This design comes from an exercise in tuning for small area on the open sky130 flow, not from production work. Where RTL was checked, it was by simulation tests only, not by an equivalence proof against the original. Some runs may be left out. An edit can pass the tests and still lose a function that they never use. The RTL of runs 3, 4 and 9 was laid out without a check of its function.

--- flow/run.sh ---
#!/bin/bash
# synth_recipe.tcl (not shown) runs the flow's synth.tcl, then flattens the netlist and writes it again
# the make line also repeats each setting of config.mk as NAME=value (left out here)
make -C /OpenROAD-flow-scripts/flow DESIGN_CONFIG=/design/flow/config.mk WORK_HOME=/design/flow/orfs CLKGATE_MAP_FILE= SYNTH_SCRIPT=/design/flow/synth_recipe.tcl finish
--- flow/config.mk ---
export PLATFORM = sky130hd
export DESIGN_NAME = full_CAE
export DESIGN_NICKNAME = full_CAE
export VERILOG_FILES = /design/flow/design.v
export SDC_FILE = /design/flow/constraint.sdc
export NUM_CORES = 4
export LEC_CHECK = 0
export CAP_MARGIN = 20
export CORE_MARGIN = 2
export CORE_UTILIZATION = 45
export SLEW_MARGIN = 20
--- flow/constraint.sdc ---
create_clock -name core_clock -period 4.5 [get_ports {clk}]
set_input_delay 0.9000 -clock core_clock [delete_from_list [all_inputs] [get_ports {clk}]]
set_output_delay 0.9000 -clock core_clock [all_outputs]
set_load 0.01 [all_outputs]
--- flow/design.v ---
module cae_reg(
    input             clk,
    input             e,
    input             d,
    input      [31:0] x,
    input      [31:0] y,
    output reg [31:0] lo,
    output reg [31:0] hi
    );
    function lt32;
        input [31:0] a, b;
        integer i;
        reg c;
        begin
            c = 1'b0;
            for (i = 0; i < 32; i = i + 1)
                c = (~a[i] & b[i]) | (~a[i] & c) | (b[i] & c);
            lt32 = c;
        end
    endfunction
    wire sw = lt32(x, y) ^ d;
    wire ls = e & sw;
    wire lk = e & ~sw;
    wire h  = ~e;
    always @(posedge clk) begin
        lo <= ({32{ls}} & y) | ({32{lk}} & x) | ({32{h}} & lo);
        hi <= ({32{ls}} & x) | ({32{lk}} & y) | ({32{h}} & hi);
    end
endmodule
module pass_reg(
    input             clk,
    input             e,
    input      [31:0] x,
    output reg [31:0] q
    );
    always @(posedge clk)
        if (e)
            q <= x;
endmodule
module full_CAE(
input [31:0] i1,
input [31:0] i2,
input [31:0] i3,
input [31:0] i4,
input [31:0] i5,
input [31:0] i6,
input [31:0] i7,
input [31:0] i8,
input dir,
input clk,
input reset,
input enable,
output [31:0] o1,
output [31:0] o2,
output [31:0] o3,
output [31:0] o4,
output [31:0] o5,
output [31:0] o6,
output [31:0] o7,
output [31:0] o8
);
wire e = enable & ~reset;
reg [6:1] dq;
always @(posedge clk)
    if (e)
        dq <= {dq[5:1], dir};
wire [31:0] a0, a1, a2, a3, a4, a5, a6, a7;    
wire [31:0] b0, b1, b2, b3, b4, b5, b6, b7;    
wire [31:0] c0, c1, c2, c3, c4, c5, c6, c7;    
wire [31:0] f0, f1, f2, f3, f4, f5, f6, f7;    
wire [31:0] g0, g1, g2, g3, g4, g5, g6, g7;    
wire [31:0] k0, k1, k2, k3, k4, k5, k6, k7;    
wire [31:0] m0, m1, m2, m3, m4, m5, m6, m7;    
pass_reg p10(clk, e, i1, a0);
pass_reg p11(clk, e, i2, a1);
pass_reg p12(clk, e, i3, a2);
pass_reg p13(clk, e, i4, a3);
pass_reg p14(clk, e, i5, a4);
pass_reg p15(clk, e, i6, a5);
pass_reg p16(clk, e, i7, a6);
pass_reg p17(clk, e, i8, a7);
cae_reg x20(clk, e, dq[1], a0, a2, b0, b2);
cae_reg x21(clk, e, dq[1], a1, a3, b1, b3);
cae_reg x22(clk, e, dq[1], a4, a6, b4, b6);
cae_reg x23(clk, e, dq[1], a5, a7, b5, b7);
cae_reg x30(clk, e, dq[2], b0, b4, c0, c4);
cae_reg x31(clk, e, dq[2], b1, b5, c1, c5);
cae_reg x32(clk, e, dq[2], b2, b6, c2, c6);
cae_reg x33(clk, e, dq[2], b3, b7, c3, c7);
cae_reg x40(clk, e, dq[3], c0, c1, f0, f1);
cae_reg x41(clk, e, dq[3], c2, c3, f2, f3);
cae_reg x42(clk, e, dq[3], c4, c5, f4, f5);
cae_reg x43(clk, e, dq[3], c6, c7, f6, f7);
cae_reg x50(clk, e, dq[4], f2, f4, g2, g4);
cae_reg x51(clk, e, dq[4], f3, f5, g3, g5);
pass_reg p50(clk, e, f0, g0);
pass_reg p51(clk, e, f1, g1);
pass_reg p56(clk, e, f6, g6);
pass_reg p57(clk, e, f7, g7);
cae_reg x60(clk, e, dq[5], g1, g4, k1, k4);
cae_reg x61(clk, e, dq[5], g3, g6, k3, k6);
pass_reg p60(clk, e, g0, k0);
pass_reg p62(clk, e, g2, k2);
pass_reg p65(clk, e, g5, k5);
pass_reg p67(clk, e, g7, k7);
cae_reg x70(clk, e, dq[6], k1, k2, m1, m2);
cae_reg x71(clk, e, dq[6], k3, k4, m3, m4);
cae_reg x72(clk, e, dq[6], k5, k6, m5, m6);
pass_reg p70(clk, e, k0, m0);
pass_reg p77(clk, e, k7, m7);
assign o1 = m0;
assign o2 = m1;
assign o3 = m2;
assign o4 = m3;
assign o5 = m4;
assign o6 = m5;
assign o7 = m6;
assign o8 = m7;
endmodule
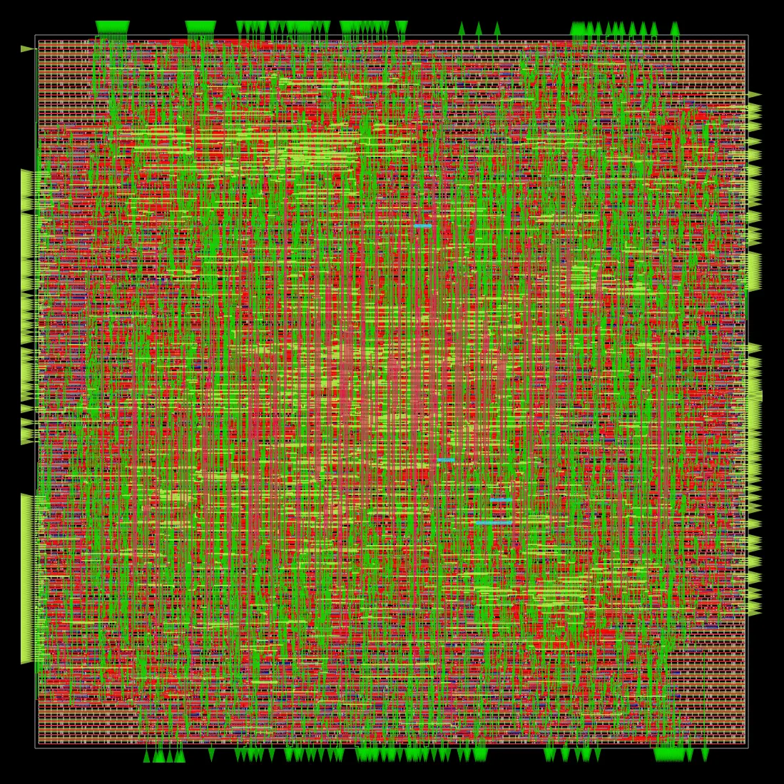
**Above:** run 1 (signal routing as the flow saved it).
met3 routed WL: 21040 um
met2 wirelength from detailed routing: 133600 um
M1 wire length: 124200 um

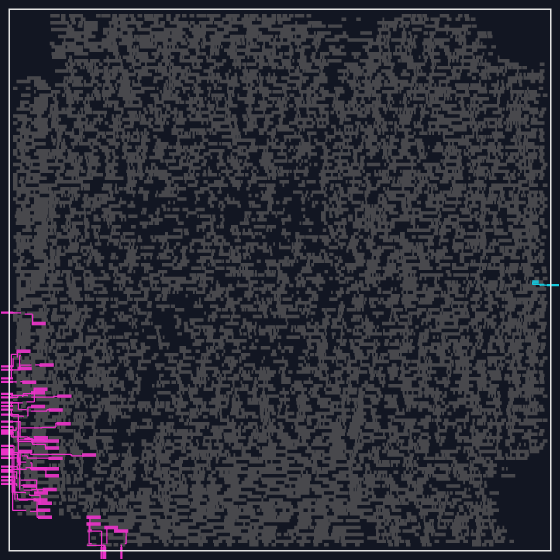
**Above:** run 1 (wires at chosen ports, followed through buffers).
| port | color | direction | edge | end cells | buffers | wire |
|---|---|---|---|---|---|---|
| reset | cyan | input | east | 1 | 1 | 18.7 um |
| i1 | magenta | input | 28 west, 4 south | 32 | 32 | 1070 um |

==> results.json, run 1 <==
{
  "sh_seq_area_pct": 44.31,
  "die_x_um": 424.8,
  "postLayoutCoreUtil_pct": 53.59,
  "grt_max_degree": 223,
  "multi_input_area_share_pct": 35.65,
  "vias_per_cell": 5.778,
  "clk_share_pct": 6.889,
  "dpl.cell_count": 10640,
  "buf_share_pct": 8.222,
  "fin_cells": 11000,
  "placed_area_mm2": 0.08786,
  "grt_util_all_layers_pct": 32.53,
  "antenna_found_initial": 20,
  "synth_compound_area_share_pct": 14.99,
  "start_util_pct": 45.24,
  "use_met3_pct": 6.037,
  "cp_slowest_cell": "nor4_1",
  "synthAdderAreaFrac_pct": 1.435,
  "worst_pin_slew_ps": 1293,
  "post-cts-setup-buffers": 0,
  "n_tap_cell": 2340,
  "regToRegSetupSlack_ps": -50,
  "fillers": 15970,
  "synth_top_family_by_area": "simple AND/OR/NAND/NOR gates",
  "yosys-mux-area-fraction_pct": 10.60,
  "met1_usage_pct": 41.73,
  "crit_fanout": 40,
  "worst_slack_ps": -54.29,
  "wirelength_um": 300700,
  "setup_viol": 1,
  "avgSynthCellArea_um2": 9.929,
  "nClkBuffers": 265,
  "crit_chain": "o22ai_1 > or4_1 > nor4_1 > o221ai_1 > a2111oi_4 > buf_12 > buf_12 > mux2i_1 > o21ai_1",
  "synth_area_mm2": 0.07967,
  "so_faults": "setup timing",
  "layout_common_cells": "nand2_1, dfxtp_1, mux2i_1",
  "post-route-period-util_pct": 101.2,
  "crit_arrival_ps": 5320,
  "synth_edf_count": 582,
  "outcome": "finished with violations",
  "r2r-start": "x33.hi[11]",
  "finClkSkew_ps": 44.23,
  "crit_family": "simple AND/OR/NAND/NOR gates",
  "nNonClkBuffers": 777,
  "start_kind": "register"
}
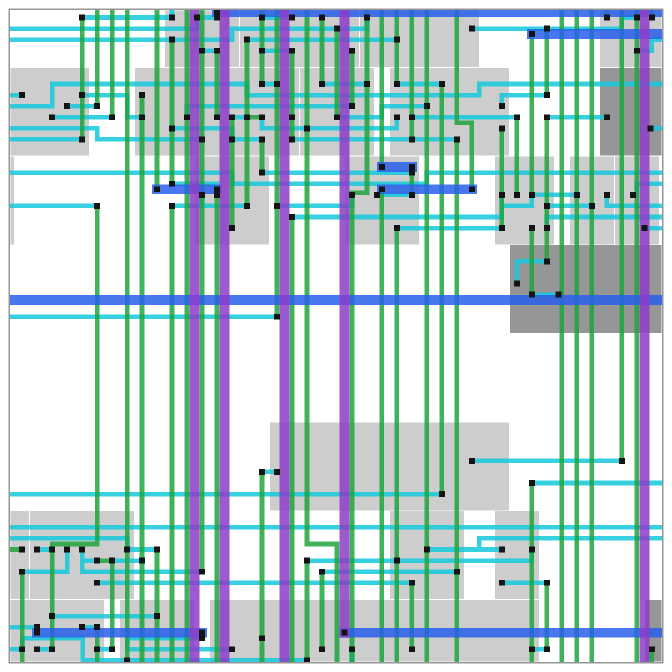
**Above:** run 1 (zoomed window).
Window x 96 to 116, y 96 to 116 um. Cells in gray, sequential cells in the stronger gray; small squares are vias.
| layer | color |
|---|---|
| M4 | purple |
| M3 | blue |
| M2 | green |
| M1 | cyan |
sequential cells in the window: 1
most frequent: nand2b_1 (3), o221ai_1 (2), mux2i_1 (2)
netlist names of flops here include: x30.lo (1)
cells with their middle in the window: 22

==> run 1 -> run 2 <==
--- a/flow/design.v
+++ b/flow/design.v
@@ -8,16 +8,5 @@
     output reg [31:0] hi
     );
-    function lt32;
-        input [31:0] a, b;
-        integer i;
-        reg c;
-        begin
-            c = 1'b0;
-            for (i = 0; i < 32; i = i + 1)
-                c = (~a[i] & b[i]) | (~a[i] & c) | (b[i] & c);
-            lt32 = c;
-        end
-    endfunction
-    wire sw = lt32(x, y) ^ d;
+    wire sw = (x < y) ^ d;
     wire ls = e & sw;
     wire lk = e & ~sw;
==> flow/flow/run.sh (new file) <==
#!/bin/bash
# Own layout flow: the standard ORFS flow with these changes:
#  - synthesis is the standard flow's synthesis script, except that ABC maps the logic for
#    area (flow/amap.script) and Yosys does not extract half/full adders;
#    registers are inferred and mapped exactly as in the standard synthesis;
#  - ports get the smallest buffer, and CTS inserts no dummy loads.
# Every tool's output is kept: make.log here, ORFS's per-step logs in orfs/logs.
set -euo pipefail
W=$(pwd)
F=$W/flow

cat > $W/my_synth.tcl <<EOT
proc abc {args} {
  set i [lsearch -exact \$args -script]
  if { \$i >= 0 } {
    set args [lreplace \$args [expr {\$i + 1}] [expr {\$i + 1}] $F/amap.script]
  }
  puts "own flow: abc \$args"
  yosys abc {*}\$args
}
proc extract_fa {args} {
  puts "own flow: no extract_fa"
}
source $W/synth_recipe.tcl
EOT

make -C "$FLOW_HOME" DESIGN_CONFIG=$W/config.mk WORK_HOME=$W/orfs CLKGATE_MAP_FILE= \
  SYNTH_SCRIPT=$W/my_synth.tcl \
  BUFFER_PORTS_ARGS="-buffer_cell sky130_fd_sc_hd__buf_1" \
  CTS_ARGS="-sink_clustering_enable -repair_clock_nets -dont_use_dummy_load" \
  finish > $W/make.log 2>&1

R=$W/orfs/results/$FLOW_PLATFORM/full_CAE/base
: # left out here: write the final layout as DEF
==> flow/flow/amap.script (new file) <==
strash
dch
amap
topo
stime -c
==> flow/standard.sh (new file) <==
#!/bin/bash
# synth_recipe.tcl (not shown) runs the flow's synth.tcl, then flattens the netlist and writes it again
# the make line also repeats each setting of config.mk as NAME=value (left out here)
make -C /OpenROAD-flow-scripts/flow DESIGN_CONFIG=/design/flow/config.mk WORK_HOME=/design/flow/orfs CLKGATE_MAP_FILE= SYNTH_SCRIPT=/design/flow/synth_recipe.tcl "${@:-finish}"
removed: flow/run.sh
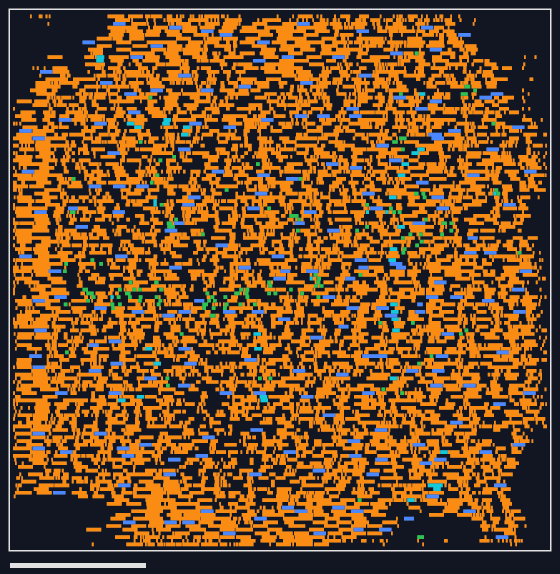
**Above:** run 2 (cells by drive strength).
The bar under the picture is 100 um long.
| size | color | cells |
|---|---|---|
| x3 and x4 | green | 130 |
| x1 and smaller | orange | 7173 |
| x6 and larger | blue | 204 |
| x2 | cyan | 43 |

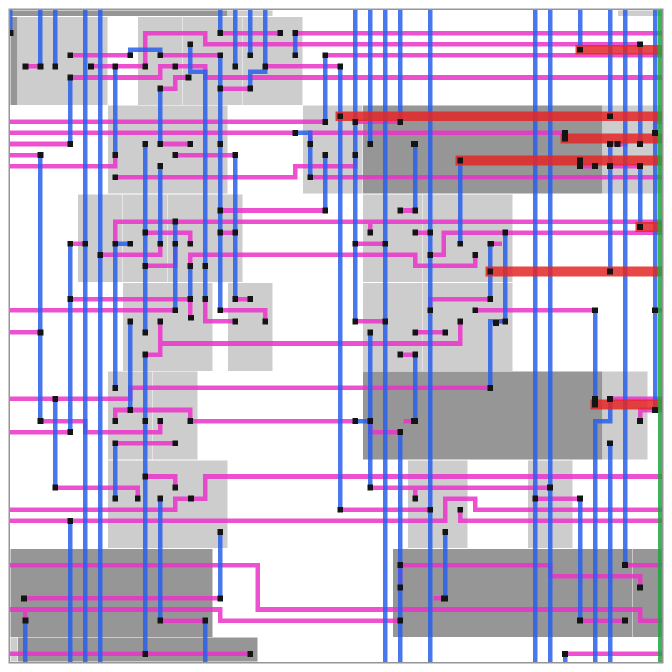
**Above:** run 2 (zoomed window).
Window x 89 to 109, y 89 to 109 um. Cells in gray, sequential cells in the stronger gray; small squares are vias.
| layer | color |
|---|---|
| M1 | magenta |
| M4 | green |
| M3 | red |
| M2 | blue |
cells with their middle in the window: 26
netlist names of flops here include: x40.hi (2)
sequential cells in the window: 4
most frequent: a22oi_1 (5), nor2_1 (5), o21ai_0 (5)

==> results.json, run 2 <==
{
  "dpl.cell_count": 9405,
  "path_clk_slew_ps": 60,
  "postLayoutCoreUtil_pct": 52.26,
  "synth_cells": 6718,
  "hp-class": "input pin to register",
  "met1_usage_pct": 44.26,
  "grt_util_all_layers_pct": 29.22,
  "crit_arrival_ps": 4920,
  "die_x_um": 397.8,
  "start_util_pct": 45.30,
  "post-dp-hpwl_um": 178800,
  "layout_common_cells": "dfxtp_1, clkinv_1, a22oi_1",
  "multi_input_area_share_pct": 30.87,
  "finClkSkew_ps": 60.84,
  "synth_compound_area_share_pct": 27.18,
  "worst_pin_slew_ps": 999.9,
  "synthAdderAreaFrac_pct": 0,
  "dr_wl_met3_um": 19840,
  "relSlewSlack_pct": 33.34,
  "clk_share_pct": 5.844,
  "synth_area_mm2": 0.06978,
  "wirelength_um": 237600,
  "fin_cells": 9598,
  "n_tap_cell": 2044,
  "use_met3_pct": 4.823,
  "nNonClkBuffers": 644,
  "critPathMaxStageDelay_ps": 680,
  "synth_top_family_by_area": "compound AO/OA/AOI/OAI gates",
  "post-place-ws_ps": 344.6,
  "use_met2_pct": 42.20,
  "sh_seq_area_pct": 51.95,
  "nClkBuffers": 188,
  "ys_ff_latch": 1798,
  "yosys-mux-area-fraction_pct": 0,
  "cp_slowest_cell": "clkinv_1",
  "grt_pass1_vias": 52790,
  "post-cts-setup-buffers": 0,
  "fillers": 13840,
  "avgSynthCellArea_um2": 10.39,
  "drt-met1-wl_um": 109300,
  "setup_viol": 0,
  "buf_share_pct": 3.847,
  "outcome": "no timing/DRC/antenna violations",
  "grt_pass1_wl_um": 347300,
  "regToRegSetupSlack_ps": 250,
  "start_kind": "register",
  "cts_tree": "done",
  "crit_fanout": 21,
  "min_from": "i7[13]",
  "r2r-start": "p13.q[30]",
  "vias_per_cell": 6.155,
  "crit_chain": "clkinv_1 > nand2_1 > o21ai_0 > a2111oi_0 > nand2_1 > or4b_1 > or4_1 > o221a_1 > nand2_1 > o21ai_0 > nor2_4 > clkinv_1 > o221ai_1",
  "placed_area_mm2": 0.07576,
  "synth_simple_gate_area_share_pct": 7.955,
  "worst_slack_ps": 246.5,
  "post-route-period-util_pct": 94.52,
  "grt_max_degree": 182,
  "synth_edf_count": 582,
  "antenna_found_initial": 18,
  "crit_family": "simple AND/OR/NAND/NOR gates"
}
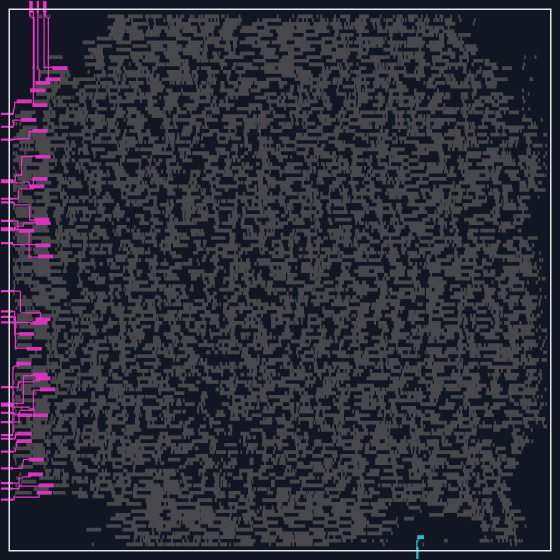
**Above:** run 2 (wires at chosen ports, followed through buffers).
| port | color | direction | edge | end cells | buffers | wire |
|---|---|---|---|---|---|---|
| reset | cyan | input | south | 1 | 1 | 9.20 um |
| i1 | magenta | input | 27 west, 5 north | 32 | 32 | 995 um |

**Run 2: signal routing as the flow saved it**

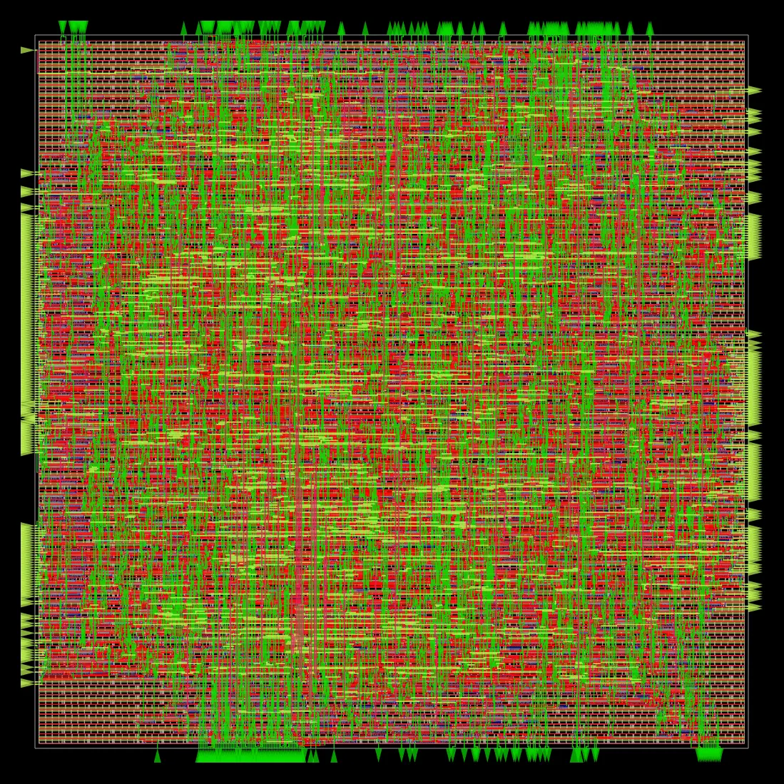

==> run 2 -> run 3 <==
--- a/flow/design.v
+++ b/flow/design.v
@@ -1,2 +1,44 @@
+module lt32(
+    input  [31:0] a,
+    input  [31:0] b,
+    output        lt
+    );
+    function f;
+        input [31:0] a, b;
+        integer i, j, n;
+        reg [1:0] l, p;
+        reg c, q;
+        begin
+            for (j = 0; j < 2; j = j + 1) begin
+                c = 1'b0;
+                q = 1'b1;
+                for (i = 16 * j; i < 16 * j + 16; i = i + 1) begin
+                    c = (~a[i] & b[i]) | (~a[i] & c) | (b[i] & c);
+                    q = q & (~a[i] | b[i]);
+                end
+                l[j] = c;
+                p[j] = q;
+            end
+            for (n = 1; n >= 1; n = n / 2)
+                for (i = 0; i < n; i = i + 1) begin
+                    l[i] = l[2*i+1] | (p[2*i+1] & l[2*i]);
+                    p[i] = p[2*i+1] & p[2*i];
+                end
+            f = l[0];
+        end
+    endfunction
+    assign lt = f(a, b);
+endmodule
+module sel3(
+    input  s1,
+    input  s0,
+    input  h,
+    input  v1,
+    input  v0,
+    input  q,
+    output d
+    );
+    assign d = (s1 & v1) | (s0 & v0) | (h & q);
+endmodule
 module cae_reg(
     input             clk,
@@ -8,11 +50,21 @@
     output reg [31:0] hi
     );
-    wire sw = (x < y) ^ d;
+    wire lt;
+    lt32 c(x, y, lt);
+    wire sw = lt ^ d;
     wire ls = e & sw;
     wire lk = e & ~sw;
     wire h  = ~e;
+    wire [31:0] dlo, dhi;
+    genvar i;
+    generate
+        for (i = 0; i < 32; i = i + 1) begin : b
+            sel3 slo(ls, lk, h, y[i], x[i], lo[i], dlo[i]);
+            sel3 shi(ls, lk, h, x[i], y[i], hi[i], dhi[i]);
+        end
+    endgenerate
     always @(posedge clk) begin
-        lo <= ({32{ls}} & y) | ({32{lk}} & x) | ({32{h}} & lo);
-        hi <= ({32{ls}} & x) | ({32{lk}} & y) | ({32{h}} & hi);
+        lo <= dlo;
+        hi <= dhi;
     end
 endmodule
==> flow/flow/run.sh (replaced) <==
#!/bin/bash
# Own layout flow: the standard ORFS flow with these changes:
#  - synthesis is the standard flow's synthesis script, except that Yosys does not extract
#    half/full adders, modules lt32 (comparator) and sel3 (one register input
#    bit) are mapped on their own before the design is flattened, and ABC maps
#    for area: lt32 with flow/mapa.script, the rest with flow/amap.script.
#    Registers are inferred and mapped exactly as in the standard synthesis.
#  - ports get the smallest buffer, and CTS inserts no dummy loads.
# Every tool's output is kept: make.log here, ORFS's per-step logs in orfs/logs.
set -euo pipefail
# clock tree: no dummy loads; the buffers CTS may use
CTS_ARGS="-sink_clustering_enable -repair_clock_nets -dont_use_dummy_load -buf_list sky130_fd_sc_hd__clkbuf_4"
W=$(pwd)
F=$W/flow

cat > $W/my_synth.tcl <<EOT
proc abc {args} {
  set i [lsearch -exact \$args -script]
  set a2 [lreplace \$args [expr {\$i + 1}] [expr {\$i + 1}] $F/mapa.script]
  puts "own flow: abc \$a2 lt32"
  yosys abc {*}\$a2 lt32
  set a1 [lreplace \$args [expr {\$i + 1}] [expr {\$i + 1}] $F/amap.script]
  puts "own flow: abc \$a1"
  yosys abc {*}\$a1
}
proc extract_fa {args} {
  puts "own flow: no extract_fa"
}
source $W/synth_recipe.tcl
EOT

make -C "$FLOW_HOME" DESIGN_CONFIG=$W/config.mk WORK_HOME=$W/orfs CLKGATE_MAP_FILE= \
  SYNTH_SCRIPT=$W/my_synth.tcl \
  SYNTH_KEEP_MODULES="lt32 sel3" \
  BUFFER_PORTS_ARGS="-buffer_cell sky130_fd_sc_hd__buf_1" \
  CTS_ARGS="$CTS_ARGS" \
  finish > $W/make.log 2>&1

R=$W/orfs/results/$FLOW_PLATFORM/full_CAE/base
: # left out here: write the final layout as DEF
==> flow/flow/mapa.script (new file) <==
strash
dch
map -a
topo
stime -c
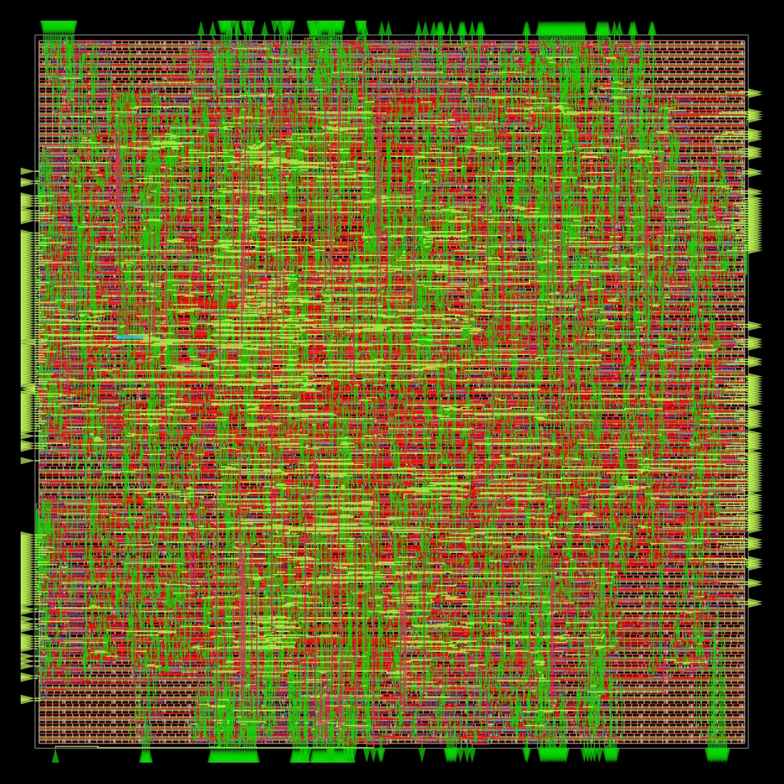
**Above:** run 3 (signal routing as the flow saved it).
met3 routed WL: 23040 um
top routing layer in use: met5
Vias: 57930

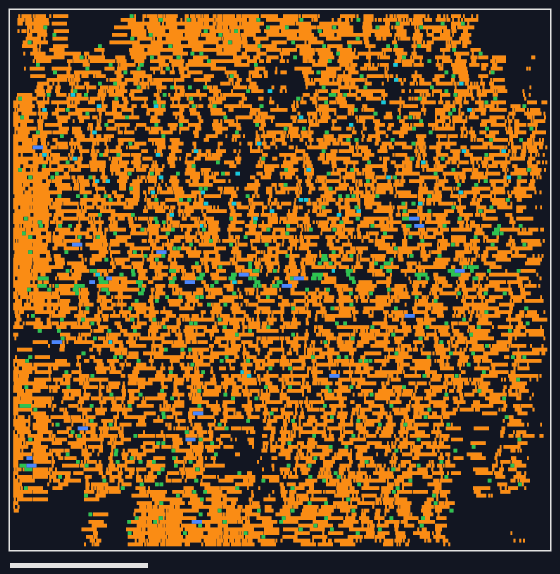
**Above:** run 3 (cells by drive strength).
The bar under the picture is 100 um long.
Syn-to-layout area delta: 17.63%
cell area after layout: 0.07974 mm^2
Worst Slack Setup Final: 239.1 ps

==> results.json, run 3 <==
{
  "tns_ps": 0,
  "nNonClkBuffers": 874,
  "yosys-mux-area-fraction_pct": 0,
  "post-place-ws_ps": 170.7,
  "finClkSkew_ps": 143.9,
  "met1_usage_pct": 41.51,
  "dpl.cell_count": 8629,
  "crit_family": "compound AO/OA/AOI/OAI gates",
  "crit_arrival_ps": 5520,
  "r2r-start": "x32.hi[16]",
  "crit_chain": "clkinv_1 > nand2_1 > o21ai_0 > nand2_1 > o221ai_1 > nand3_1 > o221ai_1 > a31o_2 > nand3_1 > o221ai_1 > a31oi_1 > and2b_2 > o211ai_1 > o221ai_1 > a32o_1 > a21oi_1 > nor2b_2 > a222oi_1 > clkinv_1",
  "fillers": 13340,
  "wirelength_um": 227000,
  "start_util_pct": 45.26,
  "min_from": "i4[31]",
  "hold_slack_ps": 211.8,
  "seq_area_mm2": 0.04182,
  "use_met3_pct": 5.686,
  "synth_top_family_by_area": "compound AO/OA/AOI/OAI gates",
  "synthAdderAreaFrac_pct": 0,
  "critical_path_class": "register to register",
  "critPathMaxStageDelay_ps": 1050,
  "vias_per_cell": 6.178,
  "gp_congestion": 0.9190,
  "antenna_found_initial": 10,
  "r2r-end": "x43.lo[12]",
  "crit_fanout": 22,
  "grt_pass1_wl_um": 330800,
  "synth_area_mm2": 0.06779,
  "drt-pass1-iter-count": 15,
  "die_x_um": 392.1,
  "path_clk_slew_ps": 80,
  "setup_viol": 0,
  "antenna_cells": 9,
  "use_met2_pct": 41.51,
  "sh_seq_area_pct": 52.44,
  "post-route-period-util_pct": 94.69,
  "wl_met2_um": 97770,
  "n_tap_cell": 2016,
  "ios": 516,
  "multi_input_area_share_pct": 24.43,
  "seq_cells": 1798,
  "synth_edf_count": 582,
  "grt_util_all_layers_pct": 28.45,
  "crit_start": "x32.hi[16]",
  "layout_common_cells": "clkinv_1, a222oi_1, dfxtp_1",
  "fin_cells": 9377,
  "nNetsFinal": 7614,
  "cts_tree": "done",
  "avgSynthCellArea_um2": 11.30,
  "cts_root_buffer": "clkbuf_4",
  "synth_cells": 5999,
  "drt-met1-wl_um": 99160,
  "relSlewSlack_pct": 17.21,
  "postLayoutCoreUtil_pct": 53.24,
  "start_kind": "register",
  "ys_ff_latch": 1798,
  "nClkBuffers": 471,
  "synth_compound_area_share_pct": 24.97,
  "worst_pin_slew_ps": 1236,
  "post-cts-setup-buffers": 0,
  "buf_share_pct": 6.902,
  "placed_area_mm2": 0.07351,
  "cp_slowest_cell": "nor2b_2",
  "dominant-cell-class": "registers",
  "outcome": "no timing/DRC/antenna violations",
  "grt_pass1_vias": 54140,
  "post-dp-hpwl_um": 165100,
  "synth_cell_types": 22,
  "grt_max_degree": 163,
  "die_area_mm2": 0.1538,
  "syn_nets": 6259,
  "ys_warn_count": 4,
  "regToRegSetupSlack_ps": 240,
  "hp-class": "input pin to register",
  "synthDominantCellAreaShare_pct": 35.91,
  "clk_share_pct": 4.434,
  "synth_simple_gate_area_share_pct": 3.236
}
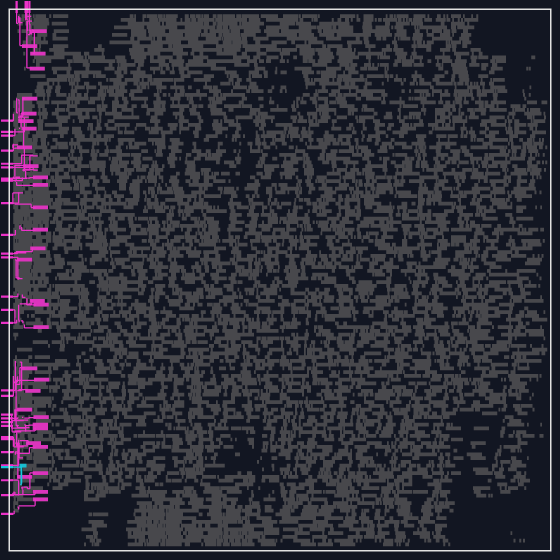
**Above:** run 3 (wires at chosen ports, followed through buffers).
| port | color | direction | edge | end cells | buffers | wire |
|---|---|---|---|---|---|---|
| i1 | magenta | input | 28 west, 4 north | 32 | 64 | 1170 um |
| reset | cyan | input | west | 1 | 1 | 34.1 um |

**Run 3: zoomed window**

Window x 88 to 108, y 88 to 108 um. Cells in gray, sequential cells in the stronger gray; small squares are vias.
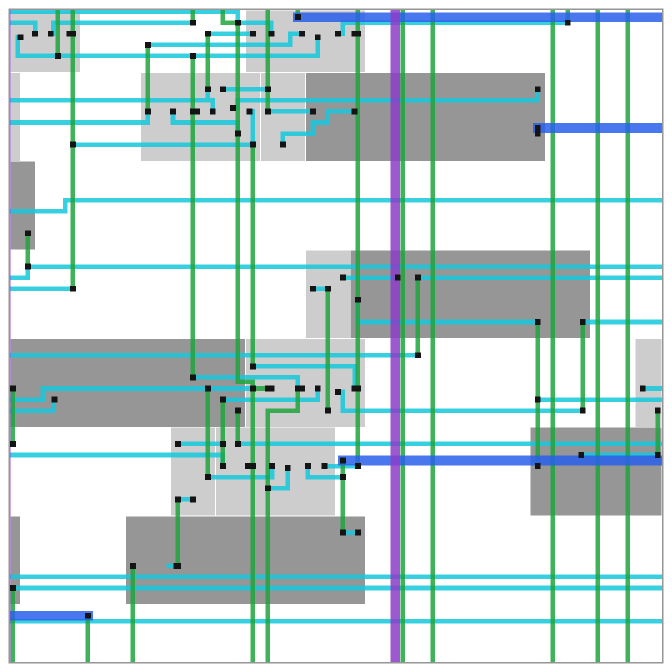

==> run 3 -> run 4 <==
--- a/flow/flow/run.sh
+++ b/flow/flow/run.sh
@@ -10,5 +10,5 @@
 set -euo pipefail
 # clock tree: no dummy loads; the buffers CTS may use
-CTS_ARGS="-sink_clustering_enable -repair_clock_nets -dont_use_dummy_load -buf_list sky130_fd_sc_hd__clkbuf_4"
+CTS_ARGS="-sink_clustering_enable -repair_clock_nets -dont_use_dummy_load"
 W=$(pwd)
 F=$W/flow
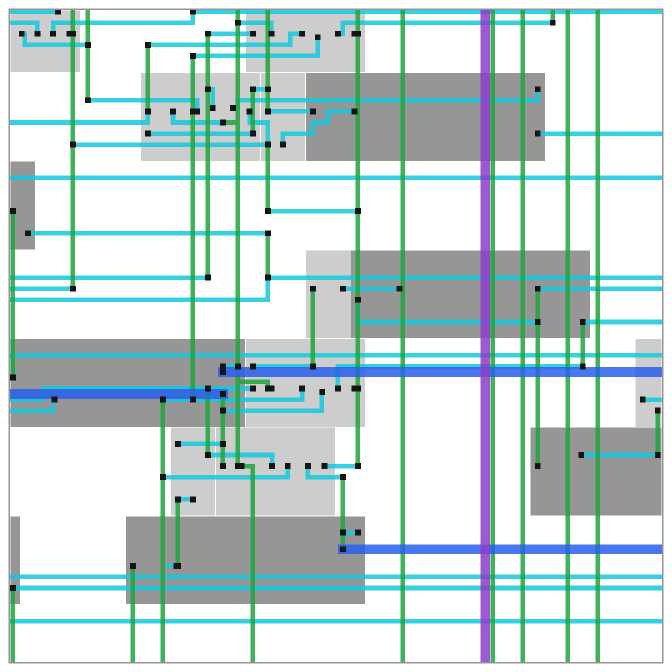
**Above:** run 4 (zoomed window).
Window x 88 to 108, y 88 to 108 um. Cells in gray, sequential cells in the stronger gray; small squares are vias.

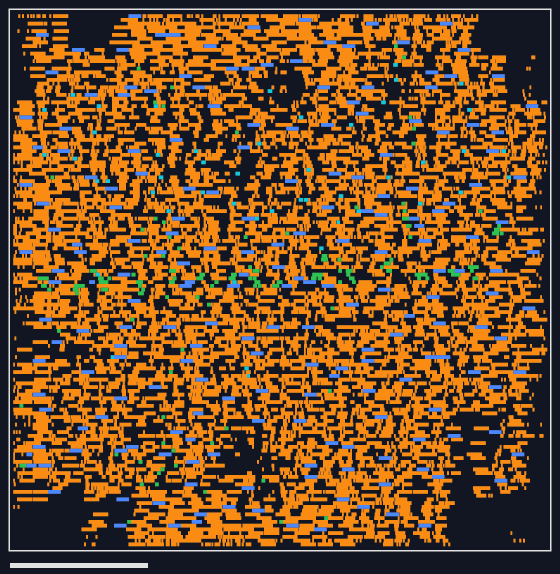
**Above:** run 4 (cells by drive strength).
The bar under the picture is 100 um long.
| size | color | cells |
|---|---|---|
| x2 | cyan | 48 |
| x3 and x4 | green | 124 |
| x6 and larger | blue | 207 |
| x1 and smaller | orange | 6433 |

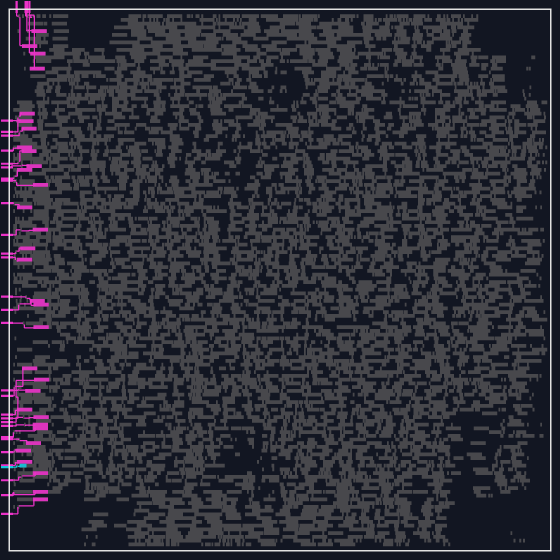
**Above:** run 4 (wires at chosen ports, followed through buffers).
| port | color | direction | edge | end cells | buffers | wire |
|---|---|---|---|---|---|---|
| reset | cyan | input | west | 1 | 1 | 8.10 um |
| i1 | magenta | input | 28 west, 4 north | 32 | 32 | 615 um |

==> results.json, run 4 <==
{
  "outcome": "no timing/DRC/antenna violations",
  "postLayoutCoreUtil_pct": 52.28,
  "post-cts-setup-buffers": 0,
  "ys_warn_count": 4,
  "met1_usage_pct": 41.50,
  "synth_top_family_by_area": "compound AO/OA/AOI/OAI gates",
  "synth_cells": 5999,
  "worst_pin_slew_ps": 1226,
  "syn_nets": 6259,
  "wl_met2_um": 93620,
  "htreeDepth": 4,
  "start_kind": "register",
  "vias": 55520,
  "fillers": 13330,
  "post-place-ws_ps": 170.7,
  "seq_cells": 1798,
  "nNetsFinal": 7074,
  "grt_util_all_layers_pct": 27.59,
  "wirelength_um": 220600,
  "drt-pass1-iter-count": 12,
  "relSlewSlack_pct": 17.90,
  "hold_slack_ps": 238.8,
  "start_util_pct": 45.26,
  "cp_slowest_cell": "nor2_4",
  "gp_congestion": 0.9190,
  "grt_pass1_vias": 50400,
  "avgSynthCellArea_um2": 11.30,
  "multi_input_area_share_pct": 24.87,
  "cts_root_buffer": "clkbuf_16",
  "use_met2_pct": 39.80,
  "crit_start": "x21.hi[16]",
  "synthAdderAreaFrac_pct": 0,
  "crit_family": "compound AO/OA/AOI/OAI gates",
  "synthDominantCellAreaShare_pct": 35.91,
  "drt-met1-wl_um": 97680,
  "seq_area_frac_synth_pct": 61.69,
  "finalInstanceArea_mm2": 0.07830,
  "yosys-mux-area-fraction_pct": 0,
  "min_from": "i4[27]",
  "layout_common_cells": "clkinv_1, a222oi_1, dfxtp_1",
  "crit_fanout": 37,
  "timing.fmax_mhz": 234.5,
  "area_growth_pct": 15.51,
  "dpl.cell_count": 8629,
  "worst_slack_ps": 236.0,
  "antenna_found_initial": 6,
  "r2r-end": "x33.lo[1]",
  "critPathMaxStageDelay_ps": 800,
  "sh_seq_area_pct": 53.41,
  "hp-class": "input pin to register",
  "setup_viol": 0,
  "die_area_mm2": 0.1538,
  "grt_max_degree": 163,
  "r2r-start": "x21.hi[16]",
  "routed.top_layer": "met5",
  "synth_simple_gate_area_share_pct": 3.236,
  "fin_cells": 8829,
  "grt_pass1_wl_um": 319400,
  "cts_tree": "done",
  "ios": 516,
  "critical_path_class": "register to register",
  "synth_area_mm2": 0.06779,
  "ys_ff_latch": 1798,
  "tns_ps": 0,
  "die_x_um": 392.1,
  "post-route-period-util_pct": 94.76,
  "n_tap_cell": 2016,
  "seq_area_mm2": 0.04182,
  "clk_share_pct": 5.976,
  "finClkSkew_ps": 72.59,
  "vias_per_cell": 6.288,
  "crit_arrival_ps": 5010,
  "path_clk_slew_ps": 60,
  "buf_share_pct": 3.758,
  "synth_edf_count": 582,
  "final_layout_size_suffix_gt1_share_pct": 5.564,
  "use_met3_pct": 4.592,
  "synth_cell_types": 22,
  "regToRegSetupSlack_ps": 240,
  "dr_wl_met3_um": 21740,
  "nNonClkBuffers": 619,
  "dominant-cell-class": "registers",
  "placed_area_mm2": 0.07351,
  "coreArea_mm2": 0.1498
}
**Run 4: signal routing as the flow saved it**

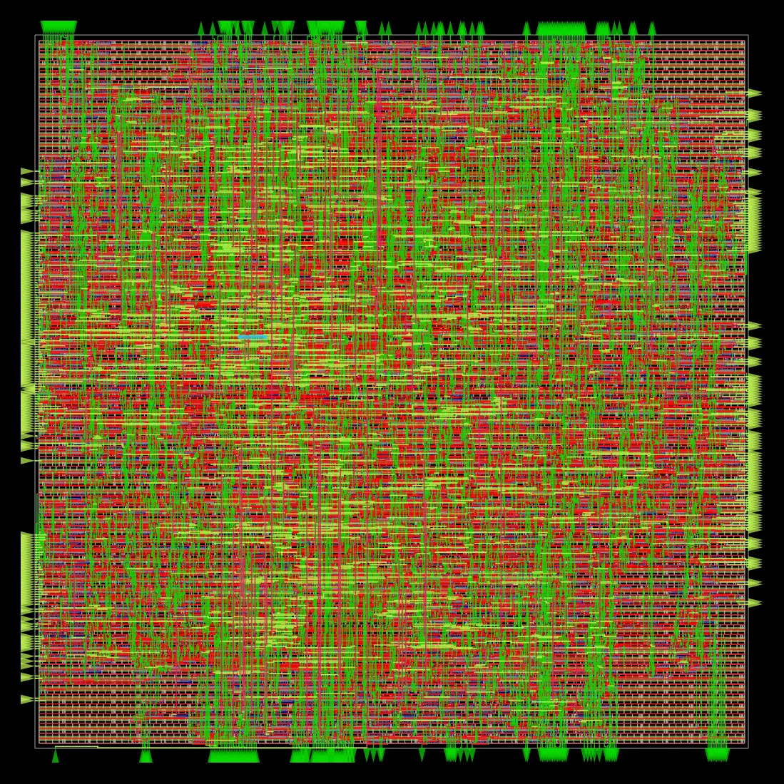

## Run 5: files that changed since run 4, shown whole
==> flow/design.v <==
module lt32(
    input  [31:0] xn,
    input  [31:0] y,
    output        lt
    );
    function f;
        input [31:0] xn, y;
        integer i, j, n;
        reg [1:0] l, p;
        reg c, q;
        begin
            for (j = 0; j < 2; j = j + 1) begin
                c = 1'b0;
                q = 1'b1;
                for (i = 16 * j; i < 16 * j + 16; i = i + 1) begin
                    c = (xn[i] & y[i]) | (xn[i] & c) | (y[i] & c);
                    q = q & (xn[i] | y[i]);
                end
                l[j] = c;
                p[j] = q;
            end
            for (n = 1; n >= 1; n = n / 2)
                for (i = 0; i < n; i = i + 1) begin
                    l[i] = l[2*i+1] | (p[2*i+1] & l[2*i]);
                    p[i] = p[2*i+1] & p[2*i];
                end
            f = l[0];
        end
    endfunction
    assign lt = f(xn, y);
endmodule
module sel3n(
    input  s1,
    input  s0,
    input  h,
    input  v1,
    input  v0,
    input  q,
    output d
    );
    assign d = ~((s1 & v1) | (s0 & v0) | (h & q));
endmodule
module cae_reg(
    input             clk,
    input             e,
    input             d,
    input             ltv,
    input      [31:0] x,
    input      [31:0] y,
    output reg [31:0] lo,
    output reg [31:0] hi,
    output     [31:0] loc,
    output     [31:0] hic
    );
    wire sw = ltv ^ d;
    wire ls = e & sw;
    wire lk = e & ~sw;
    wire h  = ~e;
    wire [31:0] dlo, dhi;
    assign loc = ~lo;
    assign hic = ~hi;
    genvar i;
    generate
        for (i = 0; i < 32; i = i + 1) begin : b
            sel3n slo(ls, lk, h, y[i], x[i], loc[i], dlo[i]);
            sel3n shi(ls, lk, h, x[i], y[i], hic[i], dhi[i]);
        end
    endgenerate
    always @(posedge clk) begin
        lo <= dlo;
        hi <= dhi;
    end
endmodule
module pass_reg(
    input             clk,
    input             e,
    input      [31:0] x,
    output reg [31:0] q
    );
    always @(posedge clk)
        if (e)
            q <= x;
endmodule
module full_CAE(
input [31:0] i1,
input [31:0] i2,
input [31:0] i3,
input [31:0] i4,
input [31:0] i5,
input [31:0] i6,
input [31:0] i7,
input [31:0] i8,
input dir,
input clk,
input reset,
input enable,
output [31:0] o1,
output [31:0] o2,
output [31:0] o3,
output [31:0] o4,
output [31:0] o5,
output [31:0] o6,
output [31:0] o7,
output [31:0] o8
);
wire e = enable & ~reset;
reg [6:1] dq;
always @(posedge clk)
    if (e)
        dq <= {dq[5:1], dir};
wire [31:0] a0, a1, a2, a3, a4, a5, a6, a7;    
wire [31:0] b0_n, b0_c, b1_n, b1_c, b2_n, b2_c, b3_n, b3_c, b4_n, b4_c, b5_n, b5_c, b6_n, b6_c, b7_n, b7_c;    
wire [31:0] c0_n, c0_c, c1_n, c1_c, c2_n, c2_c, c3_n, c3_c, c4_n, c4_c, c5_n, c5_c, c6_n, c6_c, c7_n, c7_c;    
wire [31:0] f0_n, f0_c, f1_n, f1_c, f2_n, f2_c, f3_n, f3_c, f4_n, f4_c, f5_n, f5_c, f6_n, f6_c, f7_n, f7_c;    
wire [31:0] g0, g1, g2_n, g2_c, g3_n, g3_c, g4_n, g4_c, g5_n, g5_c, g6, g7;    
wire [31:0] k0, k1_n, k1_c, k2, k3_n, k3_c, k4_n, k4_c, k5, k6_n, k6_c, k7;    
wire [31:0] m0, m1_n, m1_c, m2_n, m2_c, m3_n, m3_c, m4_n, m4_c, m5_n, m5_c, m6_n, m6_c, m7;    
pass_reg p10(clk, e, i1, a0);
pass_reg p11(clk, e, i2, a1);
pass_reg p12(clk, e, i3, a2);
pass_reg p13(clk, e, i4, a3);
pass_reg p14(clk, e, i5, a4);
pass_reg p15(clk, e, i6, a5);
pass_reg p16(clk, e, i7, a6);
pass_reg p17(clk, e, i8, a7);
wire lt_20;
lt32 c20((~a0), a2, lt_20);
cae_reg x20(clk, e, dq[1], lt_20, a0, a2, b0_n, b2_n, b0_c, b2_c);
wire lt_21;
lt32 c21((~a1), a3, lt_21);
cae_reg x21(clk, e, dq[1], lt_21, a1, a3, b1_n, b3_n, b1_c, b3_c);
wire lt_22;
lt32 c22((~a4), a6, lt_22);
cae_reg x22(clk, e, dq[1], lt_22, a4, a6, b4_n, b6_n, b4_c, b6_c);
wire lt_23;
lt32 c23((~a5), a7, lt_23);
cae_reg x23(clk, e, dq[1], lt_23, a5, a7, b5_n, b7_n, b5_c, b7_c);
wire lt_30;
lt32 c30(b0_n, b4_c, lt_30);
cae_reg x30(clk, e, dq[2], lt_30, b0_c, b4_c, c0_n, c4_n, c0_c, c4_c);
wire lt_31;
lt32 c31(b1_n, b5_c, lt_31);
cae_reg x31(clk, e, dq[2], lt_31, b1_c, b5_c, c1_n, c5_n, c1_c, c5_c);
wire lt_32;
lt32 c32(b2_n, b6_c, lt_32);
cae_reg x32(clk, e, dq[2], lt_32, b2_c, b6_c, c2_n, c6_n, c2_c, c6_c);
wire lt_33;
lt32 c33(b3_n, b7_c, lt_33);
cae_reg x33(clk, e, dq[2], lt_33, b3_c, b7_c, c3_n, c7_n, c3_c, c7_c);
wire lt_40;
lt32 c40(c0_n, c1_c, lt_40);
cae_reg x40(clk, e, dq[3], lt_40, c0_c, c1_c, f0_n, f1_n, f0_c, f1_c);
wire lt_41;
lt32 c41(c2_n, c3_c, lt_41);
cae_reg x41(clk, e, dq[3], lt_41, c2_c, c3_c, f2_n, f3_n, f2_c, f3_c);
wire lt_42;
lt32 c42(c4_n, c5_c, lt_42);
cae_reg x42(clk, e, dq[3], lt_42, c4_c, c5_c, f4_n, f5_n, f4_c, f5_c);
wire lt_43;
lt32 c43(c6_n, c7_c, lt_43);
cae_reg x43(clk, e, dq[3], lt_43, c6_c, c7_c, f6_n, f7_n, f6_c, f7_c);
wire lt_50;
lt32 c50(f2_n, f4_c, lt_50);
cae_reg x50(clk, e, dq[4], lt_50, f2_c, f4_c, g2_n, g4_n, g2_c, g4_c);
wire lt_51;
lt32 c51(f3_n, f5_c, lt_51);
cae_reg x51(clk, e, dq[4], lt_51, f3_c, f5_c, g3_n, g5_n, g3_c, g5_c);
pass_reg p50(clk, e, f0_c, g0);
pass_reg p51(clk, e, f1_c, g1);
pass_reg p56(clk, e, f6_c, g6);
pass_reg p57(clk, e, f7_c, g7);
wire gt_60;
wire lt_60 = ~gt_60;
lt32 c60(g4_n, g1, gt_60);
cae_reg x60(clk, e, dq[5], lt_60, g1, g4_c, k1_n, k4_n, k1_c, k4_c);
wire lt_61;
lt32 c61(g3_n, g6, lt_61);
cae_reg x61(clk, e, dq[5], lt_61, g3_c, g6, k3_n, k6_n, k3_c, k6_c);
pass_reg p60(clk, e, g0, k0);
pass_reg p62(clk, e, g2_c, k2);
pass_reg p65(clk, e, g5_c, k5);
pass_reg p67(clk, e, g7, k7);
wire lt_70;
lt32 c70(k1_n, k2, lt_70);
cae_reg x70(clk, e, dq[6], lt_70, k1_c, k2, m1_n, m2_n, m1_c, m2_c);
wire lt_71;
lt32 c71(k3_n, k4_c, lt_71);
cae_reg x71(clk, e, dq[6], lt_71, k3_c, k4_c, m3_n, m4_n, m3_c, m4_c);
wire gt_72;
wire lt_72 = ~gt_72;
lt32 c72(k6_n, k5, gt_72);
cae_reg x72(clk, e, dq[6], lt_72, k5, k6_c, m5_n, m6_n, m5_c, m6_c);
pass_reg p70(clk, e, k0, m0);
pass_reg p77(clk, e, k7, m7);
assign o1 = m0;
assign o2 = m1_c;
assign o3 = m2_c;
assign o4 = m3_c;
assign o5 = m4_c;
assign o6 = m5_c;
assign o7 = m6_c;
assign o8 = m7;
endmodule
==> flow/flow/run.sh <==
#!/bin/bash
# Own layout flow: the standard ORFS flow with these changes:
#  - synthesis is the standard flow's synthesis script, except that Yosys does not extract
#    half/full adders, modules lt32 (comparator) and sel3n (one register input
#    bit) are mapped on their own before the design is flattened, and ABC maps
#    for area: lt32 with flow/mapa.script, the rest with flow/amap.script.
#    Registers are inferred and mapped exactly as in the standard synthesis.
#  - ports get the smallest buffer, and CTS inserts no dummy loads.
# Every tool's output is kept: make.log here, ORFS's per-step logs in orfs/logs.
set -euo pipefail
# clock tree: no dummy loads; the buffers CTS may use
CTS_ARGS="-sink_clustering_enable -repair_clock_nets -dont_use_dummy_load -sink_clustering_size 24 -sink_clustering_max_diameter 60"
W=$(pwd)
F=$W/flow

cat > $W/my_synth.tcl <<EOT
proc abc {args} {
  set i [lsearch -exact \$args -script]
  set a2 [lreplace \$args [expr {\$i + 1}] [expr {\$i + 1}] $F/mapa.script]
  puts "own flow: abc \$a2 lt32"
  yosys abc {*}\$a2 lt32
  set a1 [lreplace \$args [expr {\$i + 1}] [expr {\$i + 1}] $F/amap.script]
  puts "own flow: abc \$a1"
  yosys abc {*}\$a1
}
proc extract_fa {args} {
  puts "own flow: no extract_fa"
}
source $W/synth_recipe.tcl
EOT

make -C "$FLOW_HOME" DESIGN_CONFIG=$W/config.mk WORK_HOME=$W/orfs CLKGATE_MAP_FILE= \
  SYNTH_SCRIPT=$W/my_synth.tcl \
  SYNTH_KEEP_MODULES="lt32 sel3n" \
  BUFFER_PORTS_ARGS="-buffer_cell sky130_fd_sc_hd__buf_1" \
  CTS_ARGS="$CTS_ARGS" \
  finish > $W/make.log 2>&1

R=$W/orfs/results/$FLOW_PLATFORM/full_CAE/base
: # left out here: write the final layout as DEF
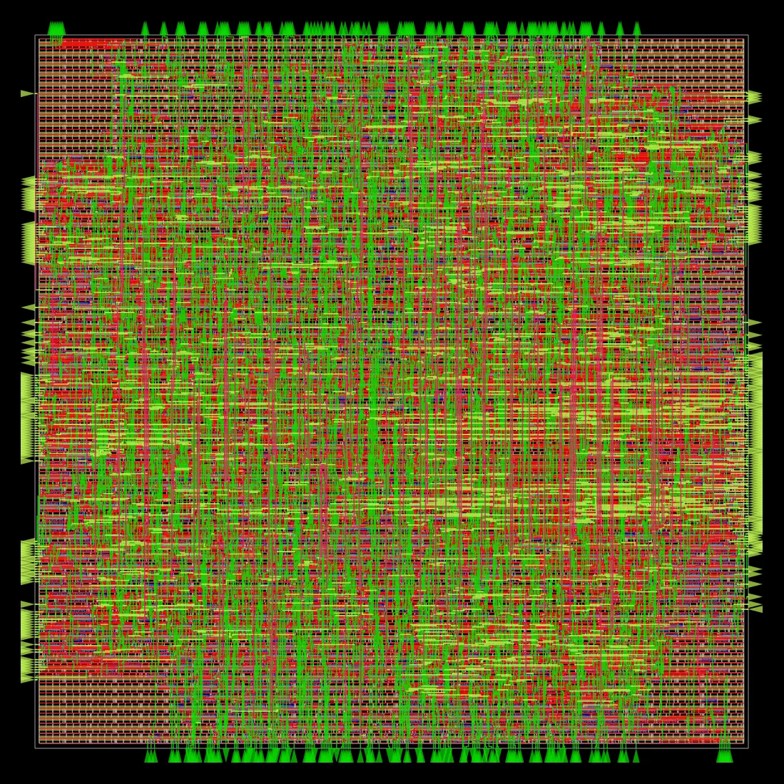
**Above:** run 5 (signal routing as the flow saved it).
total track usage: 28.76%
met3 routed WL: 19040 um
top routing layer in use: met4

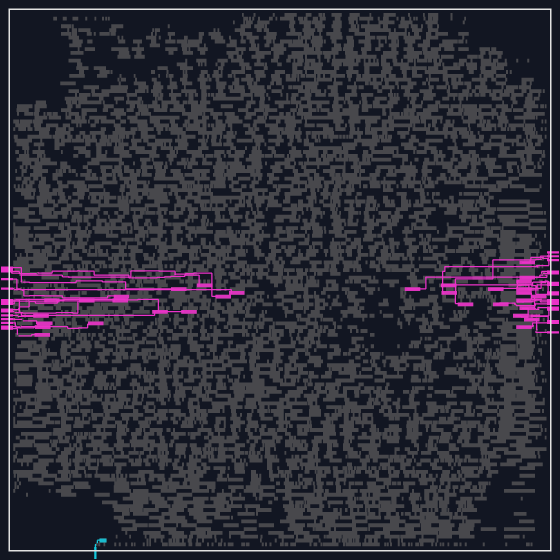
**Above:** run 5 (wires at chosen ports, followed through buffers).
Ports: 516
Port Buffers: 515

==> results.json, run 5 <==
{
  "path_clk_slew_ps": 80,
  "die_area_mm2": 0.1487,
  "crit_fanout": 32,
  "start_kind": "register",
  "numClockSinks": 1798,
  "critPathMaxStageDelay_ps": 530,
  "seq_area_frac_synth_pct": 63.81,
  "die_x_um": 385.6,
  "yosys-mux-area-fraction_pct": 0,
  "regToRegSetupSlack_ps": 250,
  "seq_area_mm2": 0.04182,
  "synthDominantCellAreaShare_pct": 37.14,
  "post-route-period-util_pct": 94.49,
  "grt_pass1_wl_um": 320200,
  "ys_warn_count": 4,
  "sh_seq_area_pct": 55.72,
  "synth_simple_gate_area_share_pct": 1.751,
  "cp_slowest_cell": "nor2_4",
  "outcome": "no timing/DRC/antenna violations",
  "relSlewSlack_pct": 17.40,
  "cts_tree": "done",
  "multi_input_area_share_pct": 25.38,
  "vias": 53480,
  "start_util_pct": 45.19,
  "timing.fmax_mhz": 235.2,
  "syn_nets": 5646,
  "crit_start": "p12.q[17]",
  "synth_cells": 5386,
  "ff2ff_path_depth": 19,
  "use_met2_pct": 46.92,
  "wirelength_um": 224500,
  "final_layout_size_suffix_gt1_share_pct": 4.876,
  "met1_usage_pct": 37.13,
  "ys_ff_latch": 1798,
  "hold_slack_ps": 272.1,
  "fin_cells": 8069,
  "placed_area_mm2": 0.07144,
  "worst_pin_slew_ps": 1239,
  "synthAdderAreaFrac_pct": 0,
  "crit_family": "compound AO/OA/AOI/OAI gates",
  "fillers": 13010,
  "dpl.cell_count": 7921,
  "postLayoutCoreUtil_pct": 51.75,
  "crit_chain": "o22ai_1 > nor2_1 > a221oi_1 > o21ai_0 > o221ai_1 > a21oi_1 > a221oi_1 > nor2_1 > a221oi_1 > nor2_1 > a221oi_1 > nor2_1 > a221oi_2 > o32ai_1 > nor2_1 > a21oi_2 > nor2_4 > buf_12 > a222oi_1",
  "grt_max_degree": 214,
  "n_tap_cell": 1917,
  "nClkBuffers": 138,
  "worst_slack_ps": 248.1,
  "final_common_cell": "clkinv_1",
  "post-cts-setup-buffers": 0,
  "r2r-end": "x20.lo[8]",
  "clk_share_pct": 4.601,
  "avgSynthCellArea_um2": 12.17,
  "synth_top_family_by_area": "compound AO/OA/AOI/OAI gates",
  "antenna_found_initial": 4,
  "nNetsFinal": 6414,
  "critical_path_class": "register to register",
  "antenna_cells": 0,
  "seq_cells": 1798,
  "synth_compound_area_share_pct": 26.73,
  "finClkSkew_ps": 66.53,
  "rsz0062_at_grt": "true",
  "wl_met2_um": 106100,
  "synth_area_mm2": 0.06554,
  "cts_root_buffer": "clkbuf_16",
  "buf_share_pct": 4.372,
  "use_met3_pct": 4.062,
  "gp_congestion": 0.9822,
  "dominant-cell-class": "registers",
  "setup_viol": 0,
  "min_from": "i7[0]",
  "coreArea_mm2": 0.1450,
  "synth_cell_types": 18,
  "layout_common_cells": "clkinv_1, a222oi_1, dfxtp_1"
}
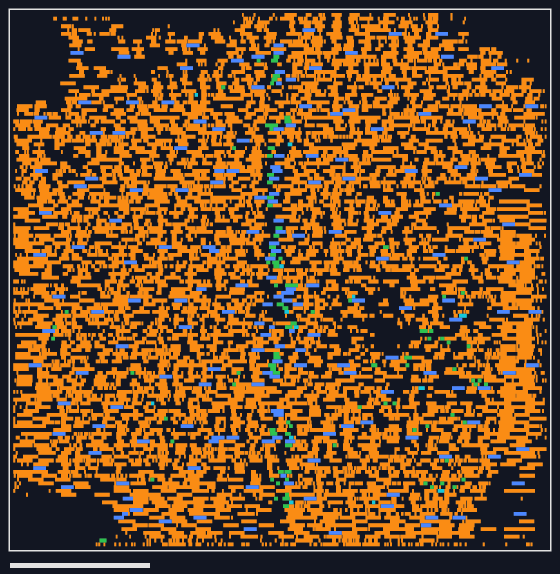
**Above:** run 5 (cells by drive strength).
The bar under the picture is 100 um long.
cell area after layout: 0.07506 mm^2
Non-clk bufs: 622

**Run 5: zoomed window**

Window x 86 to 106, y 86 to 106 um. Cells in gray, sequential cells in the stronger gray; small squares are vias.
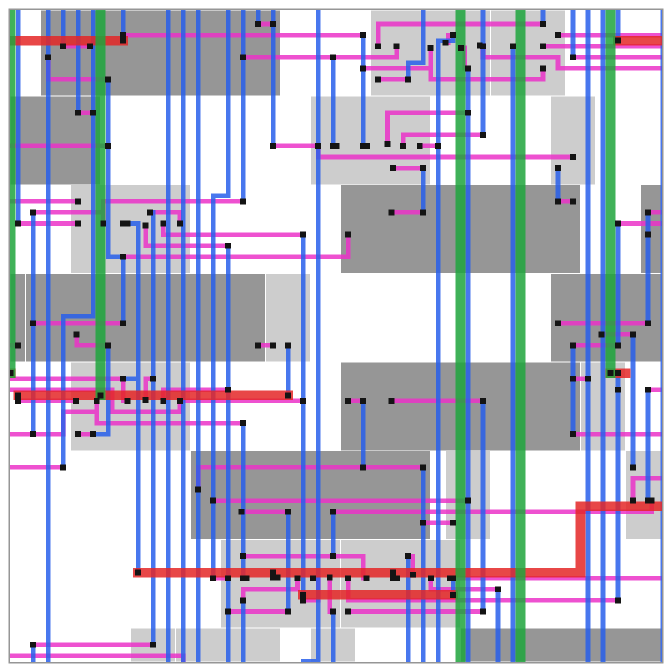

==> run 5 -> run 6 <==
--- a/flow/flow/run.sh
+++ b/flow/flow/run.sh
@@ -10,5 +10,5 @@
 set -euo pipefail
 # clock tree: no dummy loads; the buffers CTS may use
-CTS_ARGS="-sink_clustering_enable -repair_clock_nets -dont_use_dummy_load -sink_clustering_size 24 -sink_clustering_max_diameter 60"
+CTS_ARGS="-sink_clustering_enable -repair_clock_nets -dont_use_dummy_load -sink_clustering_size 14 -sink_clustering_max_diameter 60 -buf_list sky130_fd_sc_hd__clkbuf_8"
 W=$(pwd)
 F=$W/flow
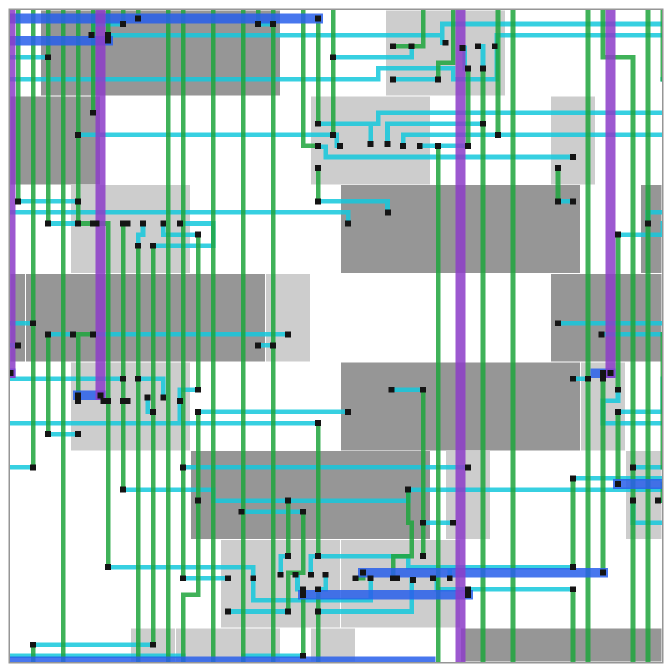
**Above:** run 6 (zoomed window).
Window x 86 to 106, y 86 to 106 um. Cells in gray, sequential cells in the stronger gray; small squares are vias.
| layer | color |
|---|---|
| M2 | green |
| M1 | cyan |
| M4 | purple |
| M3 | blue |
cells with their middle in the window: 15
sequential cells in the window: 5
most frequent: a222oi_1 (6), dfxtp_1 (5), clkinv_1 (4)
netlist names of flops here include: x31.hi (2), x33.lo (2)

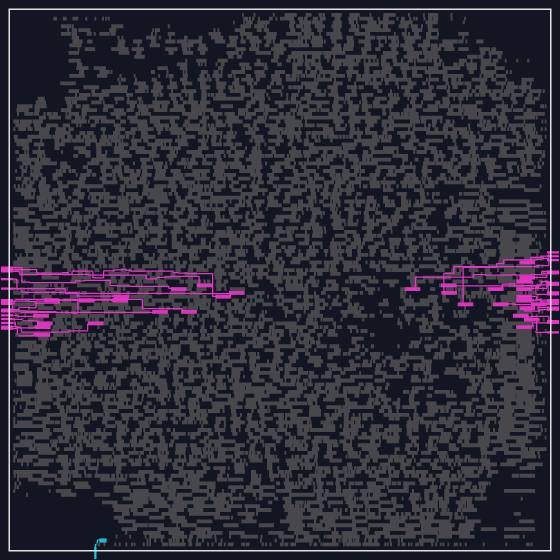
**Above:** run 6 (wires at chosen ports, followed through buffers).

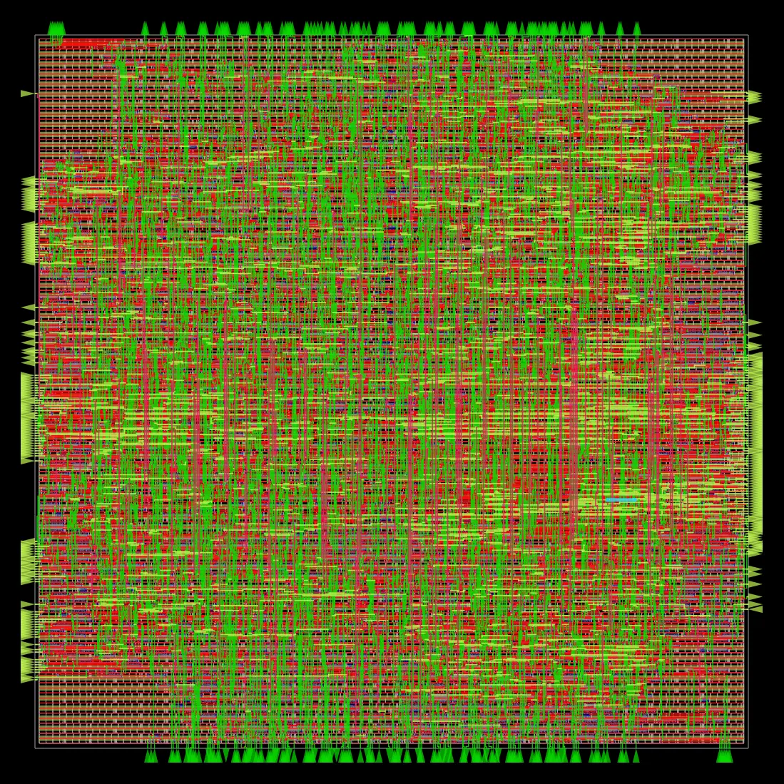
**Above:** run 6 (signal routing as the flow saved it).
met2 wirelength from detailed routing: 105600 um
Vias: 53460
total track usage: 28.76%

==> results.json, run 6 <==
{
  "outcome": "no timing/DRC/antenna violations",
  "avgSynthCellArea_um2": 12.17,
  "crit_fanout": 32,
  "post-route-period-util_pct": 93.78,
  "crit_family": "compound AO/OA/AOI/OAI gates",
  "seq_area_mm2": 0.04182,
  "cp_slowest_cell": "nor2_4",
  "placed_area_mm2": 0.07144,
  "start_util_pct": 45.19,
  "regToRegSetupSlack_ps": 280,
  "post-cts-setup-buffers": 0,
  "nNetsFinal": 6434,
  "critPathMaxStageDelay_ps": 520,
  "post-dp-hpwl_um": 161800,
  "finClkSkew_ps": 75.87,
  "gp_congestion": 0.9822,
  "multi_input_area_share_pct": 25.80,
  "area_growth_pct": 12.59,
  "synth_simple_gate_area_share_pct": 1.751,
  "coreArea_mm2": 0.1450,
  "crit_start": "p10.q[17]",
  "dpl.cell_count": 7921,
  "final_layout_size_suffix_gt1_share_pct": 5.152,
  "tns_ps": 0,
  "cts_tree": "done",
  "path_clk_slew_ps": 90,
  "htreeDepth": 4,
  "worst_pin_slew_ps": 1160,
  "vias_per_cell": 6.603,
  "cts_root_buffer": "clkbuf_8",
  "die_area_mm2": 0.1487,
  "synth_cells": 5386,
  "n_tap_cell": 1917,
  "post-place-ws_ps": 68.28,
  "nClkBuffers": 158,
  "drt-met1-wl_um": 87050,
  "layout_common_cells": "clkinv_1, a222oi_1, dfxtp_1",
  "antenna_cells": 7,
  "buf_share_pct": 4.453,
  "antenna_found_initial": 7,
  "drt-pass1-iter-count": 17,
  "start_kind": "register",
  "synth_compound_area_share_pct": 26.73,
  "synth_cell_types": 18,
  "fillers": 13160,
  "crit_arrival_ps": 4940,
  "dr_wl_met3_um": 18690,
  "r2r-start": "p10.q[17]",
  "crit_chain": "clkinv_1 > a22oi_1 > nor2_1 > a221oi_1 > o21ai_0 > o221ai_1 > a21oi_1 > a221oi_1 > nor2_1 > a221oi_1 > nor2_1 > a221oi_1 > nor2_1 > a221oi_2 > o32ai_1 > nor2_1 > a21oi_2 > nor2_4 > buf_12 > a222oi_1",
  "ys_ff_latch": 1798,
  "synthDominantCellAreaShare_pct": 37.14,
  "hp-class": "input pin to register",
  "postLayoutCoreUtil_pct": 50.87,
  "use_met2_pct": 46.79,
  "ys_warn_count": 4,
  "numClockSinks": 1798,
  "final_common_cell": "clkinv_1"
}
**Run 6: cells by drive strength**

The bar under the picture is 100 um long.
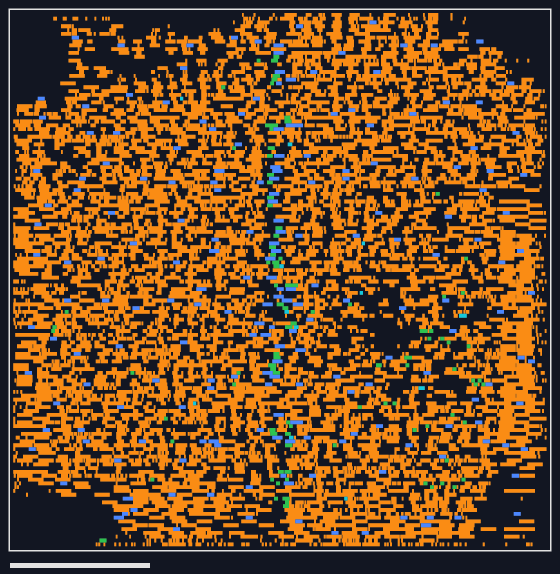

==> run 6 -> run 7 <==
--- a/flow/config.mk
+++ b/flow/config.mk
@@ -8,4 +8,5 @@
 export CAP_MARGIN = 20
 export CORE_MARGIN = 2
-export CORE_UTILIZATION = 45
+export CORE_UTILIZATION = 60
+export PLACE_DENSITY = 0.72
 export SLEW_MARGIN = 20
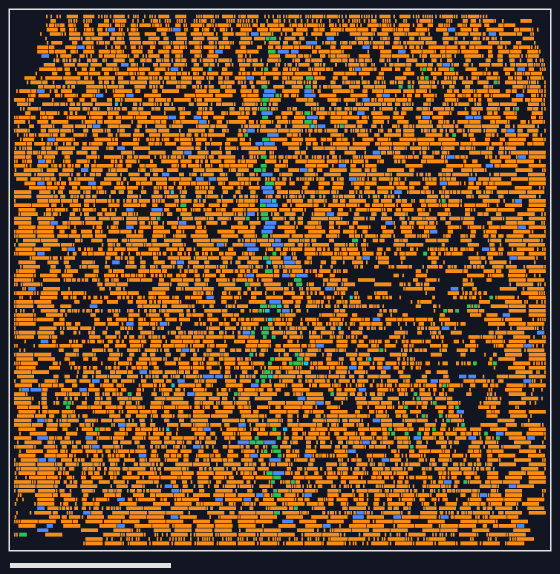
**Above:** run 7 (cells by drive strength).
The bar under the picture is 100 um long.
| size | color | cells |
|---|---|---|
| x6 and larger | blue | 188 |
| x1 and smaller | orange | 5850 |
| x2 | cyan | 17 |
| x3 and x4 | green | 118 |

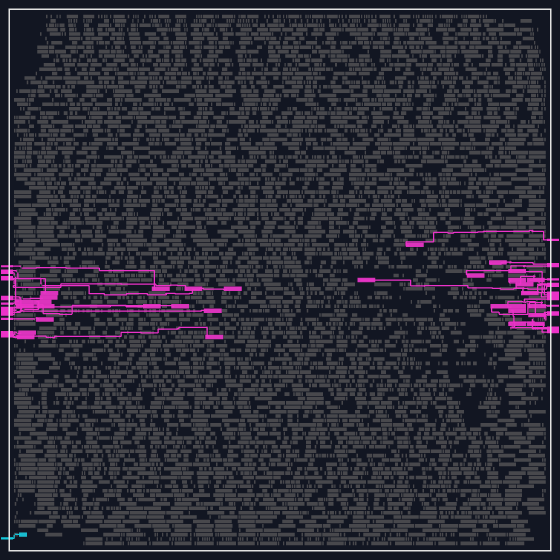
**Above:** run 7 (wires at chosen ports, followed through buffers).
| port | color | direction | edge | end cells | buffers | wire |
|---|---|---|---|---|---|---|
| i1 | magenta | input | 16 west, 16 east | 32 | 32 | 1700 um |
| reset | cyan | input | west | 1 | 1 | 7.70 um |

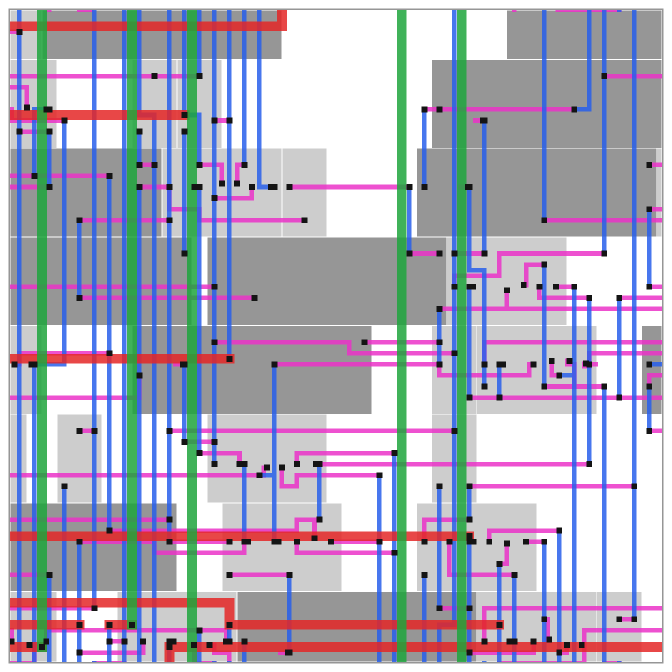
**Above:** run 7 (zoomed window).
Window x 74 to 94, y 74 to 94 um. Cells in gray, sequential cells in the stronger gray; small squares are vias.
| layer | color |
|---|---|
| M3 | red |
| M2 | blue |
| M1 | magenta |
| M4 | green |
cells with their middle in the window: 26
netlist names of flops here include: x31.hi (3), x31.lo (3), x40.lo (2)
most frequent: dfxtp_1 (10), clkinv_1 (8), a222oi_1 (8)
sequential cells in the window: 10

==> results.json, run 7 <==
{
  "coreArea_mm2": 0.1086,
  "buf_share_pct": 4.382,
  "nNetsFinal": 6435,
  "seq_area_mm2": 0.04182,
  "placed_area_mm2": 0.07068,
  "synth_cell_types": 18,
  "synth_edf_count": 582,
  "portBuffers": 515,
  "finalInstanceArea_mm2": 0.07302,
  "post-dp-hpwl_um": 148100,
  "vias": 53970,
  "post-place-ws_ps": 272.0,
  "fin_cells": 7591,
  "grt_pass1_wl_um": 302600,
  "timing.fmax_mhz": 234.9,
  "min_from": "i1[0]",
  "syn_nets": 5646,
  "die_area_mm2": 0.1119,
  "dr_wl_met3_um": 20020,
  "antenna_found_initial": 3,
  "start_util_pct": 60.37,
  "use_met3_pct": 5.071,
  "synth_cells": 5386,
  "synthDominantCellAreaShare_pct": 37.14,
  "yosys-mux-area-fraction_pct": 0,
  "htreeDepth": 4,
  "grt_pass1_vias": 48670,
  "synth_compound_area_share_pct": 26.73,
  "wl_met2_um": 97640,
  "final_common_cell": "clkinv_1",
  "outcome": "no timing/DRC/antenna violations",
  "multi_input_area_share_pct": 26.13,
  "n_tap_cell": 1414,
  "dpl.cell_count": 7417,
  "fillers": 8365,
  "ys_warn_count": 4,
  "post-cts-setup-buffers": 0,
  "drt-pass1-iter-count": 17,
  "crit_arrival_ps": 4980,
  "ios": 516,
  "use_met2_pct": 57.16,
  "final_layout_size_suffix_gt1_share_pct": 5.232,
  "grt_util_all_layers_pct": 35.49,
  "seq_cells": 1798,
  "regToRegSetupSlack_ps": 240,
  "rsz0062_at_grt": "false",
  "routed.top_layer": "met4",
  "met1_usage_pct": 45.55,
  "path_clk_slew_ps": 90,
  "nClkBuffers": 151,
  "hold_slack_ps": 193.3,
  "seq_area_frac_synth_pct": 63.81,
  "vias_per_cell": 7.110,
  "r2r-start": "p10.q[18]"
}
**Run 7: signal routing as the flow saved it**

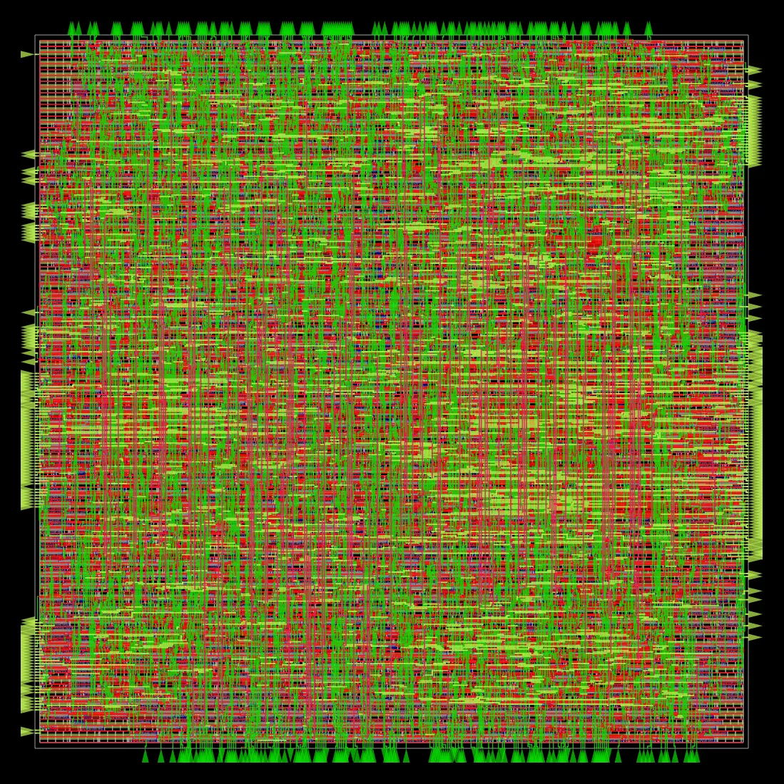

==> run 7 -> run 8 <==
--- a/flow/flow/run.sh
+++ b/flow/flow/run.sh
@@ -10,5 +10,5 @@
 set -euo pipefail
 # clock tree: no dummy loads; the buffers CTS may use
-CTS_ARGS="-sink_clustering_enable -repair_clock_nets -dont_use_dummy_load -sink_clustering_size 14 -sink_clustering_max_diameter 60 -buf_list sky130_fd_sc_hd__clkbuf_8"
+CTS_ARGS="-sink_clustering_enable -repair_clock_nets -dont_use_dummy_load -sink_clustering_size 16 -sink_clustering_max_diameter 60 -buf_list sky130_fd_sc_hd__clkbuf_8"
 W=$(pwd)
 F=$W/flow
--- a/flow/config.mk
+++ b/flow/config.mk
@@ -8,5 +8,4 @@
 export CAP_MARGIN = 20
 export CORE_MARGIN = 2
-export CORE_UTILIZATION = 60
-export PLACE_DENSITY = 0.72
+export CORE_UTILIZATION = 45
 export SLEW_MARGIN = 20
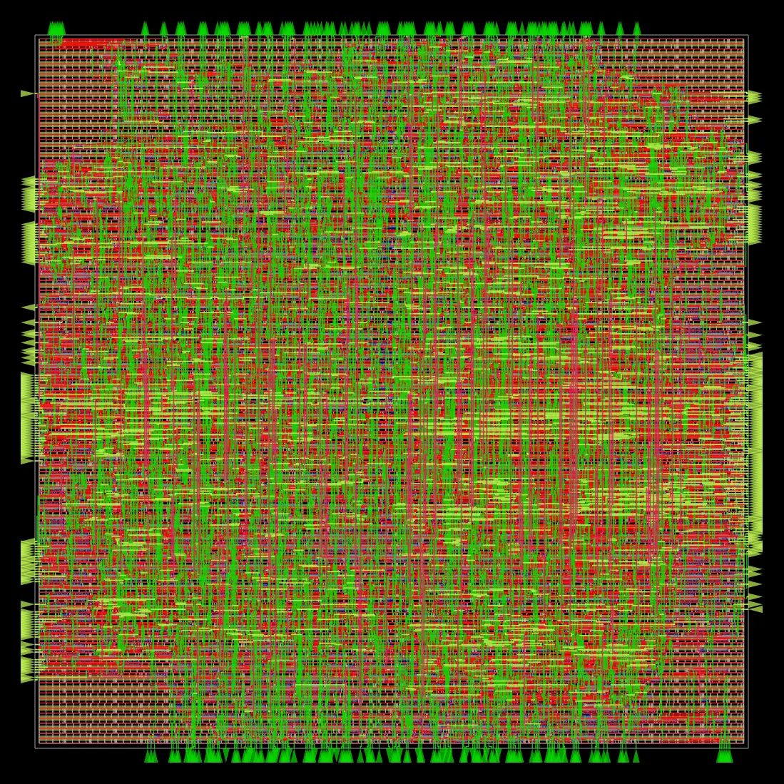
**Above:** run 8 (signal routing as the flow saved it).
Vias: 53470
met3 routed WL: 18570 um

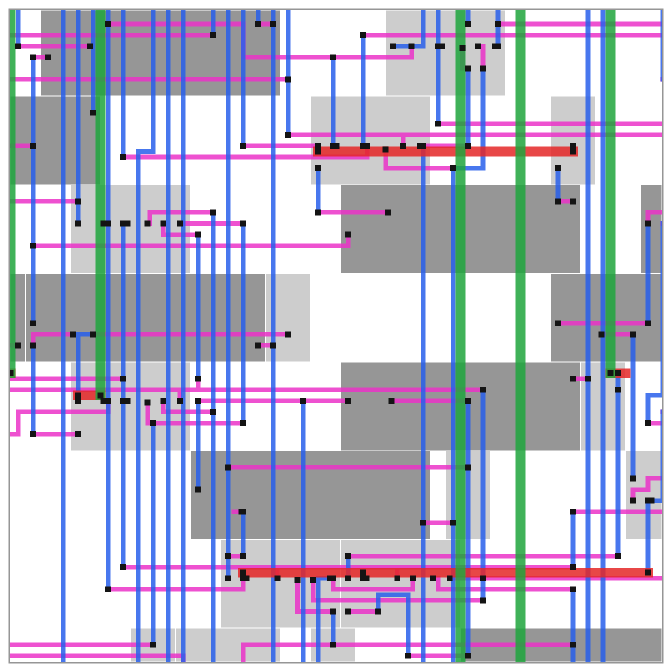
**Above:** run 8 (zoomed window).
Window x 86 to 106, y 86 to 106 um. Cells in gray, sequential cells in the stronger gray; small squares are vias.
| layer | color |
|---|---|
| M4 | green |
| M3 | red |
| M2 | blue |
| M1 | magenta |
netlist names of flops here include: x31.hi (2), x33.lo (2)
most frequent: a222oi_1 (6), dfxtp_1 (5), clkinv_1 (4)
cells with their middle in the window: 15
sequential cells in the window: 5

==> results.json, run 8 <==
{
  "synth_top_family_by_area": "compound AO/OA/AOI/OAI gates",
  "hp-class": "input pin to register",
  "nClkBuffers": 149,
  "avgSynthCellArea_um2": 12.17,
  "seq_cells": 1798,
  "die_area_mm2": 0.1487,
  "htreeDepth": 4,
  "area_growth_pct": 12.41,
  "fillers": 13170,
  "synth_simple_gate_area_share_pct": 1.751,
  "critical_path_class": "register to register",
  "clk_share_pct": 2.784,
  "tns_ps": 0,
  "fin_cells": 8084,
  "wl_met2_um": 104800,
  "nNetsFinal": 6426,
  "setup_viol": 0,
  "syn_nets": 5646,
  "finalInstanceArea_mm2": 0.07367,
  "cts_root_buffer": "clkbuf_8",
  "start_kind": "register",
  "layout_common_cells": "clkinv_1, a222oi_1, dfxtp_1",
  "use_met2_pct": 46.48,
  "grt_max_degree": 214,
  "nNonClkBuffers": 623,
  "crit_arrival_ps": 5030,
  "ios": 516,
  "post-dp-hpwl_um": 161800,
  "grt_pass1_vias": 48190,
  "antenna_found_initial": 5,
  "drt-met1-wl_um": 87710,
  "worst_slack_ps": 222.5,
  "hold_slack_ps": 121.9,
  "cts_tree": "done",
  "final_layout_size_suffix_gt1_share_pct": 5.062,
  "drt-pass1-iter-count": 15,
  "r2r-end": "x20.lo[4]",
  "dominant-cell-class": "registers",
  "seq_area_mm2": 0.04182,
  "relSlewSlack_pct": 18.32,
  "coreArea_mm2": 0.1450,
  "synth_edf_count": 582,
  "buf_share_pct": 4.465,
  "min_from": "i1[27]",
  "crit_family": "compound AO/OA/AOI/OAI gates",
  "final_common_cell": "clkinv_1",
  "postLayoutCoreUtil_pct": 50.79,
  "seq_area_frac_synth_pct": 63.81,
  "synth_area_mm2": 0.06554,
  "crit_chain": "clkinv_1 > a22oi_1 > nor2_1 > a221oi_1 > o21ai_0 > o221ai_1 > a21oi_1 > a221oi_1 > nor2_1 > a221oi_1 > nor2_1 > a221oi_1 > nor2_1 > a221oi_2 > o32ai_1 > nor2_1 > a21oi_2 > nor2_4 > buf_12 > a222oi_1",
  "post-route-period-util_pct": 95.06,
  "crit_fanout": 32,
  "vias_per_cell": 6.614,
  "cp_slowest_cell": "nor2_4",
  "crit_start": "p10.q[17]",
  "multi_input_area_share_pct": 25.85,
  "outcome": "no timing/DRC/antenna violations",
  "synth_cell_types": 18,
  "path_clk_slew_ps": 100,
  "synth_compound_area_share_pct": 26.73,
  "wirelength_um": 224400,
  "worst_pin_slew_ps": 1225,
  "finClkSkew_ps": 96.92,
  "placed_area_mm2": 0.07144,
  "numClockSinks": 1798,
  "post-cts-setup-buffers": 0,
  "ff2ff_path_depth": 20
}
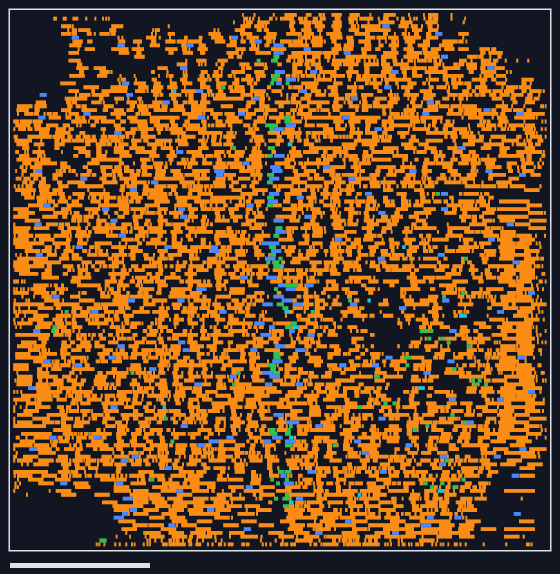
**Above:** run 8 (cells by drive strength).
The bar under the picture is 100 um long.
| size | color | cells |
|---|---|---|
| x1 and smaller | orange | 5852 |
| x2 | cyan | 14 |
| x6 and larger | blue | 196 |
| x3 and x4 | green | 102 |

**Run 8: wires at chosen ports, followed through buffers**

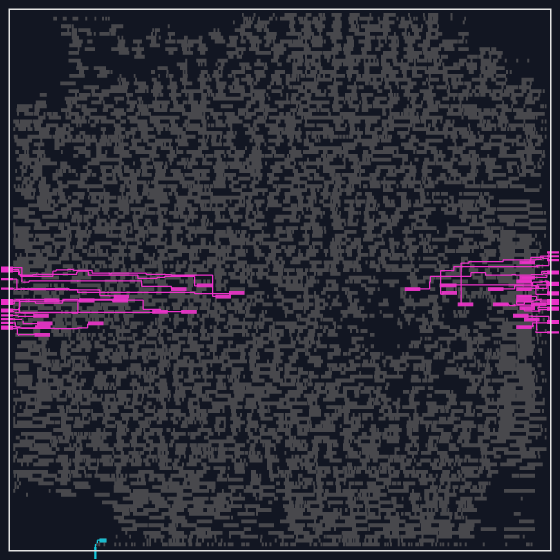

==> run 9: a larger rewrite; changed files in full <==
removed: flow/flow/run.sh
removed: flow/flow/amap.script
removed: flow/flow/mapa.script
removed: flow/standard.sh
==> flow/design.v <==
module compare_and_exchange(
    input [31:0] i1,
    input [31:0] i2,
    input dir,
    input clk,
    input reset,
    input enable,
    output [31:0] o1,
    output  [31:0] o2
    );
    reg [31:0]r1;
    reg [31:0]r2;
   always @(posedge clk)
   begin
   if(reset==0)
   begin
           if(enable==1)
            begin
                 if(dir==1)
                     begin
                        if (i1<i2)
                            begin
                                 r1 <= i1;
                                 r2 <= i2;
                            end
                        else
                             begin
                                 r1 <= i2;
                                 r2 <= i1;
                             end
                       end
                 else if(dir==0)  
                     begin
                        if (i1>i2)
                            begin
                             r1 <= i1;
                             r2 <= i2;
                            end
                        else
                             begin
                                 r1 <= i2;
                                 r2 <= i1;
                              end
                      end
            end
    else if (reset==1)
    begin
    r1<=32'b0;
    r2<=32'b0;
    end
    end
    end
    assign o2=r2; 
  assign o1=r1;
endmodule
module BM4_CAE(
    input [31:0] i1,
    input [31:0] i2,
    input [31:0] i3,
    input [31:0] i4,
    input dir1,
    input dir2,
    input dir3,
    input clk,
    input reset,
    input enable,
    output [31:0] o1,
    output [31:0] o2,
    output [31:0] o3,
    output [31:0] o4
    );
    wire [31:0]r1,r2,r3,r4,r5,r6,r7,r8,r9,r10,r11,r12,r13,r14;
           compare_and_exchange cae1(i1[31:0],i2[31:0],dir1,clk,reset,enable,r1,r2);
           compare_and_exchange cae2(i3[31:0],i4[31:0],dir1,clk,reset,enable,r3,r4);
           compare_and_exchange cae3(r1[31:0],r4[31:0],dir2,clk,reset,enable,r5,r8);
           compare_and_exchange cae4(r2[31:0],r3[31:0],dir2,clk,reset,enable,r6,r7);
           compare_and_exchange cae5(r5[31:0],r6[31:0],dir3,clk,reset,enable,r11,r13);
           compare_and_exchange cae6(r7[31:0],r8[31:0],dir3,clk,reset,enable,r12,r14); 
           assign o1=r11;
           assign o2=r12;
           assign o3=r13;
           assign o4=r14;
    endmodule
module BM8_CAE(
        input [31:0] i1,
        input [31:0] i2,
        input [31:0] i3,
        input [31:0] i4,
        input [31:0] i5,
        input [31:0] i6,
        input [31:0] i7,
        input [31:0] i8,
        input dir1,
        input dir2,
        input dir3,
        input clk,
        input reset,
        input enable,
        output [31:0] o1,
        output [31:0] o2,
        output [31:0] o3,
        output [31:0] o4,
        output [31:0] o5,
        output [31:0] o6,
        output [31:0] o7,
        output [31:0] o8
        );
      wire [31:0] r1,r2 ,r3,r4,r5,r6,r7,r8,r9,r10,r11,r12,r13,r14,r15,r16,r17,r18,r19,r20,r21,r22,r23,r24;   
         compare_and_exchange cae1(i1[31:0],i8[31:0],dir1,clk,reset,enable,r1,r8);
         compare_and_exchange cae2(i2[31:0],i7[31:0],dir1,clk,reset,enable,r2,r7);
         compare_and_exchange cae3(i3[31:0],i6[31:0],dir1,clk,reset,enable,r3,r6);
         compare_and_exchange cae4(i4[31:0],i5[31:0],dir1,clk,reset,enable,r4,r5);
         compare_and_exchange cae6(r1[31:0],r2[31:0],dir2,clk,reset,enable,r9,r10); 
         compare_and_exchange cae7(r3[31:0],r4[31:0],dir2,clk,reset,enable,r11,r12); 
         compare_and_exchange cae8(r5[31:0],r6[31:0],dir2,clk,reset,enable,r13,r14);
         compare_and_exchange cae9(r7[31:0],r8[31:0],dir2,clk,reset,enable,r15,r16);
         compare_and_exchange cae10(r9[31:0],r11[31:0],dir3,clk,reset,enable,r17,r18); 
         compare_and_exchange cae11(r10[31:0],r12[31:0],dir3,clk,reset,enable,r19,r20);
         compare_and_exchange cae12(r13[31:0],r15[31:0],dir3,clk,reset,enable,r21,r22); 
         compare_and_exchange cae13(r14[31:0],r16[31:0],dir3,clk,reset,enable,r23,r24);  
        assign o1=r17;
        assign o2=r18;
        assign o3=r19;
        assign o4=r20;
        assign o5=r21;
        assign o6=r22;
        assign o7=r23;
        assign o8=r24;
      endmodule
module full_CAE(
input [31:0] i1,
input [31:0] i2,
input [31:0] i3,
input [31:0] i4,
input [31:0] i5,
input [31:0] i6,
input [31:0] i7,
input [31:0] i8,
input dir,
input clk,
input reset,
input enable,
output [31:0] o1,
output [31:0] o2,
output [31:0] o3,
output [31:0] o4,
output [31:0] o5,
output [31:0] o6,
output [31:0] o7,
output [31:0] o8
);
wire [31:0] r1,r2 ,r3,r4,r5,r6,r7,r8,r9,r10,r11,r12,r13,r14,r15,r16,r17,r18,r19,r20,r21,r22,r23,r24;
reg [6:1] dq;
always @(posedge clk)
begin
    if (reset==0 && enable==1)
        dq <= {dq[5:1], dir};
end
compare_and_exchange cae1(i1[31:0],i2[31:0],dir,clk,reset,enable,r1,r2);
compare_and_exchange cae2(i3[31:0],i4[31:0],dir,clk,reset,enable,r3,r4);
compare_and_exchange cae3(i5[31:0],i6[31:0],dir,clk,reset,enable,r5,r6);
compare_and_exchange cae4(i7[31:0],i8[31:0],dir,clk,reset,enable,r7,r8);
BM4_CAE a1(r1,r2,r3,r4,dq[1],dq[2],dq[3],clk,reset,enable,r9,r10,r11,r12);
BM4_CAE a2(r5,r6,r7,r8,dq[1],dq[2],dq[3],clk,reset,enable,r13,r14,r15,r16);
BM8_CAE a3(r9,r10,r11,r12,r13,r14,r15,r16,dq[4],dq[5],dq[6],clk,reset,enable,r17,r18,r19,r20,r21,r22,r23,r24);
assign o1=r17;
assign o2=r18;
assign o3=r19;
assign o4=r20;
assign o5=r21;
assign o6=r22;
assign o7=r23;
assign o8=r24;
endmodule
==> flow/run.sh <==
#!/bin/bash
# synth_recipe.tcl (not shown) runs the flow's synth.tcl, then flattens the netlist and writes it again
# the make line also repeats each setting of config.mk as NAME=value (left out here)
make -C /OpenROAD-flow-scripts/flow DESIGN_CONFIG=/design/flow/config.mk WORK_HOME=/design/flow/orfs CLKGATE_MAP_FILE= SYNTH_SCRIPT=/design/flow/synth_recipe.tcl finish
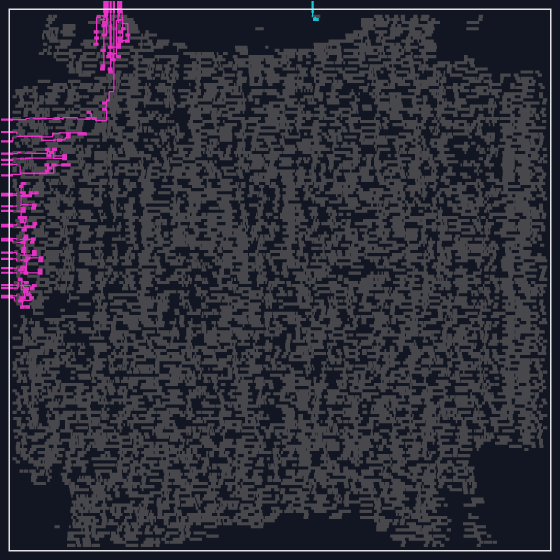
**Above:** run 9 (wires at chosen ports, followed through buffers).

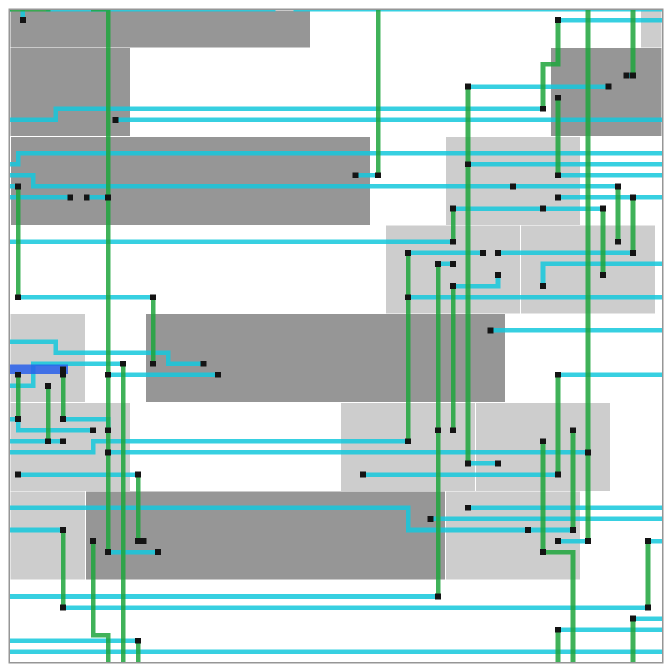
**Above:** run 9 (zoomed window).
Window x 109 to 129, y 109 to 129 um. Cells in gray, sequential cells in the stronger gray; small squares are vias.
| layer | color |
|---|---|
| M2 | green |
| M3 | blue |
| M1 | cyan |
sequential cells in the window: 3
most frequent: mux2_2 (8), edfxtp_1 (3)
cells with their middle in the window: 11

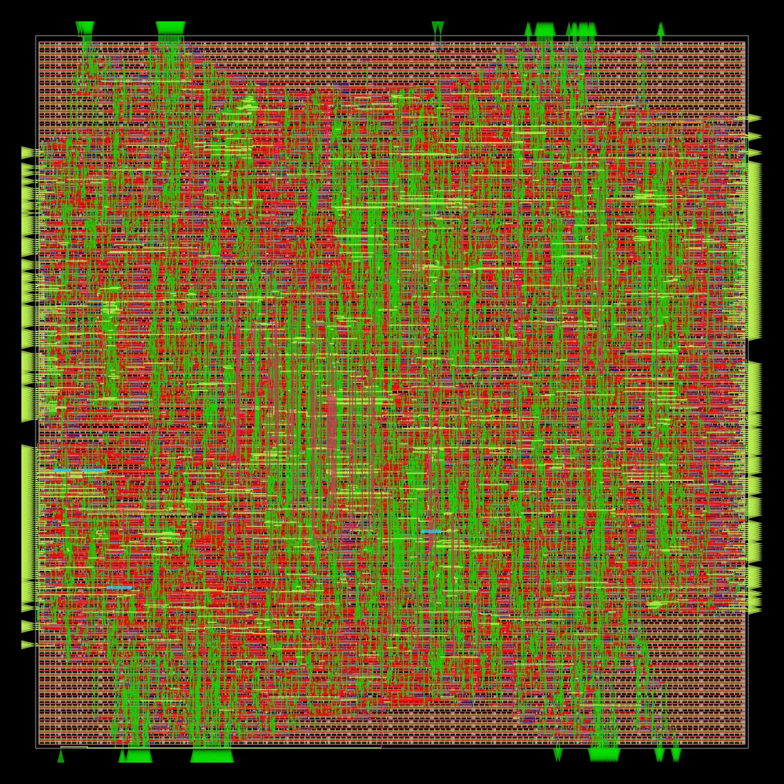
**Above:** run 9 (signal routing as the flow saved it).
Avg WL per Cell: 24.90 um
top routing layer in use: met5
Post-Route WL: 274800 um

==> results.json, run 9 <==
{
  "antenna_cells": 5,
  "clk_share_pct": 5.758,
  "regToRegSetupSlack_ps": 500,
  "synth_compound_area_share_pct": 6.835,
  "finalInstanceArea_mm2": 0.1160,
  "seq_area_frac_synth_pct": 54.13,
  "hp-class": "register to register",
  "tns_ps": 0,
  "synth_top_family_by_area": "multiplexers",
  "numClockSinks": 1798,
  "crit_arrival_ps": 4580,
  "path_clk_slew_ps": 60,
  "ff2ff_path_depth": 10,
  "start_kind": "register",
  "coreArea_mm2": 0.2199,
  "endpoint": "a2.cae5.r1[6]",
  "synth_area_mm2": 0.09975,
  "post-place-ws_ps": -270.4,
  "cts_root_buffer": "clkbuf_16",
  "portBuffers": 515,
  "timing.fmax_mhz": 249.9,
  "layout_common_cells": "edfxtp_1, mux2_2, inv_1",
  "htreeDepth": 4,
  "relSlewSlack_pct": 24.61,
  "crit_chain": "ha_1 > a21o_1 > nand3_1 > a21oi_1 > a2111oi_0 > o21ai_0 > a211oi_2 > mux2i_4 > buf_12 > mux2_2",
  "setup_viol": 0,
  "dominant-cell-class": "registers",
  "worst_slack_ps": 498.0,
  "crit_cells": 10,
  "fin_cells": 11030,
  "multi_input_area_share_pct": 35.27,
  "sh_seq_area_pct": 46.56,
  "dpl.cell_count": 10670,
  "post-dp-hpwl_um": 219700,
  "final_common_cell": "edfxtp_1",
  "synthDominantCellAreaShare_pct": 54.13,
  "cts_tree": "done",
  "postLayoutCoreUtil_pct": 52.72,
  "hold_slack_ps": 597.6,
  "drt-met1-wl_um": 132800,
  "nClkBuffers": 221,
  "r2r-start": "a2.cae3.r1[5]",
  "start_util_pct": 45.35,
  "ios": 516,
  "crit_family": "compound AO/OA/AOI/OAI gates",
  "cts_buffer_depth": 3,
  "synth_edf_count": 1798,
  "syn_nets": 8392,
  "synthAdderAreaFrac_pct": 11.24,
  "die_x_um": 474.8,
  "outcome": "no timing/DRC/antenna violations",
  "min_from": "a2.cae6.r2[7]",
  "placed_area_mm2": 0.1093,
  "use_met2_pct": 36.63,
  "yosys-mux-area-fraction_pct": 19.06,
  "final_layout_size_suffix_gt1_share_pct": 26.54,
  "n_tap_cell": 2958,
  "synth_simple_gate_area_share_pct": 3.678,
  "cp_slowest_cell": "a2111oi_0",
  "post-route-period-util_pct": 88.93,
  "synth_cells": 7236,
  "use_met3_pct": 3.137,
  "final_hold_viol_count": 0,
  "avgSynthCellArea_um2": 13.79,
  "rsz0062_at_grt": "false",
  "nNonClkBuffers": 696,
  "wl_met2_um": 119700,
  "r2r-end": "a2.cae5.r1[6]",
  "worst_pin_slew_ps": 1129,
  "area_growth_pct": 16.24,
  "dr_wl_met3_um": 13180,
  "vias": 61520,
  "grt_pass1_wl_um": 403000,
  "synth_cell_types": 64,
  "gp_congestion": 0.9510,
  "antenna_found_initial": 10,
  "fillers": 18400,
  "ys_warn_count": 2,
  "nNetsFinal": 9061,
  "critPathMaxStageDelay_ps": 600,
  "grt_pass1_vias": 60480,
  "crit_fanout": 64,
  "seq_cells": 1798,
  "crit_start": "a2.cae3.r1[5]",
  "finClkSkew_ps": 32.57,
  "met1_usage_pct": 36.10,
  "grt_max_degree": 84,
  "drt-pass1-iter-count": 6,
  "post-cts-setup-buffers": 0,
  "die_area_mm2": 0.2255
}

## re-timing with driven ports
How much do the figures lean on ideal ports? The routed layouts below were timed once more, with nothing changed but the port constraints.
Step 1: set_driving_cell puts a clkbuf_16 on clk and a buf_2 on each other input, an assumption about the parent block.
Step 2 adds t to the input delays and takes it off the output delays; t is the mean of the earliest and latest rising clock arrival at the registers after step 1. Input paths then give back, and output paths get back, about the clock's delay inside the block.
Slacks: ideal / step 1 / step 2; pairs: ideal / step 1.
run | t, ns | slack for setup (ns) | latest minus earliest clock arrival (ns)
run 1 | 0.964 | -0.054 / -0.054 / -0.054 | 0.055 / 0.056
run 2 | 0.879 | 0.246 / 0.246 / 0.246 | 0.064 / 0.064
run 3 | 1.409 | 0.239 / 0.239 / 0.239 | 0.155 / 0.155
run 4 | 0.867 | 0.236 / 0.236 / 0.236 | 0.073 / 0.072
run 5 | 0.844 | 0.248 / 0.248 / 0.248 | 0.073 / 0.074
run 6 | 0.975 | 0.280 / 0.280 / 0.280 | 0.076 / 0.076
run 7 | 0.940 | 0.242 / 0.242 / 0.242 | 0.060 / 0.061
run 8 | 0.976 | 0.222 / 0.222 / 0.222 | 0.101 / 0.100
run 9 | 0.928 | 0.498 / 0.498 / -0.222 | 0.033 / 0.032
With both steps, setup timing fails in run 9, where it was met with ideal ports. For run 9, which loses most, drivers alone change the setup slack by 0.000 ns; drivers and shift together by -0.720 ns.
